Background: an optimization exercise with open tools, aiming at small area, a short achievable clock period and few clock cycles per item. Do not read the settings as production practice. Where RTL was checked, it was by simulation tests only, not by an equivalence proof against the original. The series may have gaps, and a smaller design here may also do less where the tests do not look. For run 1, only the layout was checked, not whether the RTL still works.

==> flow/design.v, too long to show whole: its modules and the start of the top module <==
// module ntt_top: 1419 lines
// module ntt_fa: 4 lines
// module ntt_ha: 4 lines
// module ntt_a21o_1: 3 lines
// module ntt_a221o_1: 3 lines
// module ntt_a222oi_1: 3 lines
// module ntt_a22o_1: 3 lines
// module ntt_a311o_1: 3 lines
// module ntt_a311oi_1: 3 lines
// module ntt_a31oi_1: 3 lines
// module ntt_a32o_1: 3 lines
// module ntt_a32oi_1: 3 lines
// module ntt_and2_0: 3 lines
// module ntt_and2_1: 3 lines
// module ntt_inv_1: 3 lines
// module ntt_nand2_1: 3 lines
// module ntt_nand2b_1: 3 lines
// module ntt_nand3_1: 3 lines
// module ntt_nand3b_1: 3 lines
// module ntt_nand4_1: 3 lines
// module ntt_nor2_1: 3 lines
// module ntt_o211a_1: 3 lines
// module ntt_o21a_1: 3 lines
// module ntt_o21ai_0: 3 lines
// module ntt_o221a_1: 3 lines
// module ntt_o22ai_1: 3 lines
// module ntt_or2_0: 3 lines
// module ntt_or2_1: 3 lines
// module ntt_or3_1: 3 lines
// module ntt_xnor2_1: 3 lines
// module ntt_xor2_1: 3 lines
module ntt_top (
  input  wire        clk, rst, start,
  input  wire [15:0] din0, din1, din2, din3, din4, din5, din6, din7, din8, din9, din10, din11, din12, din13, din14, din15,
  output wire [15:0] dout0, dout1, dout2, dout3, dout4, dout5, dout6, dout7, dout8, dout9, dout10, dout11, dout12, dout13, dout14, dout15,
  output wire        done
);
  // ...
==> flow/flow/run.sh <==
#!/bin/bash
# The standard layout (standard.sh: the standard flow's synthesis and ORFS flow), with two
# placement options changed:
#  - port buffers are sky130_fd_sc_hd__buf_1 instead of the default pick;
#  - the constant-0 outputs share tie cells instead of one tie cell per port.
set -euo pipefail
bash standard.sh \
  "BUFFER_PORTS_ARGS=-buffer_cell sky130_fd_sc_hd__buf_1" \
  SKIP_REPAIR_TIE_FANOUT=1 \
  finish > standard_flow.log 2>&1
==> flow/standard.sh <==
#!/bin/bash
# synth_recipe.tcl (not shown) runs the flow's synth.tcl, then flattens the netlist and writes it again
# the make line also repeats each setting of config.mk as NAME=value (left out here)
make -C /OpenROAD-flow-scripts/flow DESIGN_CONFIG=/design/flow/config.mk WORK_HOME=/design/flow/orfs CLKGATE_MAP_FILE= SYNTH_SCRIPT=/design/flow/synth_recipe.tcl "${@:-finish}"
==> flow/config.mk <==
export PLATFORM = sky130hd
export DESIGN_NAME = ntt_top
export DESIGN_NICKNAME = ntt_top
export VERILOG_FILES = /design/flow/design.v
export SDC_FILE = /design/flow/constraint.sdc
export NUM_CORES = 8
export LEC_CHECK = 0
export CAP_MARGIN = 20
export CORE_MARGIN = 2
export CORE_UTILIZATION = 30
export CTS_BUF_LIST = sky130_fd_sc_hd__clkbuf_8
export SETUP_SLACK_MARGIN = 2.0
export SLEW_MARGIN = 20
export SYNTH_HIERARCHICAL = 1
export SYNTH_MINIMUM_KEEP_SIZE = 0
==> flow/constraint.sdc <==
create_clock -name core_clock -period 22.0 [get_ports {clk}]
set_input_delay 4.4000 -clock core_clock [delete_from_list [all_inputs] [get_ports {clk}]]
set_output_delay 4.4000 -clock core_clock [all_outputs]
set_load 0.01 [all_outputs]
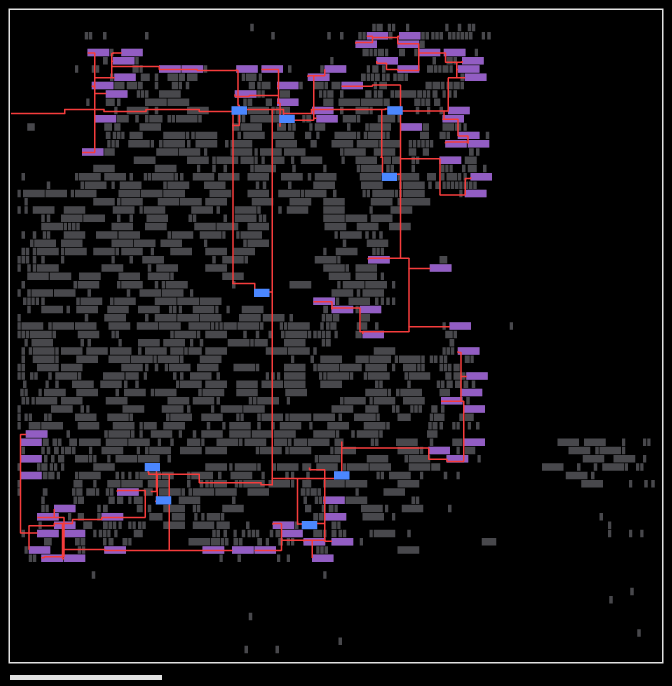
run_1/clk_routes.png
Bar = 50 um.
[red] clock wires | length: 1,420 um
[purple] flip-flops | count: 80
[blue] clock drivers | count: 9
flops lie: all over the die
routed clock nets: 10

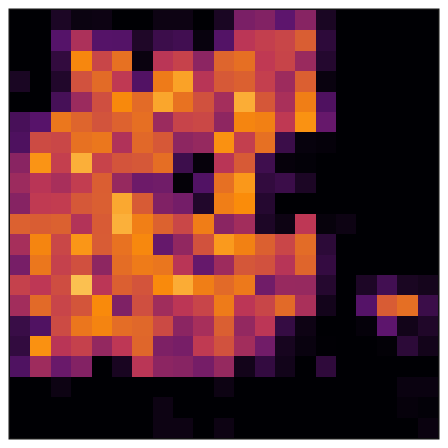
run_1/cell_density.png
21 x 21 tiles, from black (low) to pale yellow (high), 0 to 100% covered.
mean over tiles: 28%
densest ninth of the die: west
tiles over 75% full: 3.4%

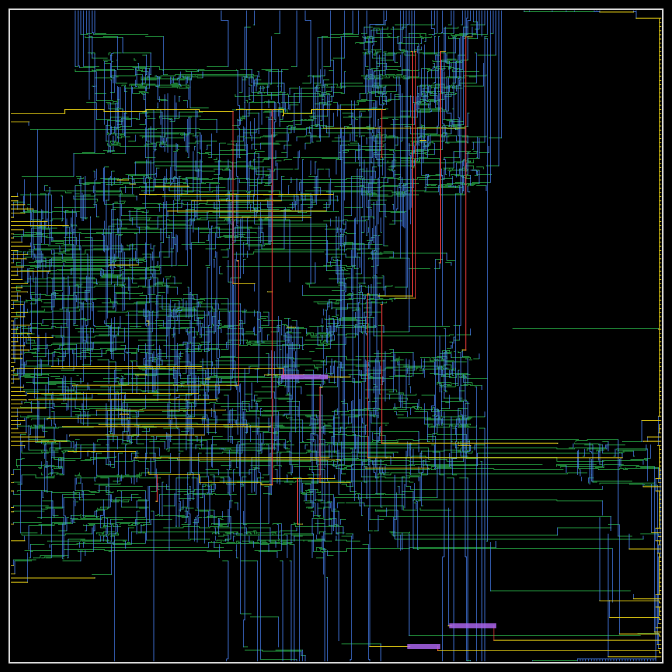
run_1/wires.png
| colour | layer | wire length |
|---|---|---|
| purple | metal 5 | 36.8 um |
| yellow | metal 3 | 2,250 um |
| blue | metal 2 | 15,300 um |
| red | metal 4 | 732 um |
| green | metal 1 | 13,600 um |

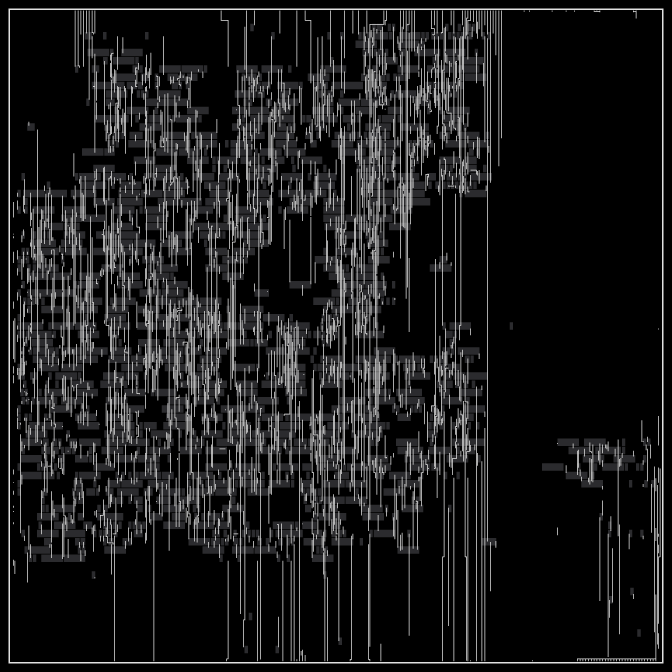
run_1/layer_met2.png
share of all routed wire: 48%
nets with wire on the layer: 1,527
wire length on this layer: 15,300 um
longest straight run: 165 um
main direction: vertical

==> impl_metrics.toml, run 1 <==
[outcome]
outcome = "timing/DRC/antenna clean"

[grt]
grt_max_degree = 177
antenna_found_initial = 3
grt_pass1_wl_mm = 49.2
grt_pass1_vias = 8783
grt_overflow = 0
gr-usage-all-layers_pct = 14.8

[synth]
syn_area_sq_mm = 0.0132
synth.area.top_cells = "fa_1 (53%), dfxtp_1 (12%), buf_4 (10%)"
synth_fa_ha_area_share_pct = 56.0
yosysTopAreaCell = "fa_1"
synth.area.mux_share_pct = 0
synth-seq-cells = 80
yosysTopAreaCellShare_pct = 53.3
synth-simple-area-share_pct = 6.20
synth_top_family_by_area = "adder cells"
synth-edff-count = 0
ys_async_sr_fraction_pct = 0
synth_compound_area_share_pct = 5.49
synth_xor_area_share_pct = 0.464
synth_flop_cell = "dfxtp_1"
netlist_instances = 1283
yosysSeqAreaShare_pct = 12.1
syn_area_per_cell_sq_um = 10.3
synth_cell_types = 32
ys.warnings.count = 9
synth_fp_nets = 1922

[clocking]
cts_root_buffer = "clkbuf_8"
cts_setup_buffers = 0
cts_sinks = 80
insertion_delay_ps = 400
cts_resized = 0
cts_tree = "yes"
cts_max_level = 3
numCtsBuffers = 9
clockBufferDepth = 2
cts_hold_buf = 0
clk_pin_slew_ps = 90

[route]
dr.pass1.iters = 4
ant_nets = 0
route.detailed.drc = 0
drt-initial-drc-count = 317
wire_per_inst_um = 17.0
routed_wl_mm = 31.9
viasPerCell = 4.16
vias = 7799

[critical_path]
cpPeakStageDelay_ps = 520
cp_slowest_cell = "fa_1"
critPathRequiredTime_ps = 17600
cp.arrival_ps = 13530
worstSetupPathType = "primary input to primary output"
reg2reg_setup_slack_ps = 21170
startpoint_type = "primary input"
worst_r2r_path_depth = 2
cp_common_cell = "fa_1"
crit_fanout = 3
cp-end-kind = "primary output"

[place]
dp_hpwl_mm = 29.3
portBuffers = 163
dp.cells = 1857
gp_congestion = 0.897

[cells_and_area]
multi_input_area_sq_mm = 0.00901
final_common_cell = "fa_1"
regArea_sq_mm = 0.00160
antennaDiodeCount = 0
fill_cells = 4511
area_growth_pct = 1.89
drive_above_1_share_pct = 1.55
largest_reg_flops = 80
finalNonFillerCells = 1873
final_nets = 1922
final_cell_mix = "fa_1 (352), inv_1 (340), buf_1 (162), nand2_1 (87), dfxtp_1 (80)"

[die]
die_x_um = 214
rows = 76
die_y_um = 214
io-pin-count = 516
initial_utilization_pct = 30.5
core-area_sq_mm = 0.0433
die-area_sq_mm = 0.0457

[timing]
timing_hold_violations_final = 0
fmax_mhz = 55.8
slew_headroom_pct = 55.1
grt_setup_unrepaired = "no"
layout_worst_path_cycle_share_pct = 81.5
final-setup-viol-count = 0
fin_setup_tns_ps = 0
tightest_slew_ps = 674
slew_violations = 0
layout_min_cycle_time_ps = 17930
finClkSkew_ps = 0

[hold_path]
whs_path_depth = 2
hold_class = "flip-flop to flip-flop"

[flow_run]
cap_viol_max_count = 0
run 1: final cells by class:
cell class | instances | area share (%)
clock inverters | 7 | 0.623
well taps | 585 | 5.44
inverters | 341 | 9.51
multi-input cells | 686 | 66.9
flip-flops and latches | 80 | 11.9
clock buffers | 9 | 0.920
repair buffers | 165 | 4.69
run 1: critical path: cells and delay by family:
kind,cells,cell delay [ps]
buffers and inverters,6,660
adders and majority gates,19,7530
AOI/OAI and AO/OA,1,110
and+or+nand+nor,6,820
run 1: cell usage after synthesis, types with 7 or more instances:
master	count
nand4_1	7
ha_1	28
buf_4	176
nor2_1	73
dfxtp_1	80
a32o_1	13
fa_1	352
nand2_1	87
a31oi_1	15
a22o_1	9
o22ai_1	12
o21ai_1	36
inv_1	341
nand3_1	7
run 1: metrics by stage:
step                      area, sq um  setup WS [ps]  hold WS [ps]  util (%)
after floorplan                 13200           4890           491         -
after global placement          13300           4230           438      30.6
after detailed placement        13300           4110           443      30.6
after CTS                       13500           4100           460      31.1
after global routing            13500           3650           465      31.1
final                           13500           4070           454      31.1
run 1: metal layers:
metal / GRT usage [%] / part of all wire [%]
met1: 18.6 / 43
met2: 25.3 / 48
met3: 3.54 / 7.0
met4: 4.29 / 2.3
met5: 0 / 0.11
run 1: kinds of logic after synthesis:
kind of cell / after synthesis
adders and majority gates: 380
buffers and inverters: 517
xor gates and xnor gates: 7
AOI/OAI and AO/OA: 103
DFF: 80
other: 1
and+or+nand+nor: 195
run_1/ir_drop.png
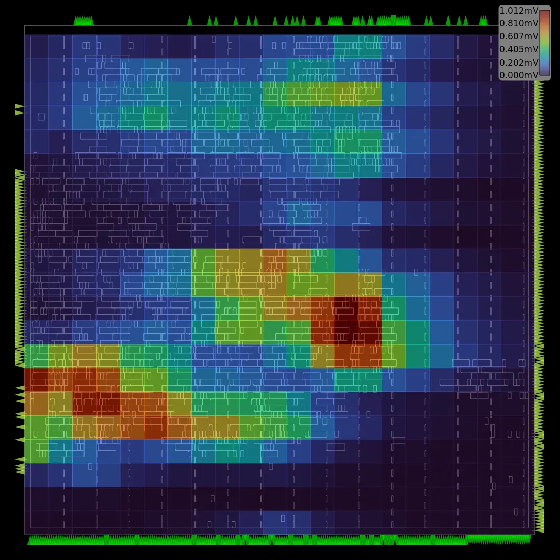

==> run 2: too many edits to list; what changed since run 1 <==
flow/design.v: 1512 -> 1512 lines; modules unchanged: 24
  ntt_top: edited, 1419 -> 1428 lines
  ntt_o21bai_1: new, 3 lines
  ntt_o22a_1: new, 3 lines
  ntt_o311ai_0: new, 3 lines
  removed: ntt_a222oi_1, ntt_a311o_1, ntt_a311oi_1, ntt_and2_0, ntt_nand3b_1, ntt_or3_1
==> module ntt_o311ai_0 as of run 2 <==
module ntt_o311ai_0 (input wire A1, A2, A3, B1, C1, output wire Y);
  assign Y = (~A1&~A2&~A3) | (~B1) | (~C1);
endmodule
==> module ntt_o22a_1 as of run 2 <==
module ntt_o22a_1 (input wire A1, A2, B1, B2, output wire X);
  assign X = (A1&B1) | (A2&B1) | (A1&B2) | (A2&B2);
endmodule
==> module ntt_o21bai_1 as of run 2 <==
module ntt_o21bai_1 (input wire A1, A2, B1_N, output wire Y);
  assign Y = (~A1&~A2) | (B1_N);
endmodule
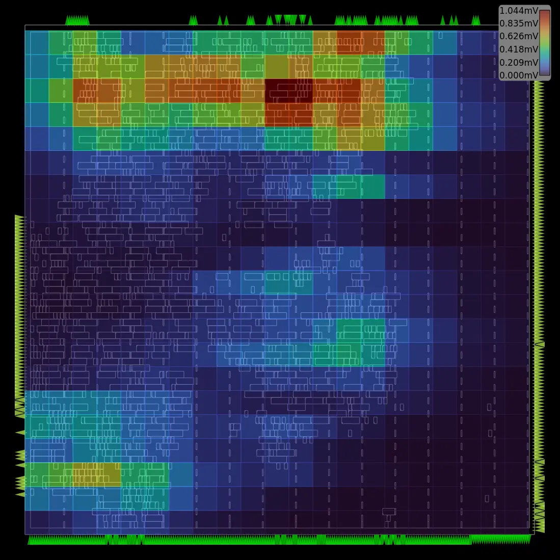
run_2/ir_drop.png

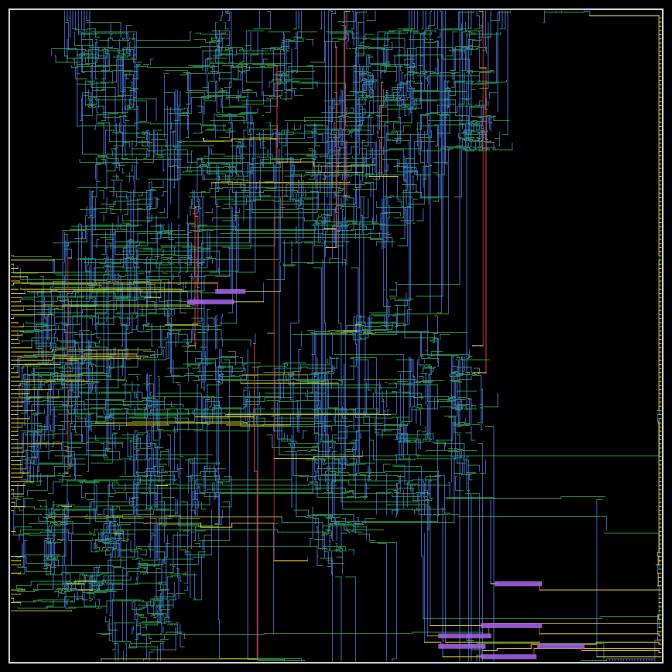
run_2/wires.png
| colour | layer | wire length |
|---|---|---|
| green | metal 1 | 12,600 um |
| purple | metal 5 | 114 um |
| blue | metal 2 | 15,300 um |
| red | metal 4 | 803 um |
| yellow | metal 3 | 2,050 um |
Vias: 7,765
GRT Overall Usage: 14.7%

==> run 2 against run 1 <==
Still clean. Non-clock buffer count unchanged. Worst hold slack worse by 10 ps. Critical path type unchanged. Highest routed layer unchanged.
==> impl_metrics.toml, run 2 <==
[outcome]
outcome = "timing/DRC/antenna clean"

[route]
route.detailed.drc = 0
viasPerCell = 4.20
ant_nets = 0
dr.pass1.iters = 4
routed_wl_mm = 30.9
drt-initial-drc-count = 310
wire_per_inst_um = 16.7

[synth]
synth-seq-cells = 80
synth_fp_nets = 1888
netlist_instances = 1257
synth.most_common_cell = "fa_1"
synthTopCellsByCount = "fa_1 (352), inv_1 (306), buf_4 (176), nand2_1 (113), dfxtp_1 (80)"
syn_area_sq_mm = 0.0130
synth_flop_cell = "dfxtp_1"
synth-edff-count = 0
synth.area.top_cells = "fa_1 (54%), dfxtp_1 (12%), buf_4 (10%)"
syn_area_per_cell_sq_um = 10.4
ys_async_sr_fraction_pct = 0
ys.warnings.count = 9
yosysTopAreaCell = "fa_1"

[clocking]
cts_hold_buf = 0
cts_tree = "yes"
cts_sinks = 80
numCtsBuffers = 9
cts_root_buffer = "clkbuf_8"
cts_setup_buffers = 0
cts_max_level = 3
insertion_delay_ps = 410
clockBufferDepth = 2
cts_resized = 0

[grt]
grt_use_met3_pct = 3.49
top_usage_layer = "met2"
antenna_found_initial = 10
grt_max_degree = 177
grt_overflow = 0
grt_pass1_vias = 8642
grtUsageMet1_pct = 17.9

[die]
die_x_um = 212
rows = 76
io-pin-count = 516
die-area_sq_mm = 0.0451
core-area_sq_mm = 0.0430
initial_utilization_pct = 30.3
die_y_um = 212

[critical_path]
crit_fanout = 4
reg2reg_setup_slack_ps = 21240
worst_r2r_path_depth = 2
cp-end-kind = "primary output"
worstSetupPathType = "primary input to primary output"
startpoint_type = "primary input"
cpPeakStageDelay_ps = 550
cp_common_cell = "fa_1"
cp_slowest_cell = "fa_1"

[hold_path]
hold_class = "flip-flop to flip-flop"
whs_path_depth = 2

[cells_and_area]
drive_above_1_share_pct = 1.58
largest_reg_flops = 80
final_cell_mix = "fa_1 (352), inv_1 (306), buf_1 (162), nand2_1 (113), dfxtp_1 (80)"
area_growth_pct = 2.13
final_common_cell = "fa_1"
final_nets = 1888

[place]
gp_congestion = 0.927
portBuffers = 163
dp.cells = 1831

[timing]
layout_worst_path_cycle_share_pct = 81.8
fmax_mhz = 55.6
grt_setup_unrepaired = "no"
tightest_slew_ps = 718
holdWs_ps = 444
fin_setup_tns_ps = 0
slew_violations = 0
timing_hold_violations_final = 0

[flow_run]
cap_viol_max_count = 0
Testbench counts for the RTL of run 2, summed over its fixed seeds: cycles 2,400, items 2,400.
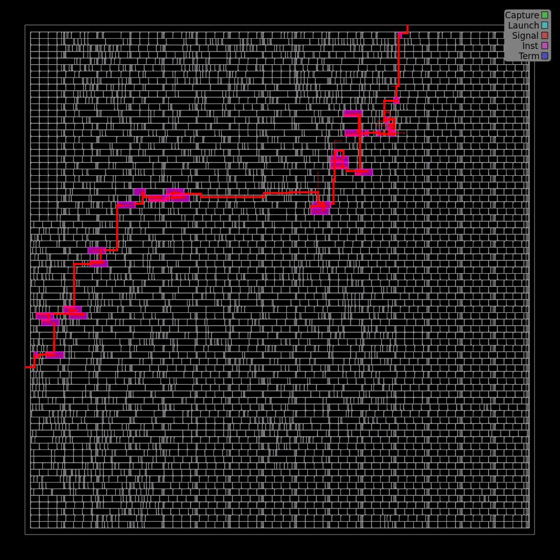
run_2/worst_path.png
min Tclk post-route: 18,000 ps
worst setup margin: 4000 ps
Layout Utilization: 30.9%
Finished Layout Cells: 1,849

run 2: changes by cell type in the layout (fill, tap and decap cells not counted), moves of 7 or more:
cell / previous run / this run
a31oi_1: 15 / 22
ha_1: 28 / 20
a32o_1: 13 / 3
nand3_1: 7 / 17
nor2_1: 73 / 51
inv_1: 340 / 306
nand2_1: 87 / 113
run 2: critical path: cells and delay by family:
kind,cells,cell delay (ps)
adders and majority gates,19,7720
and+or+nand+nor,5,720
buffers and inverters,5,520
AOI/OAI and AO/OA,1,210
run 2: layout make-up:
type / count / area (sq um)
inverter: 306 / 1150
clock buffer: 9 / 124
multi-input combinational: 695 / 8950
fill: 4489 / 29700
sequential: 80 / 1600
timing repair buffer: 165 / 631
clock inverter: 7 / 108
tap: 585 / 732
antenna: 2 / 5.00
run 2: routing by layer:
| metal | wire length, um | share of wire, % |
|---|---|---|
| met1 | 12600 | 41 |
| met2 | 15300 | 50 |
| met4 | 802 | 2.6 |
| met5 | 114 | 0.37 |
| met3 | 2050 | 6.6 |
run 2: cells by family after synthesis:
logic type	share of synthesized area, %
buf+inv	19.0
fa+ha+maj	56.0
simple gates	6.93
compound gates	5.27
flops	12.3
xor+xnor	0.471
other cells	0.0288
run 2: metrics by stage:
step           instance area, sq um  setup slack, ps
6_report                      13300             4000
5_1_grt                       13300             3560
4_1_cts                       13300             4020
3_5_place_dp                  13100             4020
3_3_place_gp                  13100             4190
2_1_floorplan                 13000             4870
run_2/cell_density.png
21 x 21 tiles, from black (low) to pale yellow (high), 0 to 100% covered.
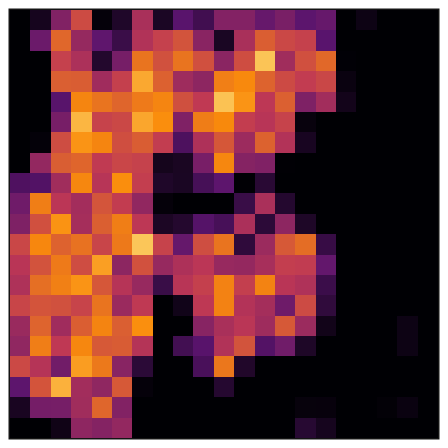

--- run 3: outline of the changes from run 2 ---
flow/design.v: 1512 -> 1528 lines; modules unchanged: 22
  ntt_top: edited, 1428 -> 1447 lines
  ntt_a222oi_1: new, 3 lines
  ntt_a311oi_1: new, 3 lines
  ntt_nand3b_1: new, 3 lines
  ntt_or3_1: new, 3 lines
  removed: ntt_a21o_1, ntt_o21bai_1, ntt_or2_0, ntt_or2_1, ntt_xor2_1
==> module ntt_nand3b_1 as of run 3 <==
module ntt_nand3b_1 (input wire A_N, B, C, output wire Y);
  assign Y = (A_N) | (~B) | (~C);
endmodule
==> module ntt_a311oi_1 as of run 3 <==
module ntt_a311oi_1 (input wire A1, A2, A3, B1, C1, output wire Y);
  assign Y = (~A1&~B1&~C1) | (~A2&~B1&~C1) | (~A3&~B1&~C1);
endmodule
==> module ntt_a222oi_1 as of run 3 <==
module ntt_a222oi_1 (input wire A1, A2, B1, B2, C1, C2, output wire Y);
  assign Y = (~A1&~B1&~C1) | (~A1&~B1&~C2) | (~A1&~B2&~C1) | (~A2&~B1&~C1) | (~A1&~B2&~C2) | (~A2&~B1&~C2) | (~A2&~B2&~C1) | (~A2&~B2&~C2);
endmodule
==> module ntt_or3_1 as of run 3 <==
module ntt_or3_1 (input wire A, B, C, output wire X);
  assign X = (A) | (B) | (C);
endmodule
--- a/flow/config.mk
+++ b/flow/config.mk
@@ -9,5 +9,7 @@
 export CORE_MARGIN = 2
 export CORE_UTILIZATION = 30
-export CTS_BUF_LIST = sky130_fd_sc_hd__clkbuf_8
+export CTS_BUF_LIST = sky130_fd_sc_hd__clkbuf_16
+export CTS_CLUSTER_DIAMETER = 500
+export CTS_CLUSTER_SIZE = 80
 export SETUP_SLACK_MARGIN = 2.0
 export SLEW_MARGIN = 20
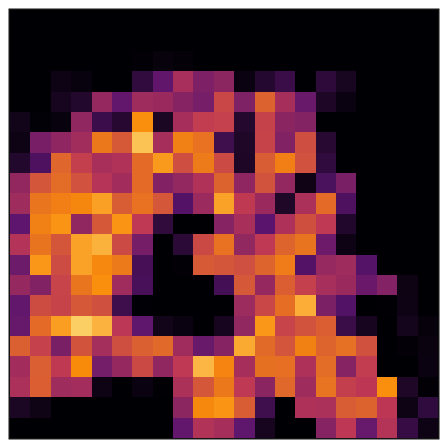
run_3/cell_density.png
21 x 21 tiles, from black (low) to pale yellow (high), 0 to 100% covered.
fullest tile: 90%
mean over tiles: 28%
emptiest ninth of the die: north-east

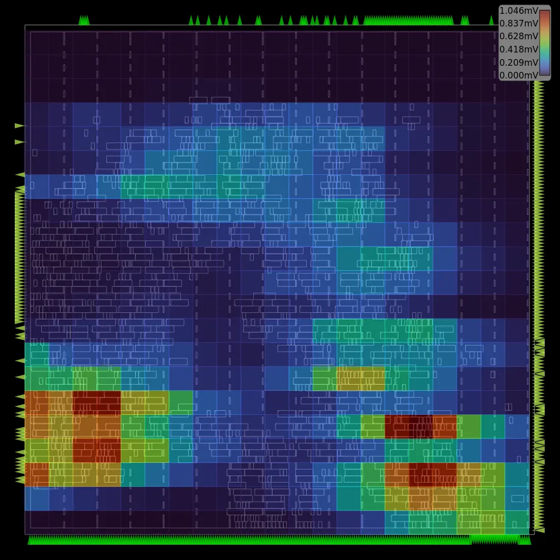
run_3/ir_drop.png

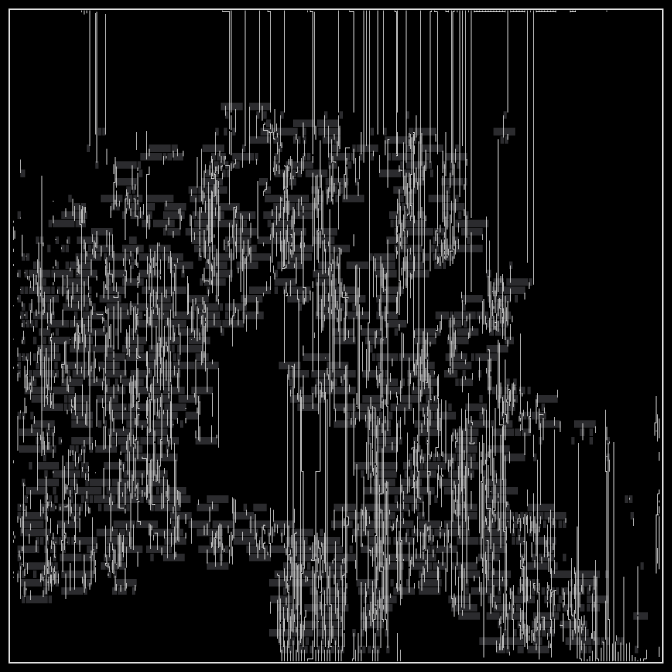
run_3/layer_met2.png
longest straight run: 102 um
nets with wire on the layer: 1,512
share of all routed wire: 50%

==> run 3 against run 2 <==
First-iteration DRC count down 24%. Worst hold slack lost 5.7 ps. Highest routed layer unchanged. Design area is 0.37% higher. Critical path type unchanged.
==> impl_metrics.toml, run 3 <==
[place]
portBuffers = 163
dp_hpwl_mm = 27.9
gp_congestion = 0.897

[synth]
synth.most_common_cell = "fa_1"
synth-seq-cells = 80
ys_async_sr_fraction_pct = 0
netlist_instances = 1257
synth_cell_types = 30
ys.warnings.count = 9
yosysTopAreaCell = "fa_1"
syn_area_per_cell_sq_um = 10.4
synth-edff-count = 0
syn_area_sq_mm = 0.0130
synth.area.top_cells = "fa_1 (54%), dfxtp_1 (12%), buf_4 (10%)"
yosysSeqAreaShare_pct = 12.3
synthTopCellsByCount = "fa_1 (354), inv_1 (296), buf_4 (176), nand2_1 (118), dfxtp_1 (80)"
synth_flop_cell = "dfxtp_1"
synth_fp_nets = 1890
yosysTopAreaCellShare_pct = 54.4

[route]
route.detailed.drc = 0
dr.pass1.iters = 5
viasPerCell = 4.17
wire_per_inst_um = 16.5
ant_nets = 0
routed_wl_mm = 30.4
vias = 7693
drt-initial-drc-count = 237

[clocking]
insertion_delay_ps = 360
clockBufferDepth = 2
cts_tree = "yes"
clk_pin_slew_ps = 60
cts_root_buffer = "clkbuf_16"
cts_hold_buf = 0
cts_setup_buffers = 0
numCtsBuffers = 9
cts_max_level = 3
cts_sinks = 80
cts_resized = 0

[critical_path]
crit_fanout = 5
critPathTopFamily = "adder cells"
cp-end-kind = "primary output"
startpoint_type = "primary input"
worstSetupPathType = "primary input to primary output"
critPathRequiredTime_ps = 17600
cp_slowest_cell = "a222oi_1"
worst_r2r_path_depth = 2
cp.buffers_inverters = 8
reg2reg_setup_slack_ps = 21130
cpPeakStageDelay_ps = 520
cp_common_cell = "fa_1"
critical_path_depth = 33
cp.arrival_ps = 13180

[timing]
tightest_slew_ps = 806
holdWs_ps = 438
finClkSkew_ps = 0
fin_setup_tns_ps = 0
layout_min_cycle_time_ps = 17580
fmax_mhz = 56.9
layout_worst_path_cycle_share_pct = 79.9
slew_headroom_pct = 46.2
slew_violations = 0
timing_hold_violations_final = 0
final-setup-viol-count = 0
grt_setup_unrepaired = "no"

[die]
die_y_um = 212
die_x_um = 212
core-area_sq_mm = 0.0430
initial_utilization_pct = 30.3
die-area_sq_mm = 0.0451
rows = 76
io-pin-count = 516

[flow_run]
cap_viol_max_count = 0

[cells_and_area]
largest_reg_flops = 80
final_cell_mix = "fa_1 (354), inv_1 (296), buf_1 (162), nand2_1 (118), dfxtp_1 (80)"
final_nets = 1890
final_common_cell = "fa_1"
drive_above_1_share_pct = 1.51
area_growth_pct = 2.53

[hold_path]
hold_class = "flip-flop to flip-flop"
whs_path_depth = 2

[outcome]
outcome = "timing/DRC/antenna clean"

[grt]
grt_pass1_wl_mm = 48.1
antenna_found_initial = 3
grt_pass1_vias = 8731
grt_overflow = 0
grt_max_degree = 177
gr-usage-all-layers_pct = 14.5
Testbench counts for the RTL of run 3, summed over its fixed seeds: cycles 2,400, items 2,400.
[run 3: cell types whose count changed in the layout (fill, tap and decap cells not counted), moves of 4 or more]
| cell | change |
|---|---|
| nor2_1 | +12 |
| inv_1 | -10 |
| clkbuf_16 | +9 |
| clkbuf_8 | -9 |
| o21ai_1 | +7 |
| a31oi_1 | -6 |
| nand2_1 | +5 |
| a21o_1 | -4 |
[run 3: logic make-up (layout without fill, tap and decap cells)]
group / after synthesis / count (layout) / share of synthesized area (%)
AOI/OAI and AO/OA: 98 / 98 / 4.92
xor gates and xnor gates: 6 / 6 / 0.404
adders and majority gates: 374 / 374 / 56.4
buffers and inverters: 472 / 476 / 18.7
DFF: 80 / 80 / 12.3
other: 1 / 2 / 0.0288
and+or+nand+nor: 226 / 226 / 7.31
[run 3: area by class of cell]
| type | count | area (sq um) |
|---|---|---|
| multi-input cells | 705 | 8990 |
| fillers | 4507 | 29600 |
| well taps | 585 | 732 |
| repair buffers | 165 | 628 |
| flip-flops and latches | 80 | 1600 |
| clock buffers | 9 | 225 |
| diodes | 1 | 2.50 |
| clock inverters | 6 | 62.6 |
| inverters | 296 | 1110 |
[run 3: worst reg2reg max path: stages, from the launching register on]
cell,delay [ps]
dfxtp_1,320
o22ai_1,70
a311oi_1,360
[run 3: per-stage QoR]
stage | setup WS, ps | instance area (sq um) | std cells | utilization, %
floorplan | 5160 | 13000 | 1257 | -
global placement | 4540 | 13100 | 1831 | 30.4
detailed placement | 4440 | 13100 | 1831 | 30.4
CTS | 4430 | 13300 | 1846 | 31.1
global route | 3990 | 13300 | 1846 | 31.1
finish | 4420 | 13300 | 1847 | 31.1
[run 3: layer usage]
metal / track usage [%] / routed length, um / vias to the layer above
met5: 0 / 23 / -
met4: 2.15 / 257 / 4
met3: 3.91 / 1820 / 19
met2: 25.5 / 15200 / 154
met1: 18.2 / 13100 / 3982
li1: - / - / 3534
run_3/clk_routes.png
Bar = 50 um.
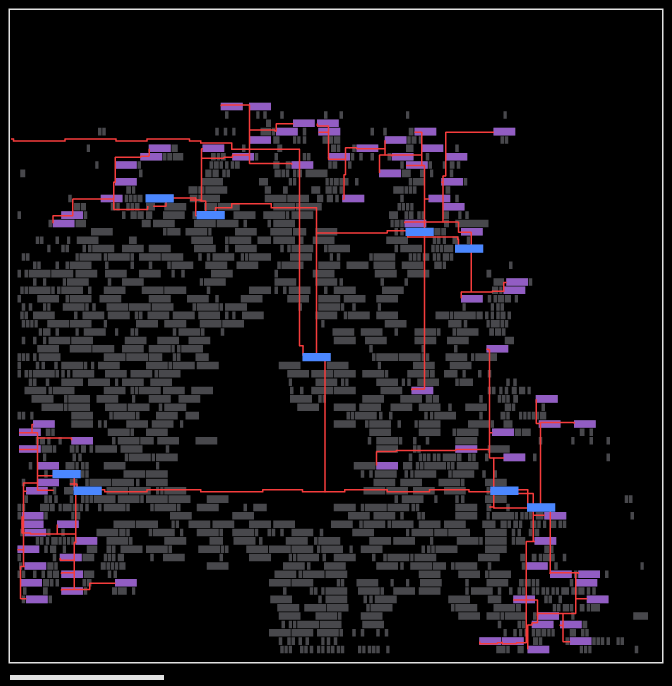

==> inputs of run 4 (changes only) <==
--- a/flow/config.mk
+++ b/flow/config.mk
@@ -8,9 +8,7 @@
 export CAP_MARGIN = 20
 export CORE_MARGIN = 2
 export CORE_UTILIZATION = 30
-export CTS_BUF_LIST = sky130_fd_sc_hd__clkbuf_16
-export CTS_CLUSTER_DIAMETER = 500
-export CTS_CLUSTER_SIZE = 80
+export CTS_BUF_LIST = sky130_fd_sc_hd__clkbuf_8
 export SETUP_SLACK_MARGIN = 2.0
 export SLEW_MARGIN = 20
 export SYNTH_HIERARCHICAL = 1
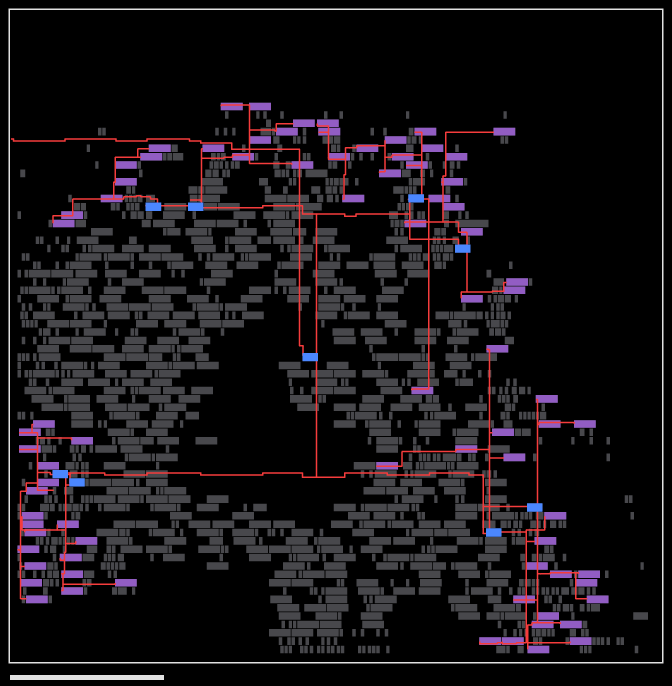
run_4/clk_routes.png
Bar = 50 um.
[blue] clock drivers | count: 9
[purple] flip-flops | count: 80
[red] clock wires | length: 1,570 um
flops lie: all over the die
routed clock nets: 10

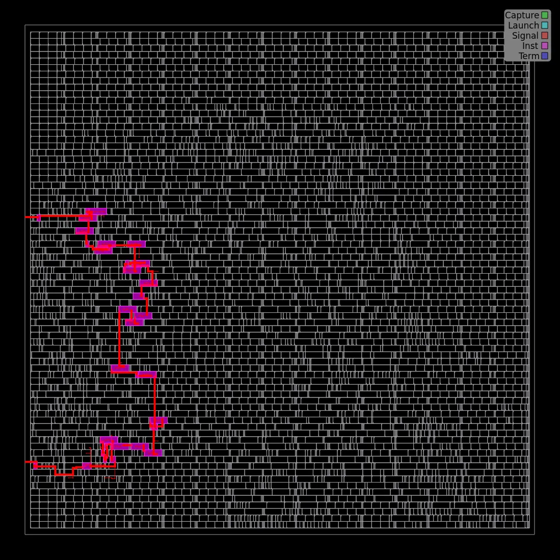
run_4/worst_path.png
worst setup margin: 4440 ps
Sum Neg Setup Slack: 0 ps
Finished Layout Cells: 1,846
min Tclk post-route: 17,560 ps

==> run 4 against run 3 <==
Still clean on timing, DRC and antenna. Die area unchanged. Critical path depth unchanged. Global-route usage about the same. Via count about the same. Critical endpoint unchanged. Highest routed layer unchanged.
==> impl_metrics.toml, run 4 <==
[outcome]
outcome = "timing/DRC/antenna clean"

[critical_path]
cp_common_cell = "fa_1"
cpPeakStageDelay_ps = 510
cp_slowest_cell = "a222oi_1"
startpoint_type = "primary input"
worst_r2r_path_depth = 2
cp.arrival_ps = 13160
critPathRequiredTime_ps = 17600
cp-end-kind = "primary output"
crit_fanout = 5
reg2reg_setup_slack_ps = 21130
worstSetupPathType = "primary input to primary output"

[grt]
grt_overflow = 0
grt_max_degree = 177
met2_usage_pct = 25.4
antenna_found_initial = 3
grt_pass1_vias = 8714
grt_pass1_wl_mm = 48.0
grt_use_met3_pct = 3.91
top_usage_layer = "met2"
grtUsageMet1_pct = 18.2

[route]
viasPerCell = 4.17
dr.pass1.iters = 5
drt-initial-drc-count = 240
ant_nets = 0
wire_per_inst_um = 16.5
route.detailed.drc = 0

[clocking]
cts_resized = 0
clockBufferDepth = 2
insertion_delay_ps = 400
cts_root_buffer = "clkbuf_8"
cts_max_level = 3
cts_sinks = 80
cts_setup_buffers = 0
cts_hold_buf = 0
cts_tree = "yes"
clk_pin_slew_ps = 80
numCtsBuffers = 9

[timing]
finClkSkew_ps = 0
layout_worst_path_cycle_share_pct = 79.8
final-setup-viol-count = 0
fmax_mhz = 56.9
timing_hold_violations_final = 0
slew_headroom_pct = 46.2
slew_violations = 0
tightest_slew_ps = 807
grt_setup_unrepaired = "no"

[synth]
syn_area_sq_mm = 0.0130
syn_area_per_cell_sq_um = 10.4
yosysTopAreaCellShare_pct = 54.4
synth.area.top_cells = "fa_1 (54%), dfxtp_1 (12%), buf_4 (10%)"
synth_cell_types = 30
synth-seq-cells = 80
synth_fp_nets = 1890
synthTopCellsByCount = "fa_1 (354), inv_1 (296), buf_4 (176), nand2_1 (118), dfxtp_1 (80)"
netlist_instances = 1257
ys_async_sr_fraction_pct = 0
yosysSeqAreaShare_pct = 12.3
ys.warnings.count = 9
synth_flop_cell = "dfxtp_1"
synth.most_common_cell = "fa_1"
synth-edff-count = 0
yosysTopAreaCell = "fa_1"

[hold_path]
whs_path_depth = 2
hold_class = "flip-flop to flip-flop"

[cells_and_area]
fin_area_sq_mm = 0.0132
area_growth_pct = 1.73
utilization_pct = 30.8
final_nets = 1890
largest_reg_flops = 80
final_cell_mix = "fa_1 (354), inv_1 (296), buf_1 (162), nand2_1 (118), dfxtp_1 (80)"
antennaDiodeCount = 0
drive_above_1_share_pct = 1.51
final_common_cell = "fa_1"

[place]
dp_hpwl_mm = 27.9
gp_congestion = 0.897
placed_cell_area_sq_mm = 0.0131
portBuffers = 163

[die]
die-area_sq_mm = 0.0451
rows = 76
initial_utilization_pct = 30.3
die_y_um = 212
die_x_um = 212
core-area_sq_mm = 0.0430
io-pin-count = 516

[flow_run]
cap_viol_max_count = 0
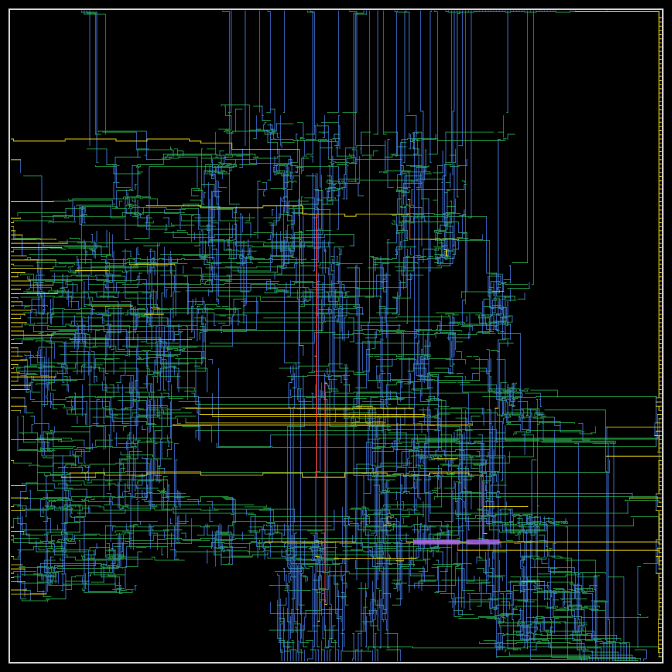
run_4/wires.png
| colour | layer | wire length |
|---|---|---|
| yellow | metal 3 | 1,780 um |
| red | metal 4 | 277 um |
| blue | metal 2 | 15,200 um |
| green | metal 1 | 13,200 um |
| purple | metal 5 | 23.0 um |
GRT Overall Usage: 14.5%
Vias: 7,699
Total Wirelength: 30.4 mm

==> run 4: changes by cell type in the layout (fill, tap and decap cells not counted), sizes merged <==
| cell | before | now |
|---|---|---|
| diode | 1 | 0 |
==> run 4: metal layers <==
metal  vias to the layer above  wire length (um)
met4                         4               277
met1                      3993             13200
met3                        19              1780
li1                       3532                 -
met5                         -                23
met2                       151             15200
==> run 4: stage by stage <==
stage          hold slack [ps]  worst slack, ps  std cells
3_5_place_dp               432             4440       1831
6_report                   443             4440       1846
2_1_floorplan              474             5160       1257
3_3_place_gp               419             4540       1831
4_1_cts                    452             4430       1846
5_1_grt                    470             3990       1846
==> run 4: kinds of logic (layout without fill, tap and decap cells) <==
family / count (synthesis) / after routing / synth area share [%]
other: 1 / 1 / 0.0288
AO/OA/AOI/OAI: 98 / 98 / 4.92
flip-flops: 80 / 80 / 12.3
XOR/XNOR: 6 / 6 / 0.404
adder cells (fa/ha/maj): 374 / 374 / 56.4
AND/OR/NAND/NOR: 226 / 226 / 7.31
buffers and inverters: 472 / 476 / 18.7
==> run 4: area by class of cell <==
type                    instances  area (sq um)
multi-input cells             705          8990
fillers                      4517         29700
flip-flops and latches         80          1600
well taps                     585           732
inverters                     296          1110
repair buffers                165           628
clock inverters                 6          62.6
clock buffers                   9           124
==> run 4: critical path, delay by kind of cell <==
family / cells / cell delay [ps]
adder cells (fa/ha/maj): 20 / 6850
AND/OR/NAND/NOR: 4 / 600
AO/OA/AOI/OAI: 1 / 510
buffers and inverters: 8 / 800
==> inputs of run 5 (changes only) <==
--- a/flow/config.mk
+++ b/flow/config.mk
@@ -9,6 +9,8 @@
 export CORE_MARGIN = 2
 export CORE_UTILIZATION = 30
 export CTS_BUF_LIST = sky130_fd_sc_hd__clkbuf_8
+export CTS_CLUSTER_DIAMETER = 200
+export CTS_CLUSTER_SIZE = 30
 export SETUP_SLACK_MARGIN = 2.0
 export SLEW_MARGIN = 20
 export SYNTH_HIERARCHICAL = 1
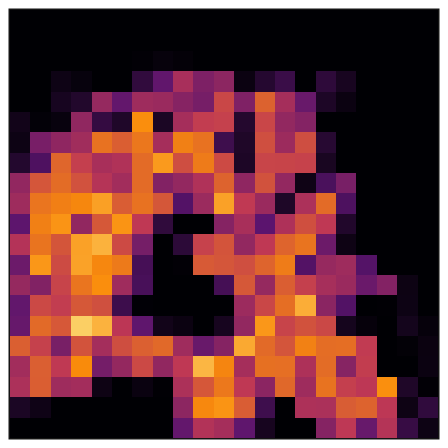
run_5/cell_density.png
21 x 21 tiles, from black (low) to pale yellow (high), 0 to 100% covered.
fullest tile: 90%
mean over tiles: 28%
tiles over 75% full: 4.3%
emptiest ninth of the die: north-east

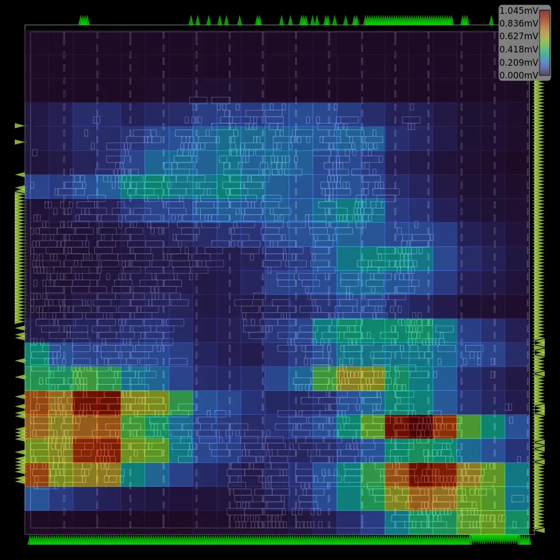
run_5/ir_drop.png

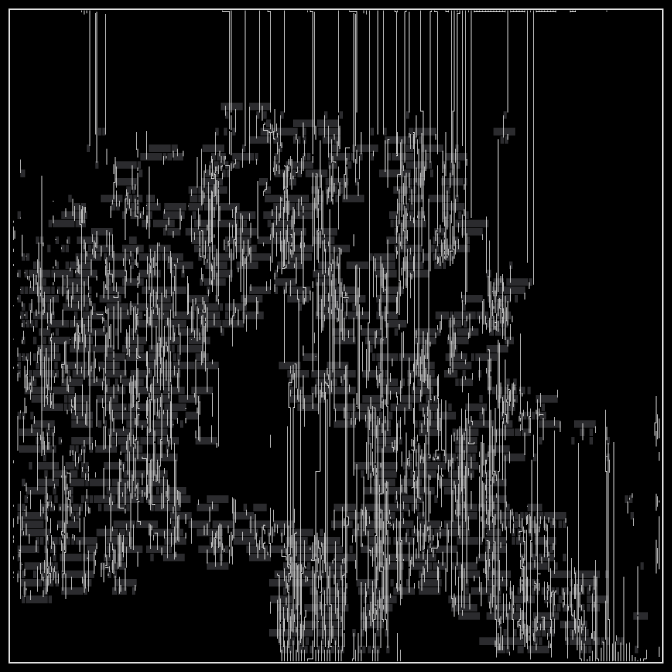
run_5/layer_met2.png
nets with wire on the layer: 1,510
main direction: vertical
wire length on this layer: 15,200 um
longest straight run: 104 um

==> run 5 against run 4 <==
Non-clock buffer count unchanged. Clock skew unchanged. Worst hold slack unchanged. Still clean. Fmax unchanged. Design area unchanged.
==> impl_metrics.toml, run 5 <==
[outcome]
outcome = "timing/DRC/antenna clean"

[synth]
synth_cell_types = 30
ys_async_sr_fraction_pct = 0
netlist_instances = 1257
synth_fp_nets = 1890
synth-edff-count = 0
yosysSeqAreaShare_pct = 12.3
yosysTopAreaCellShare_pct = 54.4
synth.most_common_cell = "fa_1"
syn_area_sq_mm = 0.0130
ys.warnings.count = 9
synthTopCellsByCount = "fa_1 (354), inv_1 (296), buf_4 (176), nand2_1 (118), dfxtp_1 (80)"
synth_flop_cell = "dfxtp_1"
synth.area.top_cells = "fa_1 (54%), dfxtp_1 (12%), buf_4 (10%)"
syn_area_per_cell_sq_um = 10.4
yosysTopAreaCell = "fa_1"
synth-seq-cells = 80

[timing]
layout_min_cycle_time_ps = 17560
finClkSkew_ps = 0
tightest_slew_ps = 807
layout_worst_path_cycle_share_pct = 79.8
grt_setup_unrepaired = "no"
slew_headroom_pct = 46.2
fin_setup_tns_ps = 0
final-setup-viol-count = 0
timing_hold_violations_final = 0
fmax_mhz = 56.9
slew_violations = 0

[critical_path]
reg2reg_setup_slack_ps = 21130
worst_r2r_path_depth = 2
cp-end-kind = "primary output"
critPathRequiredTime_ps = 17600
cp_common_cell = "fa_1"
cp_slowest_cell = "a222oi_1"
cp.arrival_ps = 13160
startpoint_type = "primary input"
worstSetupPathType = "primary input to primary output"
crit_fanout = 5
cpPeakStageDelay_ps = 510

[cells_and_area]
drive_above_1_share_pct = 1.51
largest_reg_flops = 80
final_nets = 1890
antennaDiodeCount = 0
area_growth_pct = 1.73
final_cell_mix = "fa_1 (354), inv_1 (296), buf_1 (162), nand2_1 (118), dfxtp_1 (80)"
final_common_cell = "fa_1"

[route]
drt-initial-drc-count = 240
viasPerCell = 4.17
ant_nets = 0
route.detailed.drc = 0
wire_per_inst_um = 16.5
routed_wl_mm = 30.4
dr.pass1.iters = 5
vias = 7699

[place]
gp_congestion = 0.897
dp_hpwl_mm = 27.9
portBuffers = 163

[grt]
grt_max_degree = 177
grt_pass1_wl_mm = 48.0
gr-usage-all-layers_pct = 14.5
grt_overflow = 0
antenna_found_initial = 3
grt_pass1_vias = 8714

[clocking]
insertion_delay_ps = 400
cts_root_buffer = "clkbuf_8"
cts_resized = 0
numCtsBuffers = 9
clk_pin_slew_ps = 80
cts_tree = "yes"
cts_hold_buf = 0
clockBufferDepth = 2
cts_sinks = 80
cts_max_level = 3
cts_setup_buffers = 0

[hold_path]
hold_class = "flip-flop to flip-flop"
whs_path_depth = 2

[die]
die_y_um = 212
initial_utilization_pct = 30.3
die_x_um = 212
core-area_sq_mm = 0.0430
rows = 76
io-pin-count = 516

[flow_run]
cap_viol_max_count = 0
-- run 5: cell counts in the layout (fill, tap and decap cells not counted) --
Identical to the previous run, type by type.
-- run 5: layout make-up --
cell class / count / area, sq um
Clock buffer: 9 / 124
Clock inverter: 6 / 62.6
Fill cell: 4517 / 29700
Inverter: 296 / 1110
Multi-Input combinational cell: 705 / 8990
Sequential cell: 80 / 1600
Tap cell: 585 / 732
Timing Repair Buffer: 165 / 628
-- run 5: per-layer routing --
metal / wire, um / vias up / GRT usage (%)
li1: - / 3532 / -
met2: 15200 / 151 / 25.4
met3: 1780 / 19 / 3.91
met5: 23 / - / 0
met4: 277 / 4 / 2.29
met1: 13200 / 3993 / 18.2
-- run 5: stage by stage --
stage	hold slack [ps]	setup slack [ps]	std cells	util, %	cell area [sq um]
after global routing	470	3990	1846	30.8	13200
after global placement	419	4540	1831	30.4	13100
after CTS	452	4430	1846	30.8	13200
final	443	4440	1846	30.8	13200
after detailed placement	432	4440	1831	30.4	13100
after floorplan	474	5160	1257	-	13000
-- run 5: cells by family after synthesis --
kind of cell	Yosys count	share of synthesized area (%)
other	1	0.0288
and+or+nand+nor	226	7.31
DFF	80	12.3
AOI/OAI and AO/OA	98	4.92
buffers and inverters	472	18.7
adders and majority gates	374	56.4
xor gates and xnor gates	6	0.404
-- run 5: worst max-delay path, delay by kind of cell --
family | cells | cell delay [ps]
adders and majority gates | 20 | 6850
buffers and inverters | 8 | 800
and+or+nand+nor | 4 | 600
AOI/OAI and AO/OA | 1 | 510
==> inputs of run 6 (changes only) <==
--- a/flow/config.mk
+++ b/flow/config.mk
@@ -9,9 +9,7 @@
 export CORE_MARGIN = 2
 export CORE_UTILIZATION = 30
 export CTS_BUF_LIST = sky130_fd_sc_hd__clkbuf_8
-export CTS_CLUSTER_DIAMETER = 200
-export CTS_CLUSTER_SIZE = 30
-export SETUP_SLACK_MARGIN = 2.0
+export SETUP_SLACK_MARGIN = 5.0
 export SLEW_MARGIN = 20
 export SYNTH_HIERARCHICAL = 1
 export SYNTH_MINIMUM_KEEP_SIZE = 0
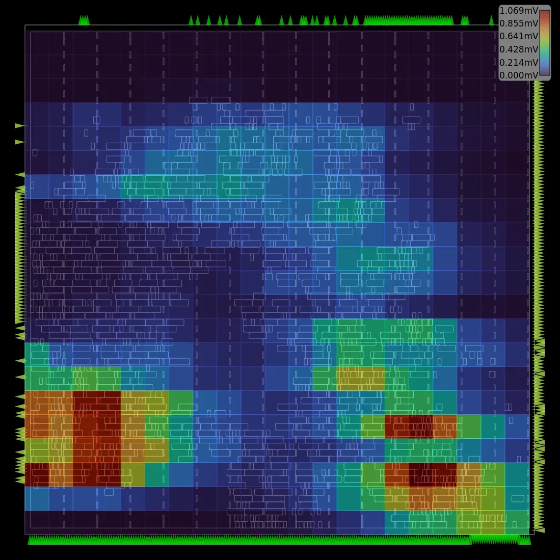
run_6/ir_drop.png

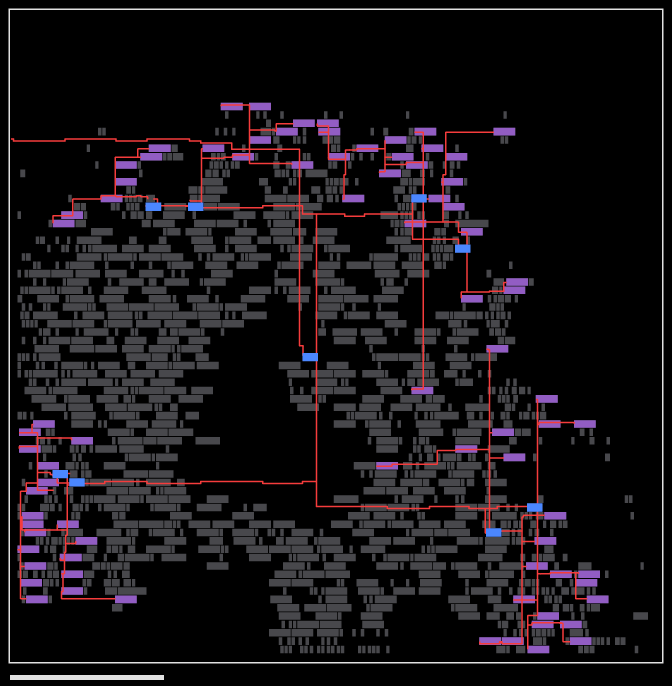
run_6/clk_routes.png
Bar = 50 um.
[purple] flip-flops | count: 80
[red] clock wires | length: 1,570 um
[blue] clock drivers | count: 9
flops lie: all over the die
clock latency (worst-skew pair): 400 ps
Layout Skew: 0 ps

==> run 6 against run 5 <==
Still clean on timing, DRC and antenna. Global-route usage rose by 0.19 points. First-iteration DRC count up 2.1%. Sequential cell count did not move. Via count grew 2.6%. Core utilization increased by 1.4 points. Final cell count up 1.6%. Synthesized cell count is the same.
==> impl_metrics.toml, run 6 <==
[outcome]
outcome = "timing/DRC/antenna clean"

[critical_path]
cp_common_cell = "fa_2"
reg2reg_setup_slack_ps = 21120
worst_r2r_path_depth = 2
crit_fanout = 4
cp.buffers_inverters = 6
cp-end-kind = "primary output"
critPathRequiredTime_ps = 17600
startpoint_type = "primary input"
cpPeakStageDelay_ps = 490
critical_path_depth = 30
worstSetupPathType = "primary input to primary output"
cp_slowest_cell = "fa_1"
critPathTopFamily = "adder cells"
cp.arrival_ps = 12430

[grt]
grt_max_degree = 177
grt_pass1_wl_mm = 48.7
antenna_found_initial = 3
grt_pass1_vias = 8863
grt_overflow = 0

[synth]
synth-seq-cells = 80
syn_area_per_cell_sq_um = 10.4
synth.most_common_cell = "fa_1"
synth_cell_types = 30
synth_fp_nets = 1890
ys_async_sr_fraction_pct = 0
synth_flop_cell = "dfxtp_1"
syn_area_sq_mm = 0.0130
yosysTopAreaCellShare_pct = 54.4
yosysTopAreaCell = "fa_1"
yosysSeqAreaShare_pct = 12.3
synth-edff-count = 0
synth.area.top_cells = "fa_1 (54%), dfxtp_1 (12%), buf_4 (10%)"
netlist_instances = 1257
ys.warnings.count = 9
synthTopCellsByCount = "fa_1 (354), inv_1 (296), buf_4 (176), nand2_1 (118), dfxtp_1 (80)"

[cells_and_area]
final_cell_mix = "inv_1 (280), fa_1 (263), buf_1 (138), nand2_1 (113), fa_2 (91)"
utilization_pct = 32.2
area_growth_pct = 6.43
antennaDiodeCount = 0
drive_above_1_share_pct = 16.3
final_common_cell = "inv_1"
final_nets = 1920
largest_reg_flops = 80

[timing]
grt_setup_unrepaired = "yes"
layout_worst_path_cycle_share_pct = 76.5
slew_headroom_pct = 43.0
layout_min_cycle_time_ps = 16830
final-setup-viol-count = 0
fin_setup_tns_ps = 0
fmax_mhz = 59.4
timing_hold_violations_final = 0
slew_violations = 0
tightest_slew_ps = 855

[route]
route.detailed.drc = 0
viasPerCell = 4.21
ant_nets = 0
dr.pass1.iters = 4
drt-initial-drc-count = 245

[clocking]
cts_max_level = 3
cts_hold_buf = 0
clk_pin_slew_ps = 80
numCtsBuffers = 9
cts_tree = "yes"
cts_sinks = 80
cts_root_buffer = "clkbuf_8"
clockBufferDepth = 2

[place]
gp_congestion = 0.897
dp_hpwl_mm = 27.9
portBuffers = 163

[flow_run]
cap_viol_max_count = 0

[hold_path]
whs_path_depth = 2
hold_class = "flip-flop to flip-flop"

[die]
initial_utilization_pct = 30.3
die_x_um = 212
io-pin-count = 516
core-area_sq_mm = 0.0430
die_y_um = 212
die-area_sq_mm = 0.0451
rows = 76
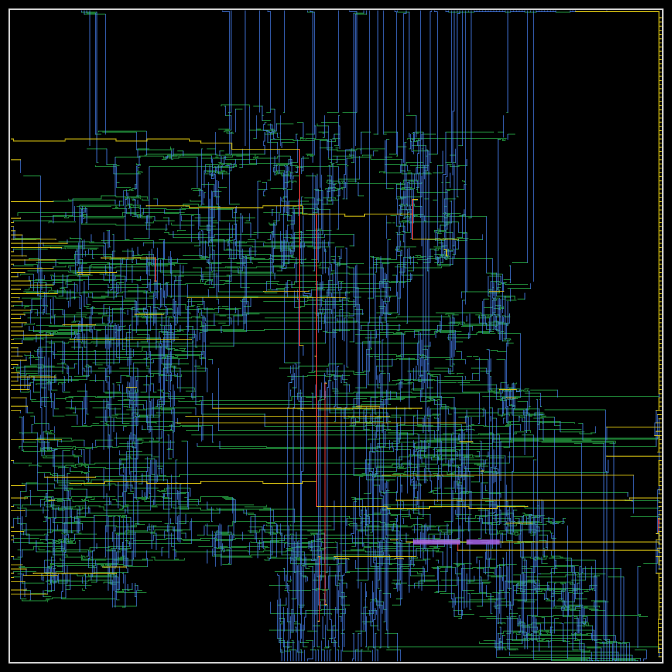
run_6/wires.png
| colour | layer | wire length |
|---|---|---|
| blue | metal 2 | 15,700 um |
| red | metal 4 | 280 um |
| green | metal 1 | 13,200 um |
| yellow | metal 3 | 1,890 um |
| purple | metal 5 | 23.0 um |
Total Wirelength: 31.1 mm
Vias: 7,902
GRT Overall Usage: 14.7%
WL per Instance: 16.6 um

[run 6: per-layer routing]
layer / vias to the layer above / global-route usage, % / routed length (um)
met2: 172 / 26.0 / 15700
met3: 23 / 3.62 / 1890
li1: 3591 / - / -
met5: - / 0 / 23
met4: 4 / 2.29 / 280
met1: 4112 / 18.5 / 13200
[run 6: cell families after synthesis]
logic type	share of synthesized area, %
buffers and inverters	18.7
other	0.0288
xor gates and xnor gates	0.404
AOI/OAI and AO/OA	4.92
DFF	12.3
adders and majority gates	56.4
and+or+nand+nor	7.31
[run 6: per-stage QoR]
stage | instances | cell area (sq um) | worst slack (ps) | hold WS (ps)
after floorplan | 1257 | 13000 | 5160 | 474
after global routing | 1876 | 13900 | 4920 | 470
final | 1876 | 13900 | 5170 | 443
after detailed placement | 1831 | 13100 | 4440 | 432
after global placement | 1831 | 13100 | 4540 | 419
after CTS | 1857 | 13500 | 4970 | 452
[run 6: final cells by class]
| cell class | instances | area [sq um] |
|---|---|---|
| inverters | 296 | 1110 |
| clock inverters | 6 | 62.6 |
| clock buffers | 9 | 124 |
| well taps | 585 | 732 |
| multi-input cells | 705 | 9340 |
| repair buffers | 195 | 886 |
| fillers | 4474 | 29100 |
| flip-flops and latches | 80 | 1600 |
[run 6: what timing repair did]
action / CTS / global route
gates resized for setup: 66 / 103
gates cloned: 0 / 0
pin swaps: 20 / 54
setup buffers: 11 / 19
endpoints found under the setup margin: 37 / 53
[run 6: worst register-to-register path: stages, from the launching register on]
cell	delay (ps)
dfxtp_1	320
o22ai_1	70
a311oi_1	370
run_6/cell_density.png
21 x 21 tiles, from black (low) to pale yellow (high), 0 to 100% covered.
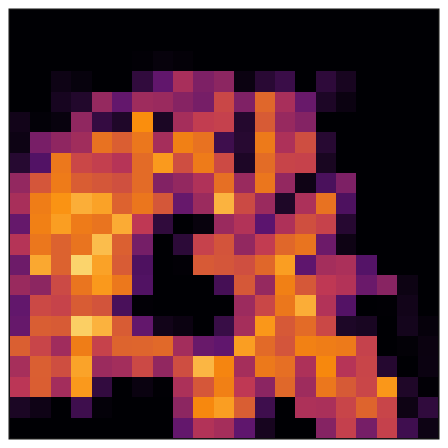

==> inputs of run 7 (changes only) <==
--- a/flow/config.mk
+++ b/flow/config.mk
@@ -9,7 +9,7 @@
 export CORE_MARGIN = 2
 export CORE_UTILIZATION = 30
 export CTS_BUF_LIST = sky130_fd_sc_hd__clkbuf_8
-export SETUP_SLACK_MARGIN = 5.0
+export SETUP_SLACK_MARGIN = 4.6
 export SLEW_MARGIN = 20
 export SYNTH_HIERARCHICAL = 1
 export SYNTH_MINIMUM_KEEP_SIZE = 0
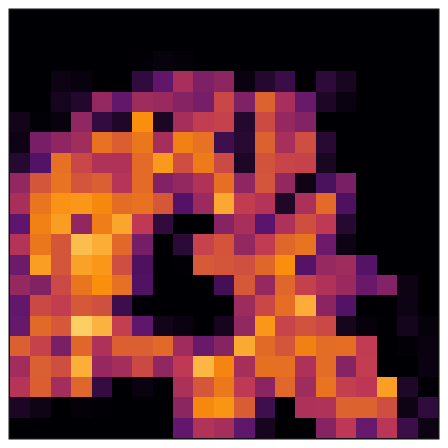
run_7/cell_density.png
21 x 21 tiles, from black (low) to pale yellow (high), 0 to 100% covered.
mean over tiles: 28%
fullest tile: 90%
tiles over 75% full: 5.2%
emptiest ninth of the die: north-east
nearly empty tiles: 36%
densest ninth of the die: west
Core Area: 0.0430 sq mm
Layout Utilization: 31.4%
Starting Density: 30.3%

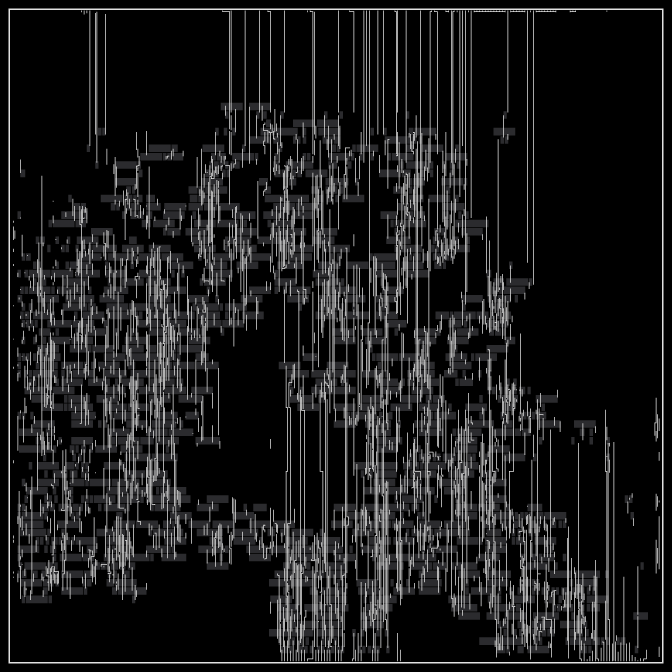
run_7/layer_met2.png
share of all routed wire: 50%
nets with wire on the layer: 1,526

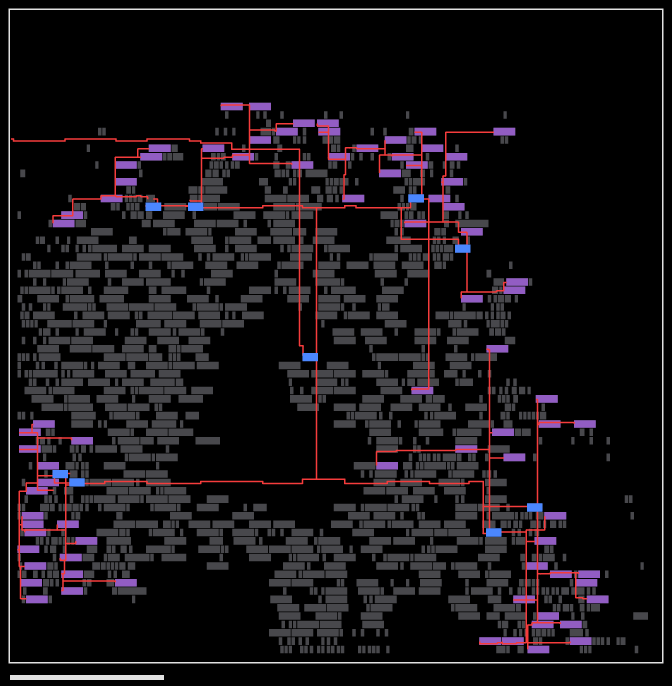
run_7/clk_routes.png
Bar = 50 um.
[purple] flip-flops | count: 80
[red] clock wires | length: 1,570 um
[blue] clock drivers | count: 9
routed clock nets: 10
flops lie: all over the die

==> run 7 against run 6 <==
Final cell count shrank 1.0%. Clock skew is the same. Die area did not move. Synthesized cell count unchanged. Wire length shrank 1.5%. Critical path type unchanged. Critical endpoint unchanged.
==> impl_metrics.toml, run 7 <==
[synth]
ys.warnings.count = 9
ys_async_sr_fraction_pct = 0
yosysTopAreaCellShare_pct = 54.4
synth.most_common_cell = "fa_1"
netlist_instances = 1257
synth_fp_nets = 1890
synth_flop_cell = "dfxtp_1"
yosysTopAreaCell = "fa_1"
syn_area_sq_mm = 0.0130
syn_area_per_cell_sq_um = 10.4
yosysSeqAreaShare_pct = 12.3
synthTopCellsByCount = "fa_1 (354), inv_1 (296), buf_4 (176), nand2_1 (118), dfxtp_1 (80)"
synth-seq-cells = 80
synth_cell_types = 30
synth-edff-count = 0
synth.area.top_cells = "fa_1 (54%), dfxtp_1 (12%), buf_4 (10%)"

[clocking]
clockBufferDepth = 2
numCtsBuffers = 9
cts_max_level = 3
clk_pin_slew_ps = 80
cts_root_buffer = "clkbuf_8"
insertion_delay_ps = 400
cts_hold_buf = 0
cts_sinks = 80
cts_tree = "yes"

[critical_path]
worst_r2r_path_depth = 2
crit_fanout = 4
cp-end-kind = "primary output"
cp.buffers_inverters = 8
worstSetupPathType = "primary input to primary output"
critical_path_depth = 32
cpPeakStageDelay_ps = 490
critPathTopFamily = "adder cells"
startpoint_type = "primary input"
critPathRequiredTime_ps = 17600
cp_slowest_cell = "a222oi_1"
cp.arrival_ps = 12750
cp_common_cell = "fa_2"
reg2reg_setup_slack_ps = 21130

[route]
drt-initial-drc-count = 219
routed_wl_mm = 30.6
dr.pass1.iters = 4
vias = 7770
wire_per_inst_um = 16.5
route.detailed.drc = 0
viasPerCell = 4.18
ant_nets = 0

[timing]
tightest_slew_ps = 851
fmax_mhz = 58.3
slew_violations = 0
timing_hold_violations_final = 0
final-setup-viol-count = 0
slew_headroom_pct = 43.3
fin_setup_tns_ps = 0
layout_worst_path_cycle_share_pct = 78.0
grt_setup_unrepaired = "yes"
layout_min_cycle_time_ps = 17150
finClkSkew_ps = 0
setup_ws_ps = 4850

[place]
dp.cells = 1831
portBuffers = 163
pre_cts_slack_ps = 4440
dp_hpwl_mm = 27.9
gp_congestion = 0.897

[cells_and_area]
regArea_sq_mm = 0.00160
drive_above_1_share_pct = 7.08
fill_cells = 4497
largest_reg_flops = 80
multi_input_area_sq_mm = 0.00913
final_cell_mix = "fa_1 (319), inv_1 (291), buf_1 (153), nand2_1 (117), dfxtp_1 (80)"
antennaDiodeCount = 0
final_common_cell = "fa_1"
area_growth_pct = 3.60
final_nets = 1901
finalNonFillerCells = 1857

[die]
io-pin-count = 516
die-area_sq_mm = 0.0451
die_x_um = 212
rows = 76
die_y_um = 212

[grt]
grt_overflow = 0
grt_pass1_vias = 8730
antenna_found_initial = 3
gr-usage-all-layers_pct = 14.5
grt_max_degree = 177
grt_pass1_wl_mm = 48.0

[hold_path]
hold_class = "flip-flop to flip-flop"
whs_path_depth = 2

[outcome]
outcome = "timing/DRC/antenna clean"

[flow_run]
cap_viol_max_count = 0
[run 7: cell counts after synthesis]
Identical to the previous run, type by type.
[run 7: routing by layer]
metal | global-route usage (%) | wire length, um | vias up
li1 | - | - | 3555
met1 | 18.2 | 13200 | 4027
met2 | 25.5 | 15300 | 164
met3 | 3.91 | 1830 | 20
met4 | 2.29 | 282 | 4
met5 | 0 | 23 | -
[run 7: what timing repair did]
| item | 4_1_cts | 5_1_grt |
|---|---|---|
| gates resized for setup | 6 | 60 |
| pin swaps | 2 | 19 |
| buffers inserted | 2 | 9 |
| setup endpoints to repair | 8 | 30 |
[run 7: metrics by stage]
step                      hold WS (ps)  instance area, sq um
after detailed placement           432                 13100
after CTS                          452                 13300
after global placement             419                 13100
final                              443                 13500
after global routing               470                 13500
after floorplan                    474                 13000
[run 7: worst min-delay path: cells and delay by family (launching register included)]
kind	cells	cell delay [ps]
flops	1	300
simple gates	2	90
[run 7: logic make-up (layout without fill, tap and decap cells)]
kind of cell	Yosys count	count (layout)	synth area share, %
AO/OA/AOI/OAI	98	98	4.92
XOR/XNOR	6	6	0.404
adder cells (fa/ha/maj)	374	374	56.4
buffers and inverters	472	487	18.7
flip-flops	80	80	12.3
other	1	1	0.0288
AND/OR/NAND/NOR	226	226	7.31
[run 7: area by class of cell]
class                      count  share of cell area, %
inverter                     296                   8.24
multi-input combinational    705                   67.7
clock inverter                 6                  0.464
sequential                    80                   11.9
tap                          585                   5.43
timing repair buffer         176                   5.37
clock buffer                   9                  0.918
run_7/ir_drop.png
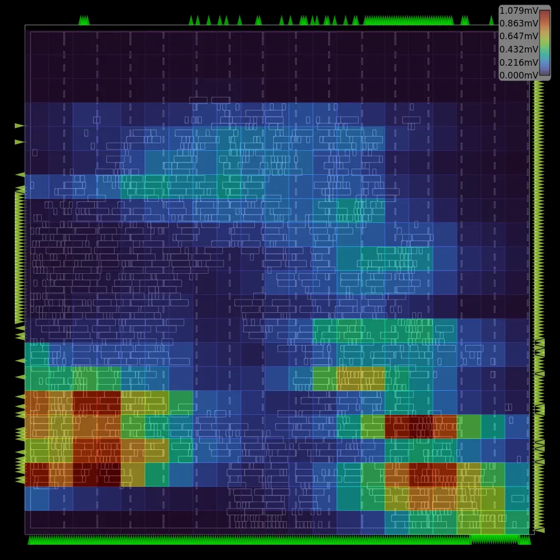

==> run 8: too many edits to list; what changed since run 7 <==
flow/design.v: 1528 -> 1540 lines; modules unchanged: 24
  ntt_top: edited, 1447 -> 1447 lines
  ntt_a211o_1: new, 3 lines
  ntt_a21o_1: new, 3 lines
  ntt_and2_0: new, 3 lines
  ntt_and3_1: new, 3 lines
  ntt_or2_0: new, 3 lines
  ntt_xor2_1: new, 3 lines
  removed: ntt_a222oi_1, ntt_nand3b_1
==> module ntt_and2_0 as of run 8 <==
module ntt_and2_0 (input wire A, B, output wire X);
  assign X = (A&B);
endmodule
==> module ntt_and3_1 as of run 8 <==
module ntt_and3_1 (input wire A, B, C, output wire X);
  assign X = (A&B&C);
endmodule
==> module ntt_a21o_1 as of run 8 <==
module ntt_a21o_1 (input wire A1, A2, B1, output wire X);
  assign X = (A1&A2) | (B1);
endmodule
==> module ntt_or2_0 as of run 8 <==
module ntt_or2_0 (input wire A, B, output wire X);
  assign X = (A) | (B);
endmodule
==> module ntt_xor2_1 as of run 8 <==
module ntt_xor2_1 (input wire A, B, output wire X);
  assign X = (A&~B) | (~A&B);
endmodule
==> module ntt_a211o_1 as of run 8 <==
module ntt_a211o_1 (input wire A1, A2, B1, C1, output wire X);
  assign X = (A1&A2) | (B1) | (C1);
endmodule
--- a/flow/config.mk
+++ b/flow/config.mk
@@ -10,5 +10,5 @@
 export CORE_UTILIZATION = 30
 export CTS_BUF_LIST = sky130_fd_sc_hd__clkbuf_8
-export SETUP_SLACK_MARGIN = 4.6
+export SETUP_SLACK_MARGIN = 2.0
 export SLEW_MARGIN = 20
 export SYNTH_HIERARCHICAL = 1
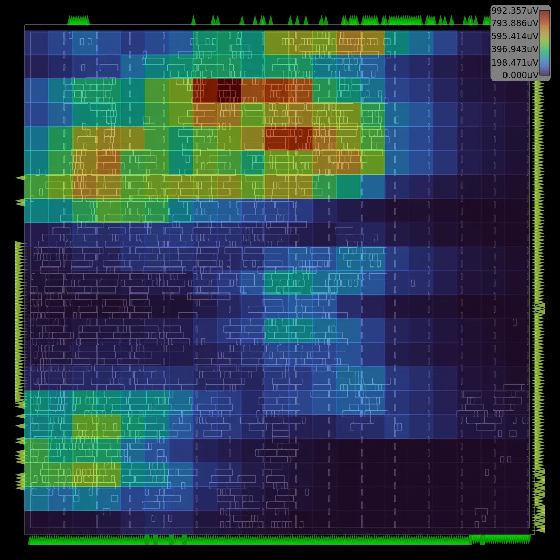
run_8/ir_drop.png

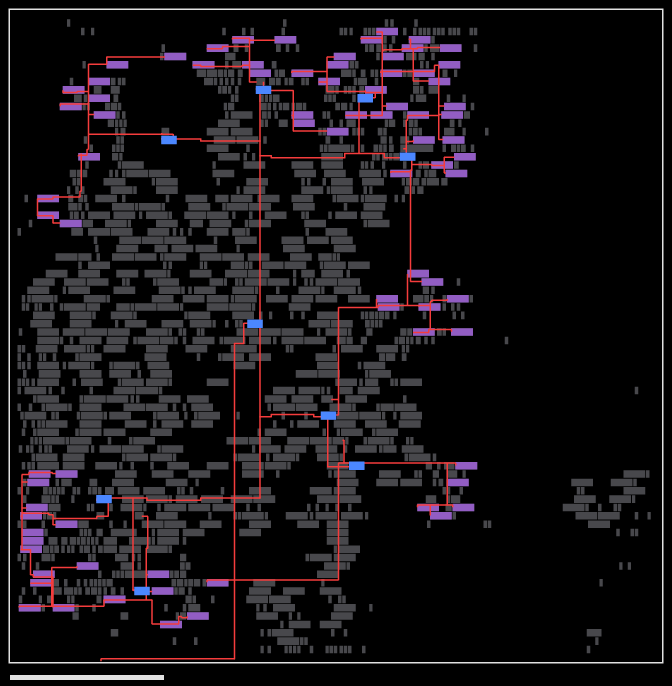
run_8/clk_routes.png
Bar = 50 um.
[red] clock wires | length: 1,590 um
[blue] clock drivers | count: 9
[purple] flip-flops | count: 80
flops lie: all over the die

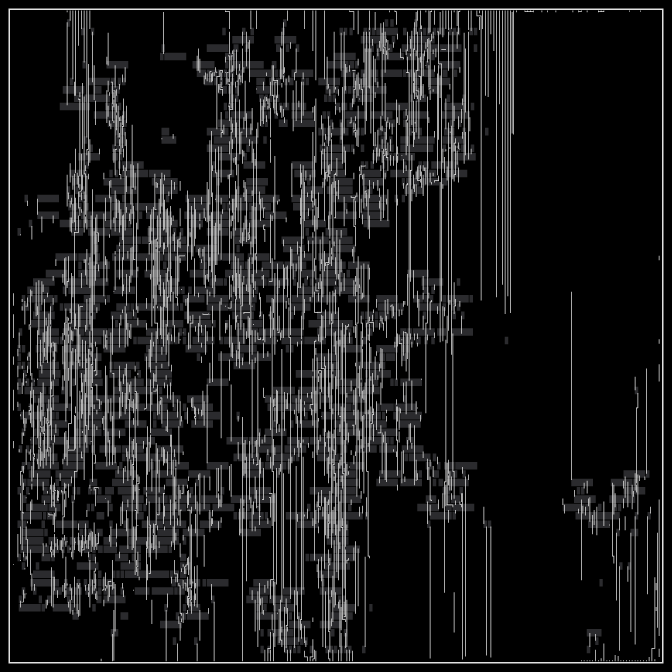
run_8/layer_met2.png
nets with wire on the layer: 1,509
longest straight run: 100 um
main direction: vertical
wire length on this layer: 15,900 um
Total Wirelength: 32.0 mm
met2 usage: 26.7%
Vias: 7,844

==> run 8 against run 7 <==
Synthesized cell count is 0.24% lower. Global-route usage is 0.72 points higher. Die area about the same. First-iteration DRC count is 42% higher. Final cell count is 0.65% lower. Non-clock buffer count decreased by 11. Area after synthesis is essentially flat. Highest routed layer unchanged.
==> impl_metrics.toml, run 8 <==
[clocking]
cts_root_buffer = "clkbuf_8"
clockBufferDepth = 2
cts_tree = "yes"
cts_resized = 0
cts_hold_buf = 0

[timing]
holdWs_ps = 456
finClkSkew_ps = 0
tightest_slew_ps = 690
final-setup-viol-count = 0
layout_min_cycle_time_ps = 17280
fin_setup_tns_ps = 0
slew_violations = 0
slew_headroom_pct = 54.0

[synth]
synth_flop_cell = "dfxtp_1"
netlist_instances = 1254
synth_xor_area_share_pct = 0.336
synth_top_family_by_area = "adder cells"
synth-edff-count = 0
synth_fp_nets = 1885
synth_fa_ha_area_share_pct = 56.0
synth.area.mux_share_pct = 0

[die]
core-area_sq_mm = 0.0430
io-pin-count = 516
die_x_um = 212

[critical_path]
worst_r2r_path_depth = 2
cp.buffers_inverters = 10
cpPeakStageDelay_ps = 500
cp_common_cell = "fa_1"

[route]
route.detailed.drc = 0
viasPerCell = 4.25

[place]
dp.cells = 1828
gp_congestion = 0.910
portBuffers = 163
dp_hpwl_mm = 29.1

[cells_and_area]
finalNonFillerCells = 1845
final_common_cell = "fa_1"

[outcome]
outcome = "timing/DRC/antenna clean"

[grt]
grt_pass1_vias = 9028
gr-usage-all-layers_pct = 15.2

[flow_run]
cap_viol_max_count = 0
Testbench counts for the RTL of run 8, summed over its fixed seeds: cycles 2,400, items 2,400.
## run 8: cell count changes after synthesis, sizes merged, moves of 3 or more
cell   previous run  this run
nand3            15        20
xnor2             6         3
nand2           118       109
a32o              2        10
or2               0         4
## run 8: stage by stage
| stage | setup slack, ps | area [sq um] |
|---|---|---|
| 2_1_floorplan | 5590 | 13000 |
| 3_3_place_gp | 4870 | 13100 |
| 3_5_place_dp | 4720 | 13100 |
| 4_1_cts | 4720 | 13300 |
| 5_1_grt | 4310 | 13300 |
| 6_report | 4720 | 13300 |
## run 8: worst min-delay path: stages, from the launching register on
cell and delay (ps):
dfxtp_1 310, nand2_1 50, nand2_1 60
## run 8: per-layer routing
layer	part of all wire, %	wire length [um]	track usage [%]	up-vias
met5	0.23	74	0	-
met4	2.6	835	5.09	12
met3	5.7	1820	3.19	44
met2	50	15900	26.7	187
met1	42	13400	18.7	4049
li1	-	-	-	3552
## run 8: kinds of logic (layout without fill, tap and decap cells)
kind of cell / Yosys count / count (layout)
adder cells (fa/ha/maj): 372 / 372
XOR/XNOR: 5 / 5
buffers and inverters: 471 / 476
AND/OR/NAND/NOR: 221 / 221
other: 1 / 2
flip-flops: 80 / 80
AO/OA/AOI/OAI: 104 / 104
## run 8: cell type report
cell class                 instances  area [sq um]
antenna                            1          2.50
clock buffer                       9           124
clock inverter                     7          85.1
fill                            4514         29700
inverter                         295          1110
multi-input combinational        703          8990
sequential                        80          1600
tap                              585           732
timing repair buffer             165           631
run_8/cell_density.png
21 x 21 tiles, from black (low) to pale yellow (high), 0 to 100% covered.
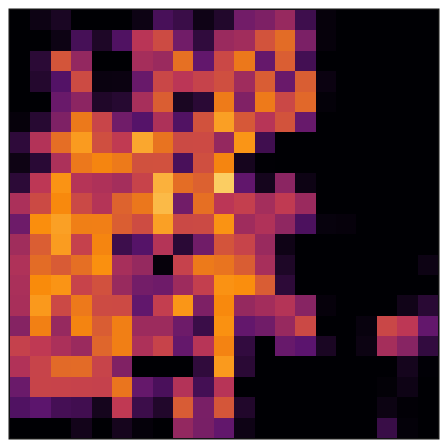

==> inputs of run 9 (changes only) <==
--- a/flow/config.mk
+++ b/flow/config.mk
@@ -9,7 +9,7 @@
 export CORE_MARGIN = 2
 export CORE_UTILIZATION = 30
 export CTS_BUF_LIST = sky130_fd_sc_hd__clkbuf_8
-export SETUP_SLACK_MARGIN = 2.0
+export SETUP_SLACK_MARGIN = 5.0
 export SLEW_MARGIN = 20
 export SYNTH_HIERARCHICAL = 1
 export SYNTH_MINIMUM_KEEP_SIZE = 0
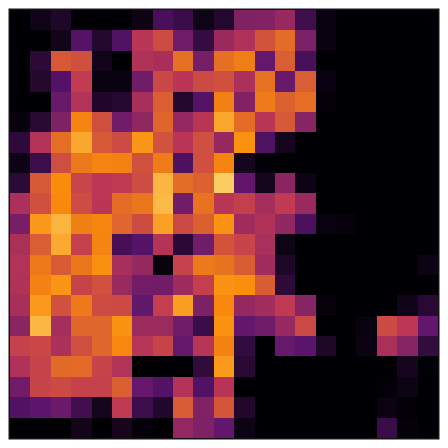
run_9/cell_density.png
21 x 21 tiles, from black (low) to pale yellow (high), 0 to 100% covered.
fullest tile: 89%
nearly empty tiles: 34%
densest ninth of the die: west

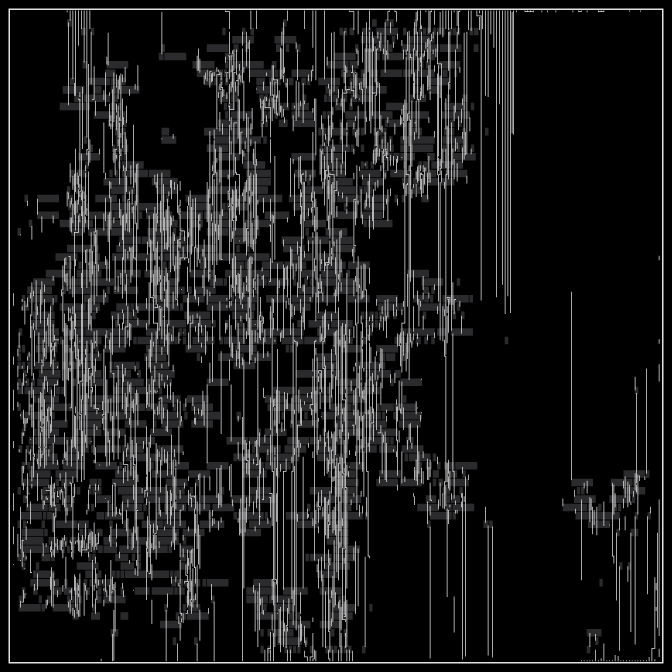
run_9/layer_met2.png
wire length on this layer: 16,000 um
share of all routed wire: 50%
main direction: vertical

==> run 9 against run 8 <==
Still clean on timing, DRC and antenna. Sequential share of layout area is 0.34 points lower. Largest cell class unchanged. Area after synthesis stayed put. Global-route usage hardly changed.
==> impl_metrics.toml, run 9 <==
[route]
routed_wl_mm = 32.2
route.detailed.drc = 0
drt-initial-drc-count = 291
viasPerCell = 4.25
ant_nets = 0

[timing]
tightest_slew_ps = 710
layout_min_cycle_time_ps = 16710
slew_violations = 0
slew_headroom_pct = 52.7
finClkSkew_ps = 0
grt_setup_unrepaired = "yes"
fmax_mhz = 59.8

[place]
placed_cell_area_sq_mm = 0.0131
dp.cells = 1828

[clocking]
clockBufferDepth = 2
insertion_delay_ps = 410
cts_sinks = 80
cts_hold_buf = 0
numCtsBuffers = 9
clk_pin_slew_ps = 90
cts_max_level = 3

[cells_and_area]
final_cell_mix = "fa_1 (296), inv_1 (289), buf_1 (140), nand2_1 (108), dfxtp_1 (80)"
drive_above_1_share_pct = 11.1
finalNonFillerCells = 1854
final_nets = 1894
utilization_pct = 31.8

[synth]
synth-seq-cells = 80
synth_cell_types = 33
synth_flop_cell = "dfxtp_1"
ys.warnings.count = 9
yosysTopAreaCellShare_pct = 54.1
yosysTopAreaCell = "fa_1"
syn_area_sq_mm = 0.0130
synthTopCellsByCount = "fa_1 (352), inv_1 (295), buf_4 (176), nand2_1 (109), dfxtp_1 (80)"
synth-edff-count = 0

[grt]
grt_pass1_vias = 9051
gr-usage-all-layers_pct = 15.3
grt_pass1_wl_mm = 50.6

[die]
io-pin-count = 516
rows = 76
die_y_um = 212
die_x_um = 212

[outcome]
outcome = "timing/DRC/antenna clean"

[critical_path]
reg2reg_setup_slack_ps = 21170
crit_fanout = 3
critPathRequiredTime_ps = 17600
cpPeakStageDelay_ps = 580
cp_slowest_cell = "fa_1"
startpoint_type = "primary input"
cp_common_cell = "fa_1"

[hold_path]
hold_class = "flip-flop to flip-flop"
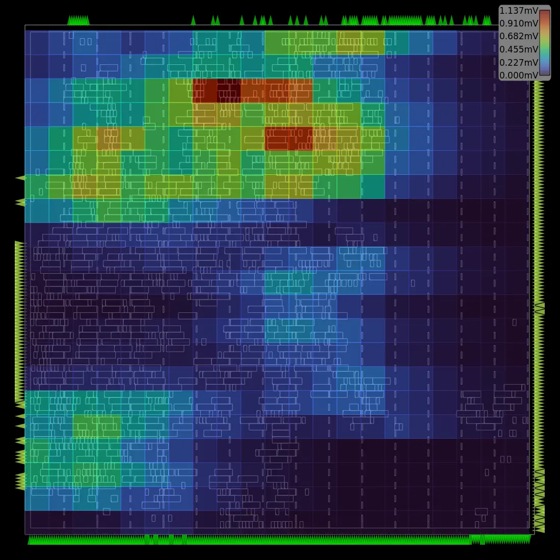
run_9/ir_drop.png

==> run 9: cell counts after synthesis <==
Identical to the previous run, type by type.
==> run 9: critical path, delay by kind of cell <==
family | cells | cell delay, ps
buf+inv | 2 | 290
compound gates | 2 | 440
fa+ha+maj | 16 | 6950
simple gates | 2 | 210
==> run 9: repair_timing <==
item	in CTS	in global routing
resized for setup	20	93
pin swaps	7	27
endpoints found under the setup margin	14	60
setup buffers	4	5
hold endpoints to repair	0	0
==> run 9: layout make-up <==
type / instances / area (sq um) / area share [%]
Antenna cell: 1 / 2.50 / 0.0183
Clock buffer: 9 / 124 / 0.907
Clock inverter: 7 / 85.1 / 0.623
Inverter: 295 / 1110 / 8.11
Multi-Input combinational cell: 703 / 9280 / 67.9
Sequential cell: 80 / 1600 / 11.7
Tap cell: 585 / 732 / 5.36
Timing Repair Buffer: 174 / 726 / 5.31
==> run 9: cells by family (layout without fill, tap and decap cells) <==
logic type      count (synthesis)  count (layout)  share of synthesized area (%)
buf+inv                       471             485                           18.7
flops                          80              80                           12.3
xor+xnor                        5               5                          0.336
fa+ha+maj                     372             372                           56.0
compound gates                104             104                           5.43
simple gates                  221             221                           7.22
other cells                     1               2                         0.0288
==> run 9: routing by layer <==
metal	share of wire [%]	GRT usage, %
met3	5.5	3.19
met1	42	18.7
met5	0.23	0
met2	50	26.6
met4	3.0	5.45
run_9/clk_routes.png
Bar = 50 um.
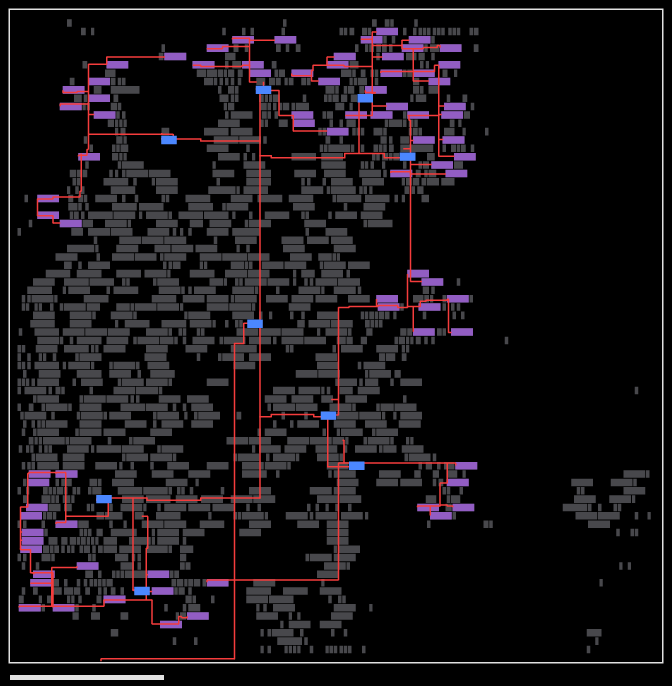

==> inputs of run 10 (changes only) <==
--- a/flow/config.mk
+++ b/flow/config.mk
@@ -9,7 +9,7 @@
 export CORE_MARGIN = 2
 export CORE_UTILIZATION = 30
 export CTS_BUF_LIST = sky130_fd_sc_hd__clkbuf_8
-export SETUP_SLACK_MARGIN = 5.0
+export SETUP_SLACK_MARGIN = 4.9
 export SLEW_MARGIN = 20
 export SYNTH_HIERARCHICAL = 1
 export SYNTH_MINIMUM_KEEP_SIZE = 0
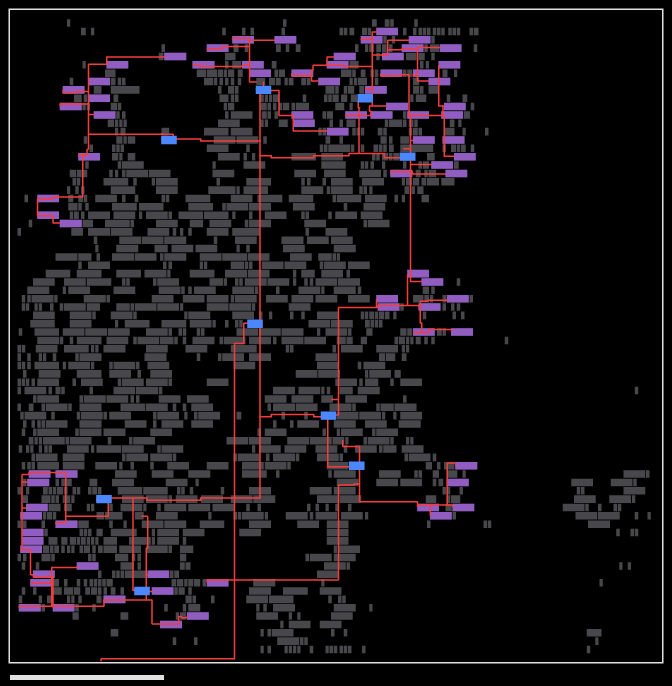
run_10/clk_routes.png
Bar = 50 um.
[purple] flip-flops | count: 80
[blue] clock drivers | count: 9
[red] clock wires | length: 1,600 um
flops lie: all over the die

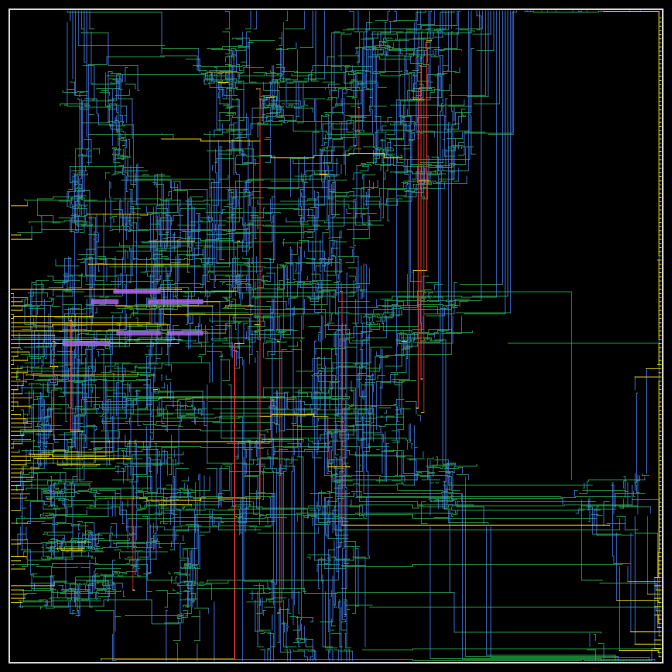
run_10/wires.png
| colour | layer | wire length |
|---|---|---|
| green | metal 1 | 13,400 um |
| yellow | metal 3 | 1,800 um |
| blue | metal 2 | 15,900 um |
| purple | metal 5 | 74.5 um |
| red | metal 4 | 969 um |
WL per Instance: 17.3 um
Total Wirelength: 32.1 mm

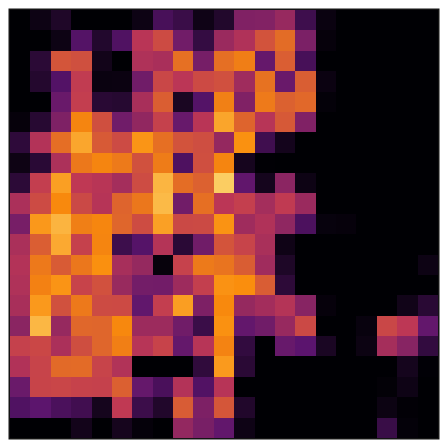
run_10/cell_density.png
21 x 21 tiles, from black (low) to pale yellow (high), 0 to 100% covered.
nearly empty tiles: 34%
fullest tile: 89%
densest ninth of the die: west
Starting Density: 30.3%
Layout Utilization: 31.5%

==> run 10 against run 9 <==
Still clean on timing, DRC and antenna. Critical path depth rose by 3. Setup slack got worse by 110 ps. Area after synthesis unchanged. Largest cell class unchanged.
==> impl_metrics.toml, run 10 <==
[route]
ant_nets = 0
dr.pass1.iters = 7
route.detailed.drc = 0
drt-initial-drc-count = 332
viasPerCell = 4.27

[clocking]
cts_max_level = 3
cts_root_buffer = "clkbuf_8"
cts_hold_buf = 0
cts_tree = "yes"
clockBufferDepth = 2
clk_pin_slew_ps = 100
cts_sinks = 80

[grt]
grt_max_degree = 177
grt_pass1_wl_mm = 50.7
met2_usage_pct = 26.6
gr-usage-all-layers_pct = 15.3
antenna_found_initial = 7
grt_use_met3_pct = 3.19

[place]
dp.cells = 1828
dp_hpwl_mm = 29.1
gp_congestion = 0.910
portBuffers = 163
pre_cts_slack_ps = 4720

[critical_path]
cp-end-kind = "primary output"
reg2reg_setup_slack_ps = 21160
worstSetupPathType = "primary input to primary output"
cp.arrival_ps = 12420
cpPeakStageDelay_ps = 570
startpoint_type = "primary input"
cp_common_cell = "fa_1"
crit_fanout = 3
worst_r2r_path_depth = 2

[timing]
finClkSkew_ps = 0
timing_hold_violations_final = 0
slew_headroom_pct = 53.1
fin_setup_tns_ps = 0
setup_ws_ps = 5180
layout_min_cycle_time_ps = 16820
holdWs_ps = 456
tightest_slew_ps = 703

[synth]
synth_cell_types = 33
synth_flop_cell = "dfxtp_1"
syn_area_per_cell_sq_um = 10.4
synthTopCellsByCount = "fa_1 (352), inv_1 (295), buf_4 (176), nand2_1 (109), dfxtp_1 (80)"
yosysTopAreaCellShare_pct = 54.1
netlist_instances = 1254
synth-edff-count = 0
yosysTopAreaCell = "fa_1"
yosysSeqAreaShare_pct = 12.3
ys_async_sr_fraction_pct = 0
synth_fp_nets = 1885

[die]
rows = 76
io-pin-count = 516
die_y_um = 212
core-area_sq_mm = 0.0430
die-area_sq_mm = 0.0451

[cells_and_area]
final_cell_mix = "fa_1 (313), inv_1 (291), buf_1 (147), nand2_1 (108), dfxtp_1 (80)"
final_common_cell = "fa_1"
area_growth_pct = 4.05
largest_reg_flops = 80
finalNonFillerCells = 1851
drive_above_1_share_pct = 8.30
final_nets = 1891

[hold_path]
whs_path_depth = 2
hold_class = "flip-flop to flip-flop"

[outcome]
outcome = "timing/DRC/antenna clean"
[run 10: cell counts after synthesis]
No cell type changed its count.
[run 10: logic make-up after synthesis]
logic type	share of synthesized area, %
and+or+nand+nor	7.22
adders and majority gates	56.0
other	0.0288
xor gates and xnor gates	0.336
AOI/OAI and AO/OA	5.43
DFF	12.3
buffers and inverters	18.7
[run 10: critical path: cells and delay by family]
family / cells / cell delay (ps)
buf+inv: 4 / 440
compound gates: 2 / 440
fa+ha+maj: 17 / 6920
simple gates: 2 / 210
[run 10: layout make-up]
| type | count | area, sq um | area share [%] |
|---|---|---|---|
| clock inverters | 7 | 85.1 | 0.628 |
| clock buffers | 9 | 124 | 0.914 |
| multi-input cells | 703 | 9200 | 67.9 |
| inverters | 295 | 1110 | 8.17 |
| diodes | 1 | 2.50 | 0.0185 |
| flip-flops and latches | 80 | 1600 | 11.8 |
| repair buffers | 171 | 694 | 5.13 |
| well taps | 585 | 732 | 5.40 |
[run 10: metrics by stage]
step	cell area, sq um
6_report	13500
3_5_place_dp	13100
3_3_place_gp	13100
2_1_floorplan	13000
4_1_cts	13300
5_1_grt	13500
[run 10: repair_timing]
item / CTS / global route
setup buffers: 2 / 4
pin swaps: 2 / 16
endpoints found under the setup margin: 5 / 46
gates resized for setup: 10 / 70
[run 10: metal layers]
| metal | part of all wire [%] | wire (um) |
|---|---|---|
| met1 | 42 | 13400 |
| met2 | 49 | 15900 |
| met3 | 5.6 | 1800 |
| met4 | 3.0 | 969 |
| met5 | 0.23 | 74 |

what the ideal ports hide:
No port has a modelled driver above. Below, the same layouts with a new extraction and two added sets of constraints. Step 1 assumes that a clkbuf_16 drives the clock port and a buf_2 every other input. Step 2 moves the port delays by t, midway between the first and last clock arrival at a register: inputs arrive t later, outputs are due t later. That takes back most of the time a late clock gives input paths. a / b / c = ideal ports / drivers / drivers and shift; a / b = the first two.
run | shift t [ns] | setup WS [ns] | worst setup path after step 2
run 1 | 0.438 | 4.069 / 4.043 / 4.043 | input to output
run 2 | 0.454 | 4.000 / 3.977 / 3.977 | input to output
run 3 | 0.411 | 4.425 / 4.402 / 4.402 | input to output
run 4 | 0.452 | 4.437 / 4.414 / 4.414 | input to output
run 5 | 0.452 | 4.437 / 4.414 / 4.414 | input to output
run 6 | 0.450 | 5.173 / 5.145 / 5.145 | input to output
run 7 | 0.451 | 4.847 / 4.827 / 4.827 | input to output
run 8 | 0.456 | 4.723 / 4.687 / 4.687 | input to output
run 9 | 0.458 | 5.286 / 5.250 / 5.250 | input to output
run 10 | 0.456 | 5.181 / 5.136 / 5.136 | input to output
After both steps setup and hold are still met in every run listed. The setup slack of run 10, which loses most, moves by -0.045 ns with the drivers and by -0.045 ns with both steps.
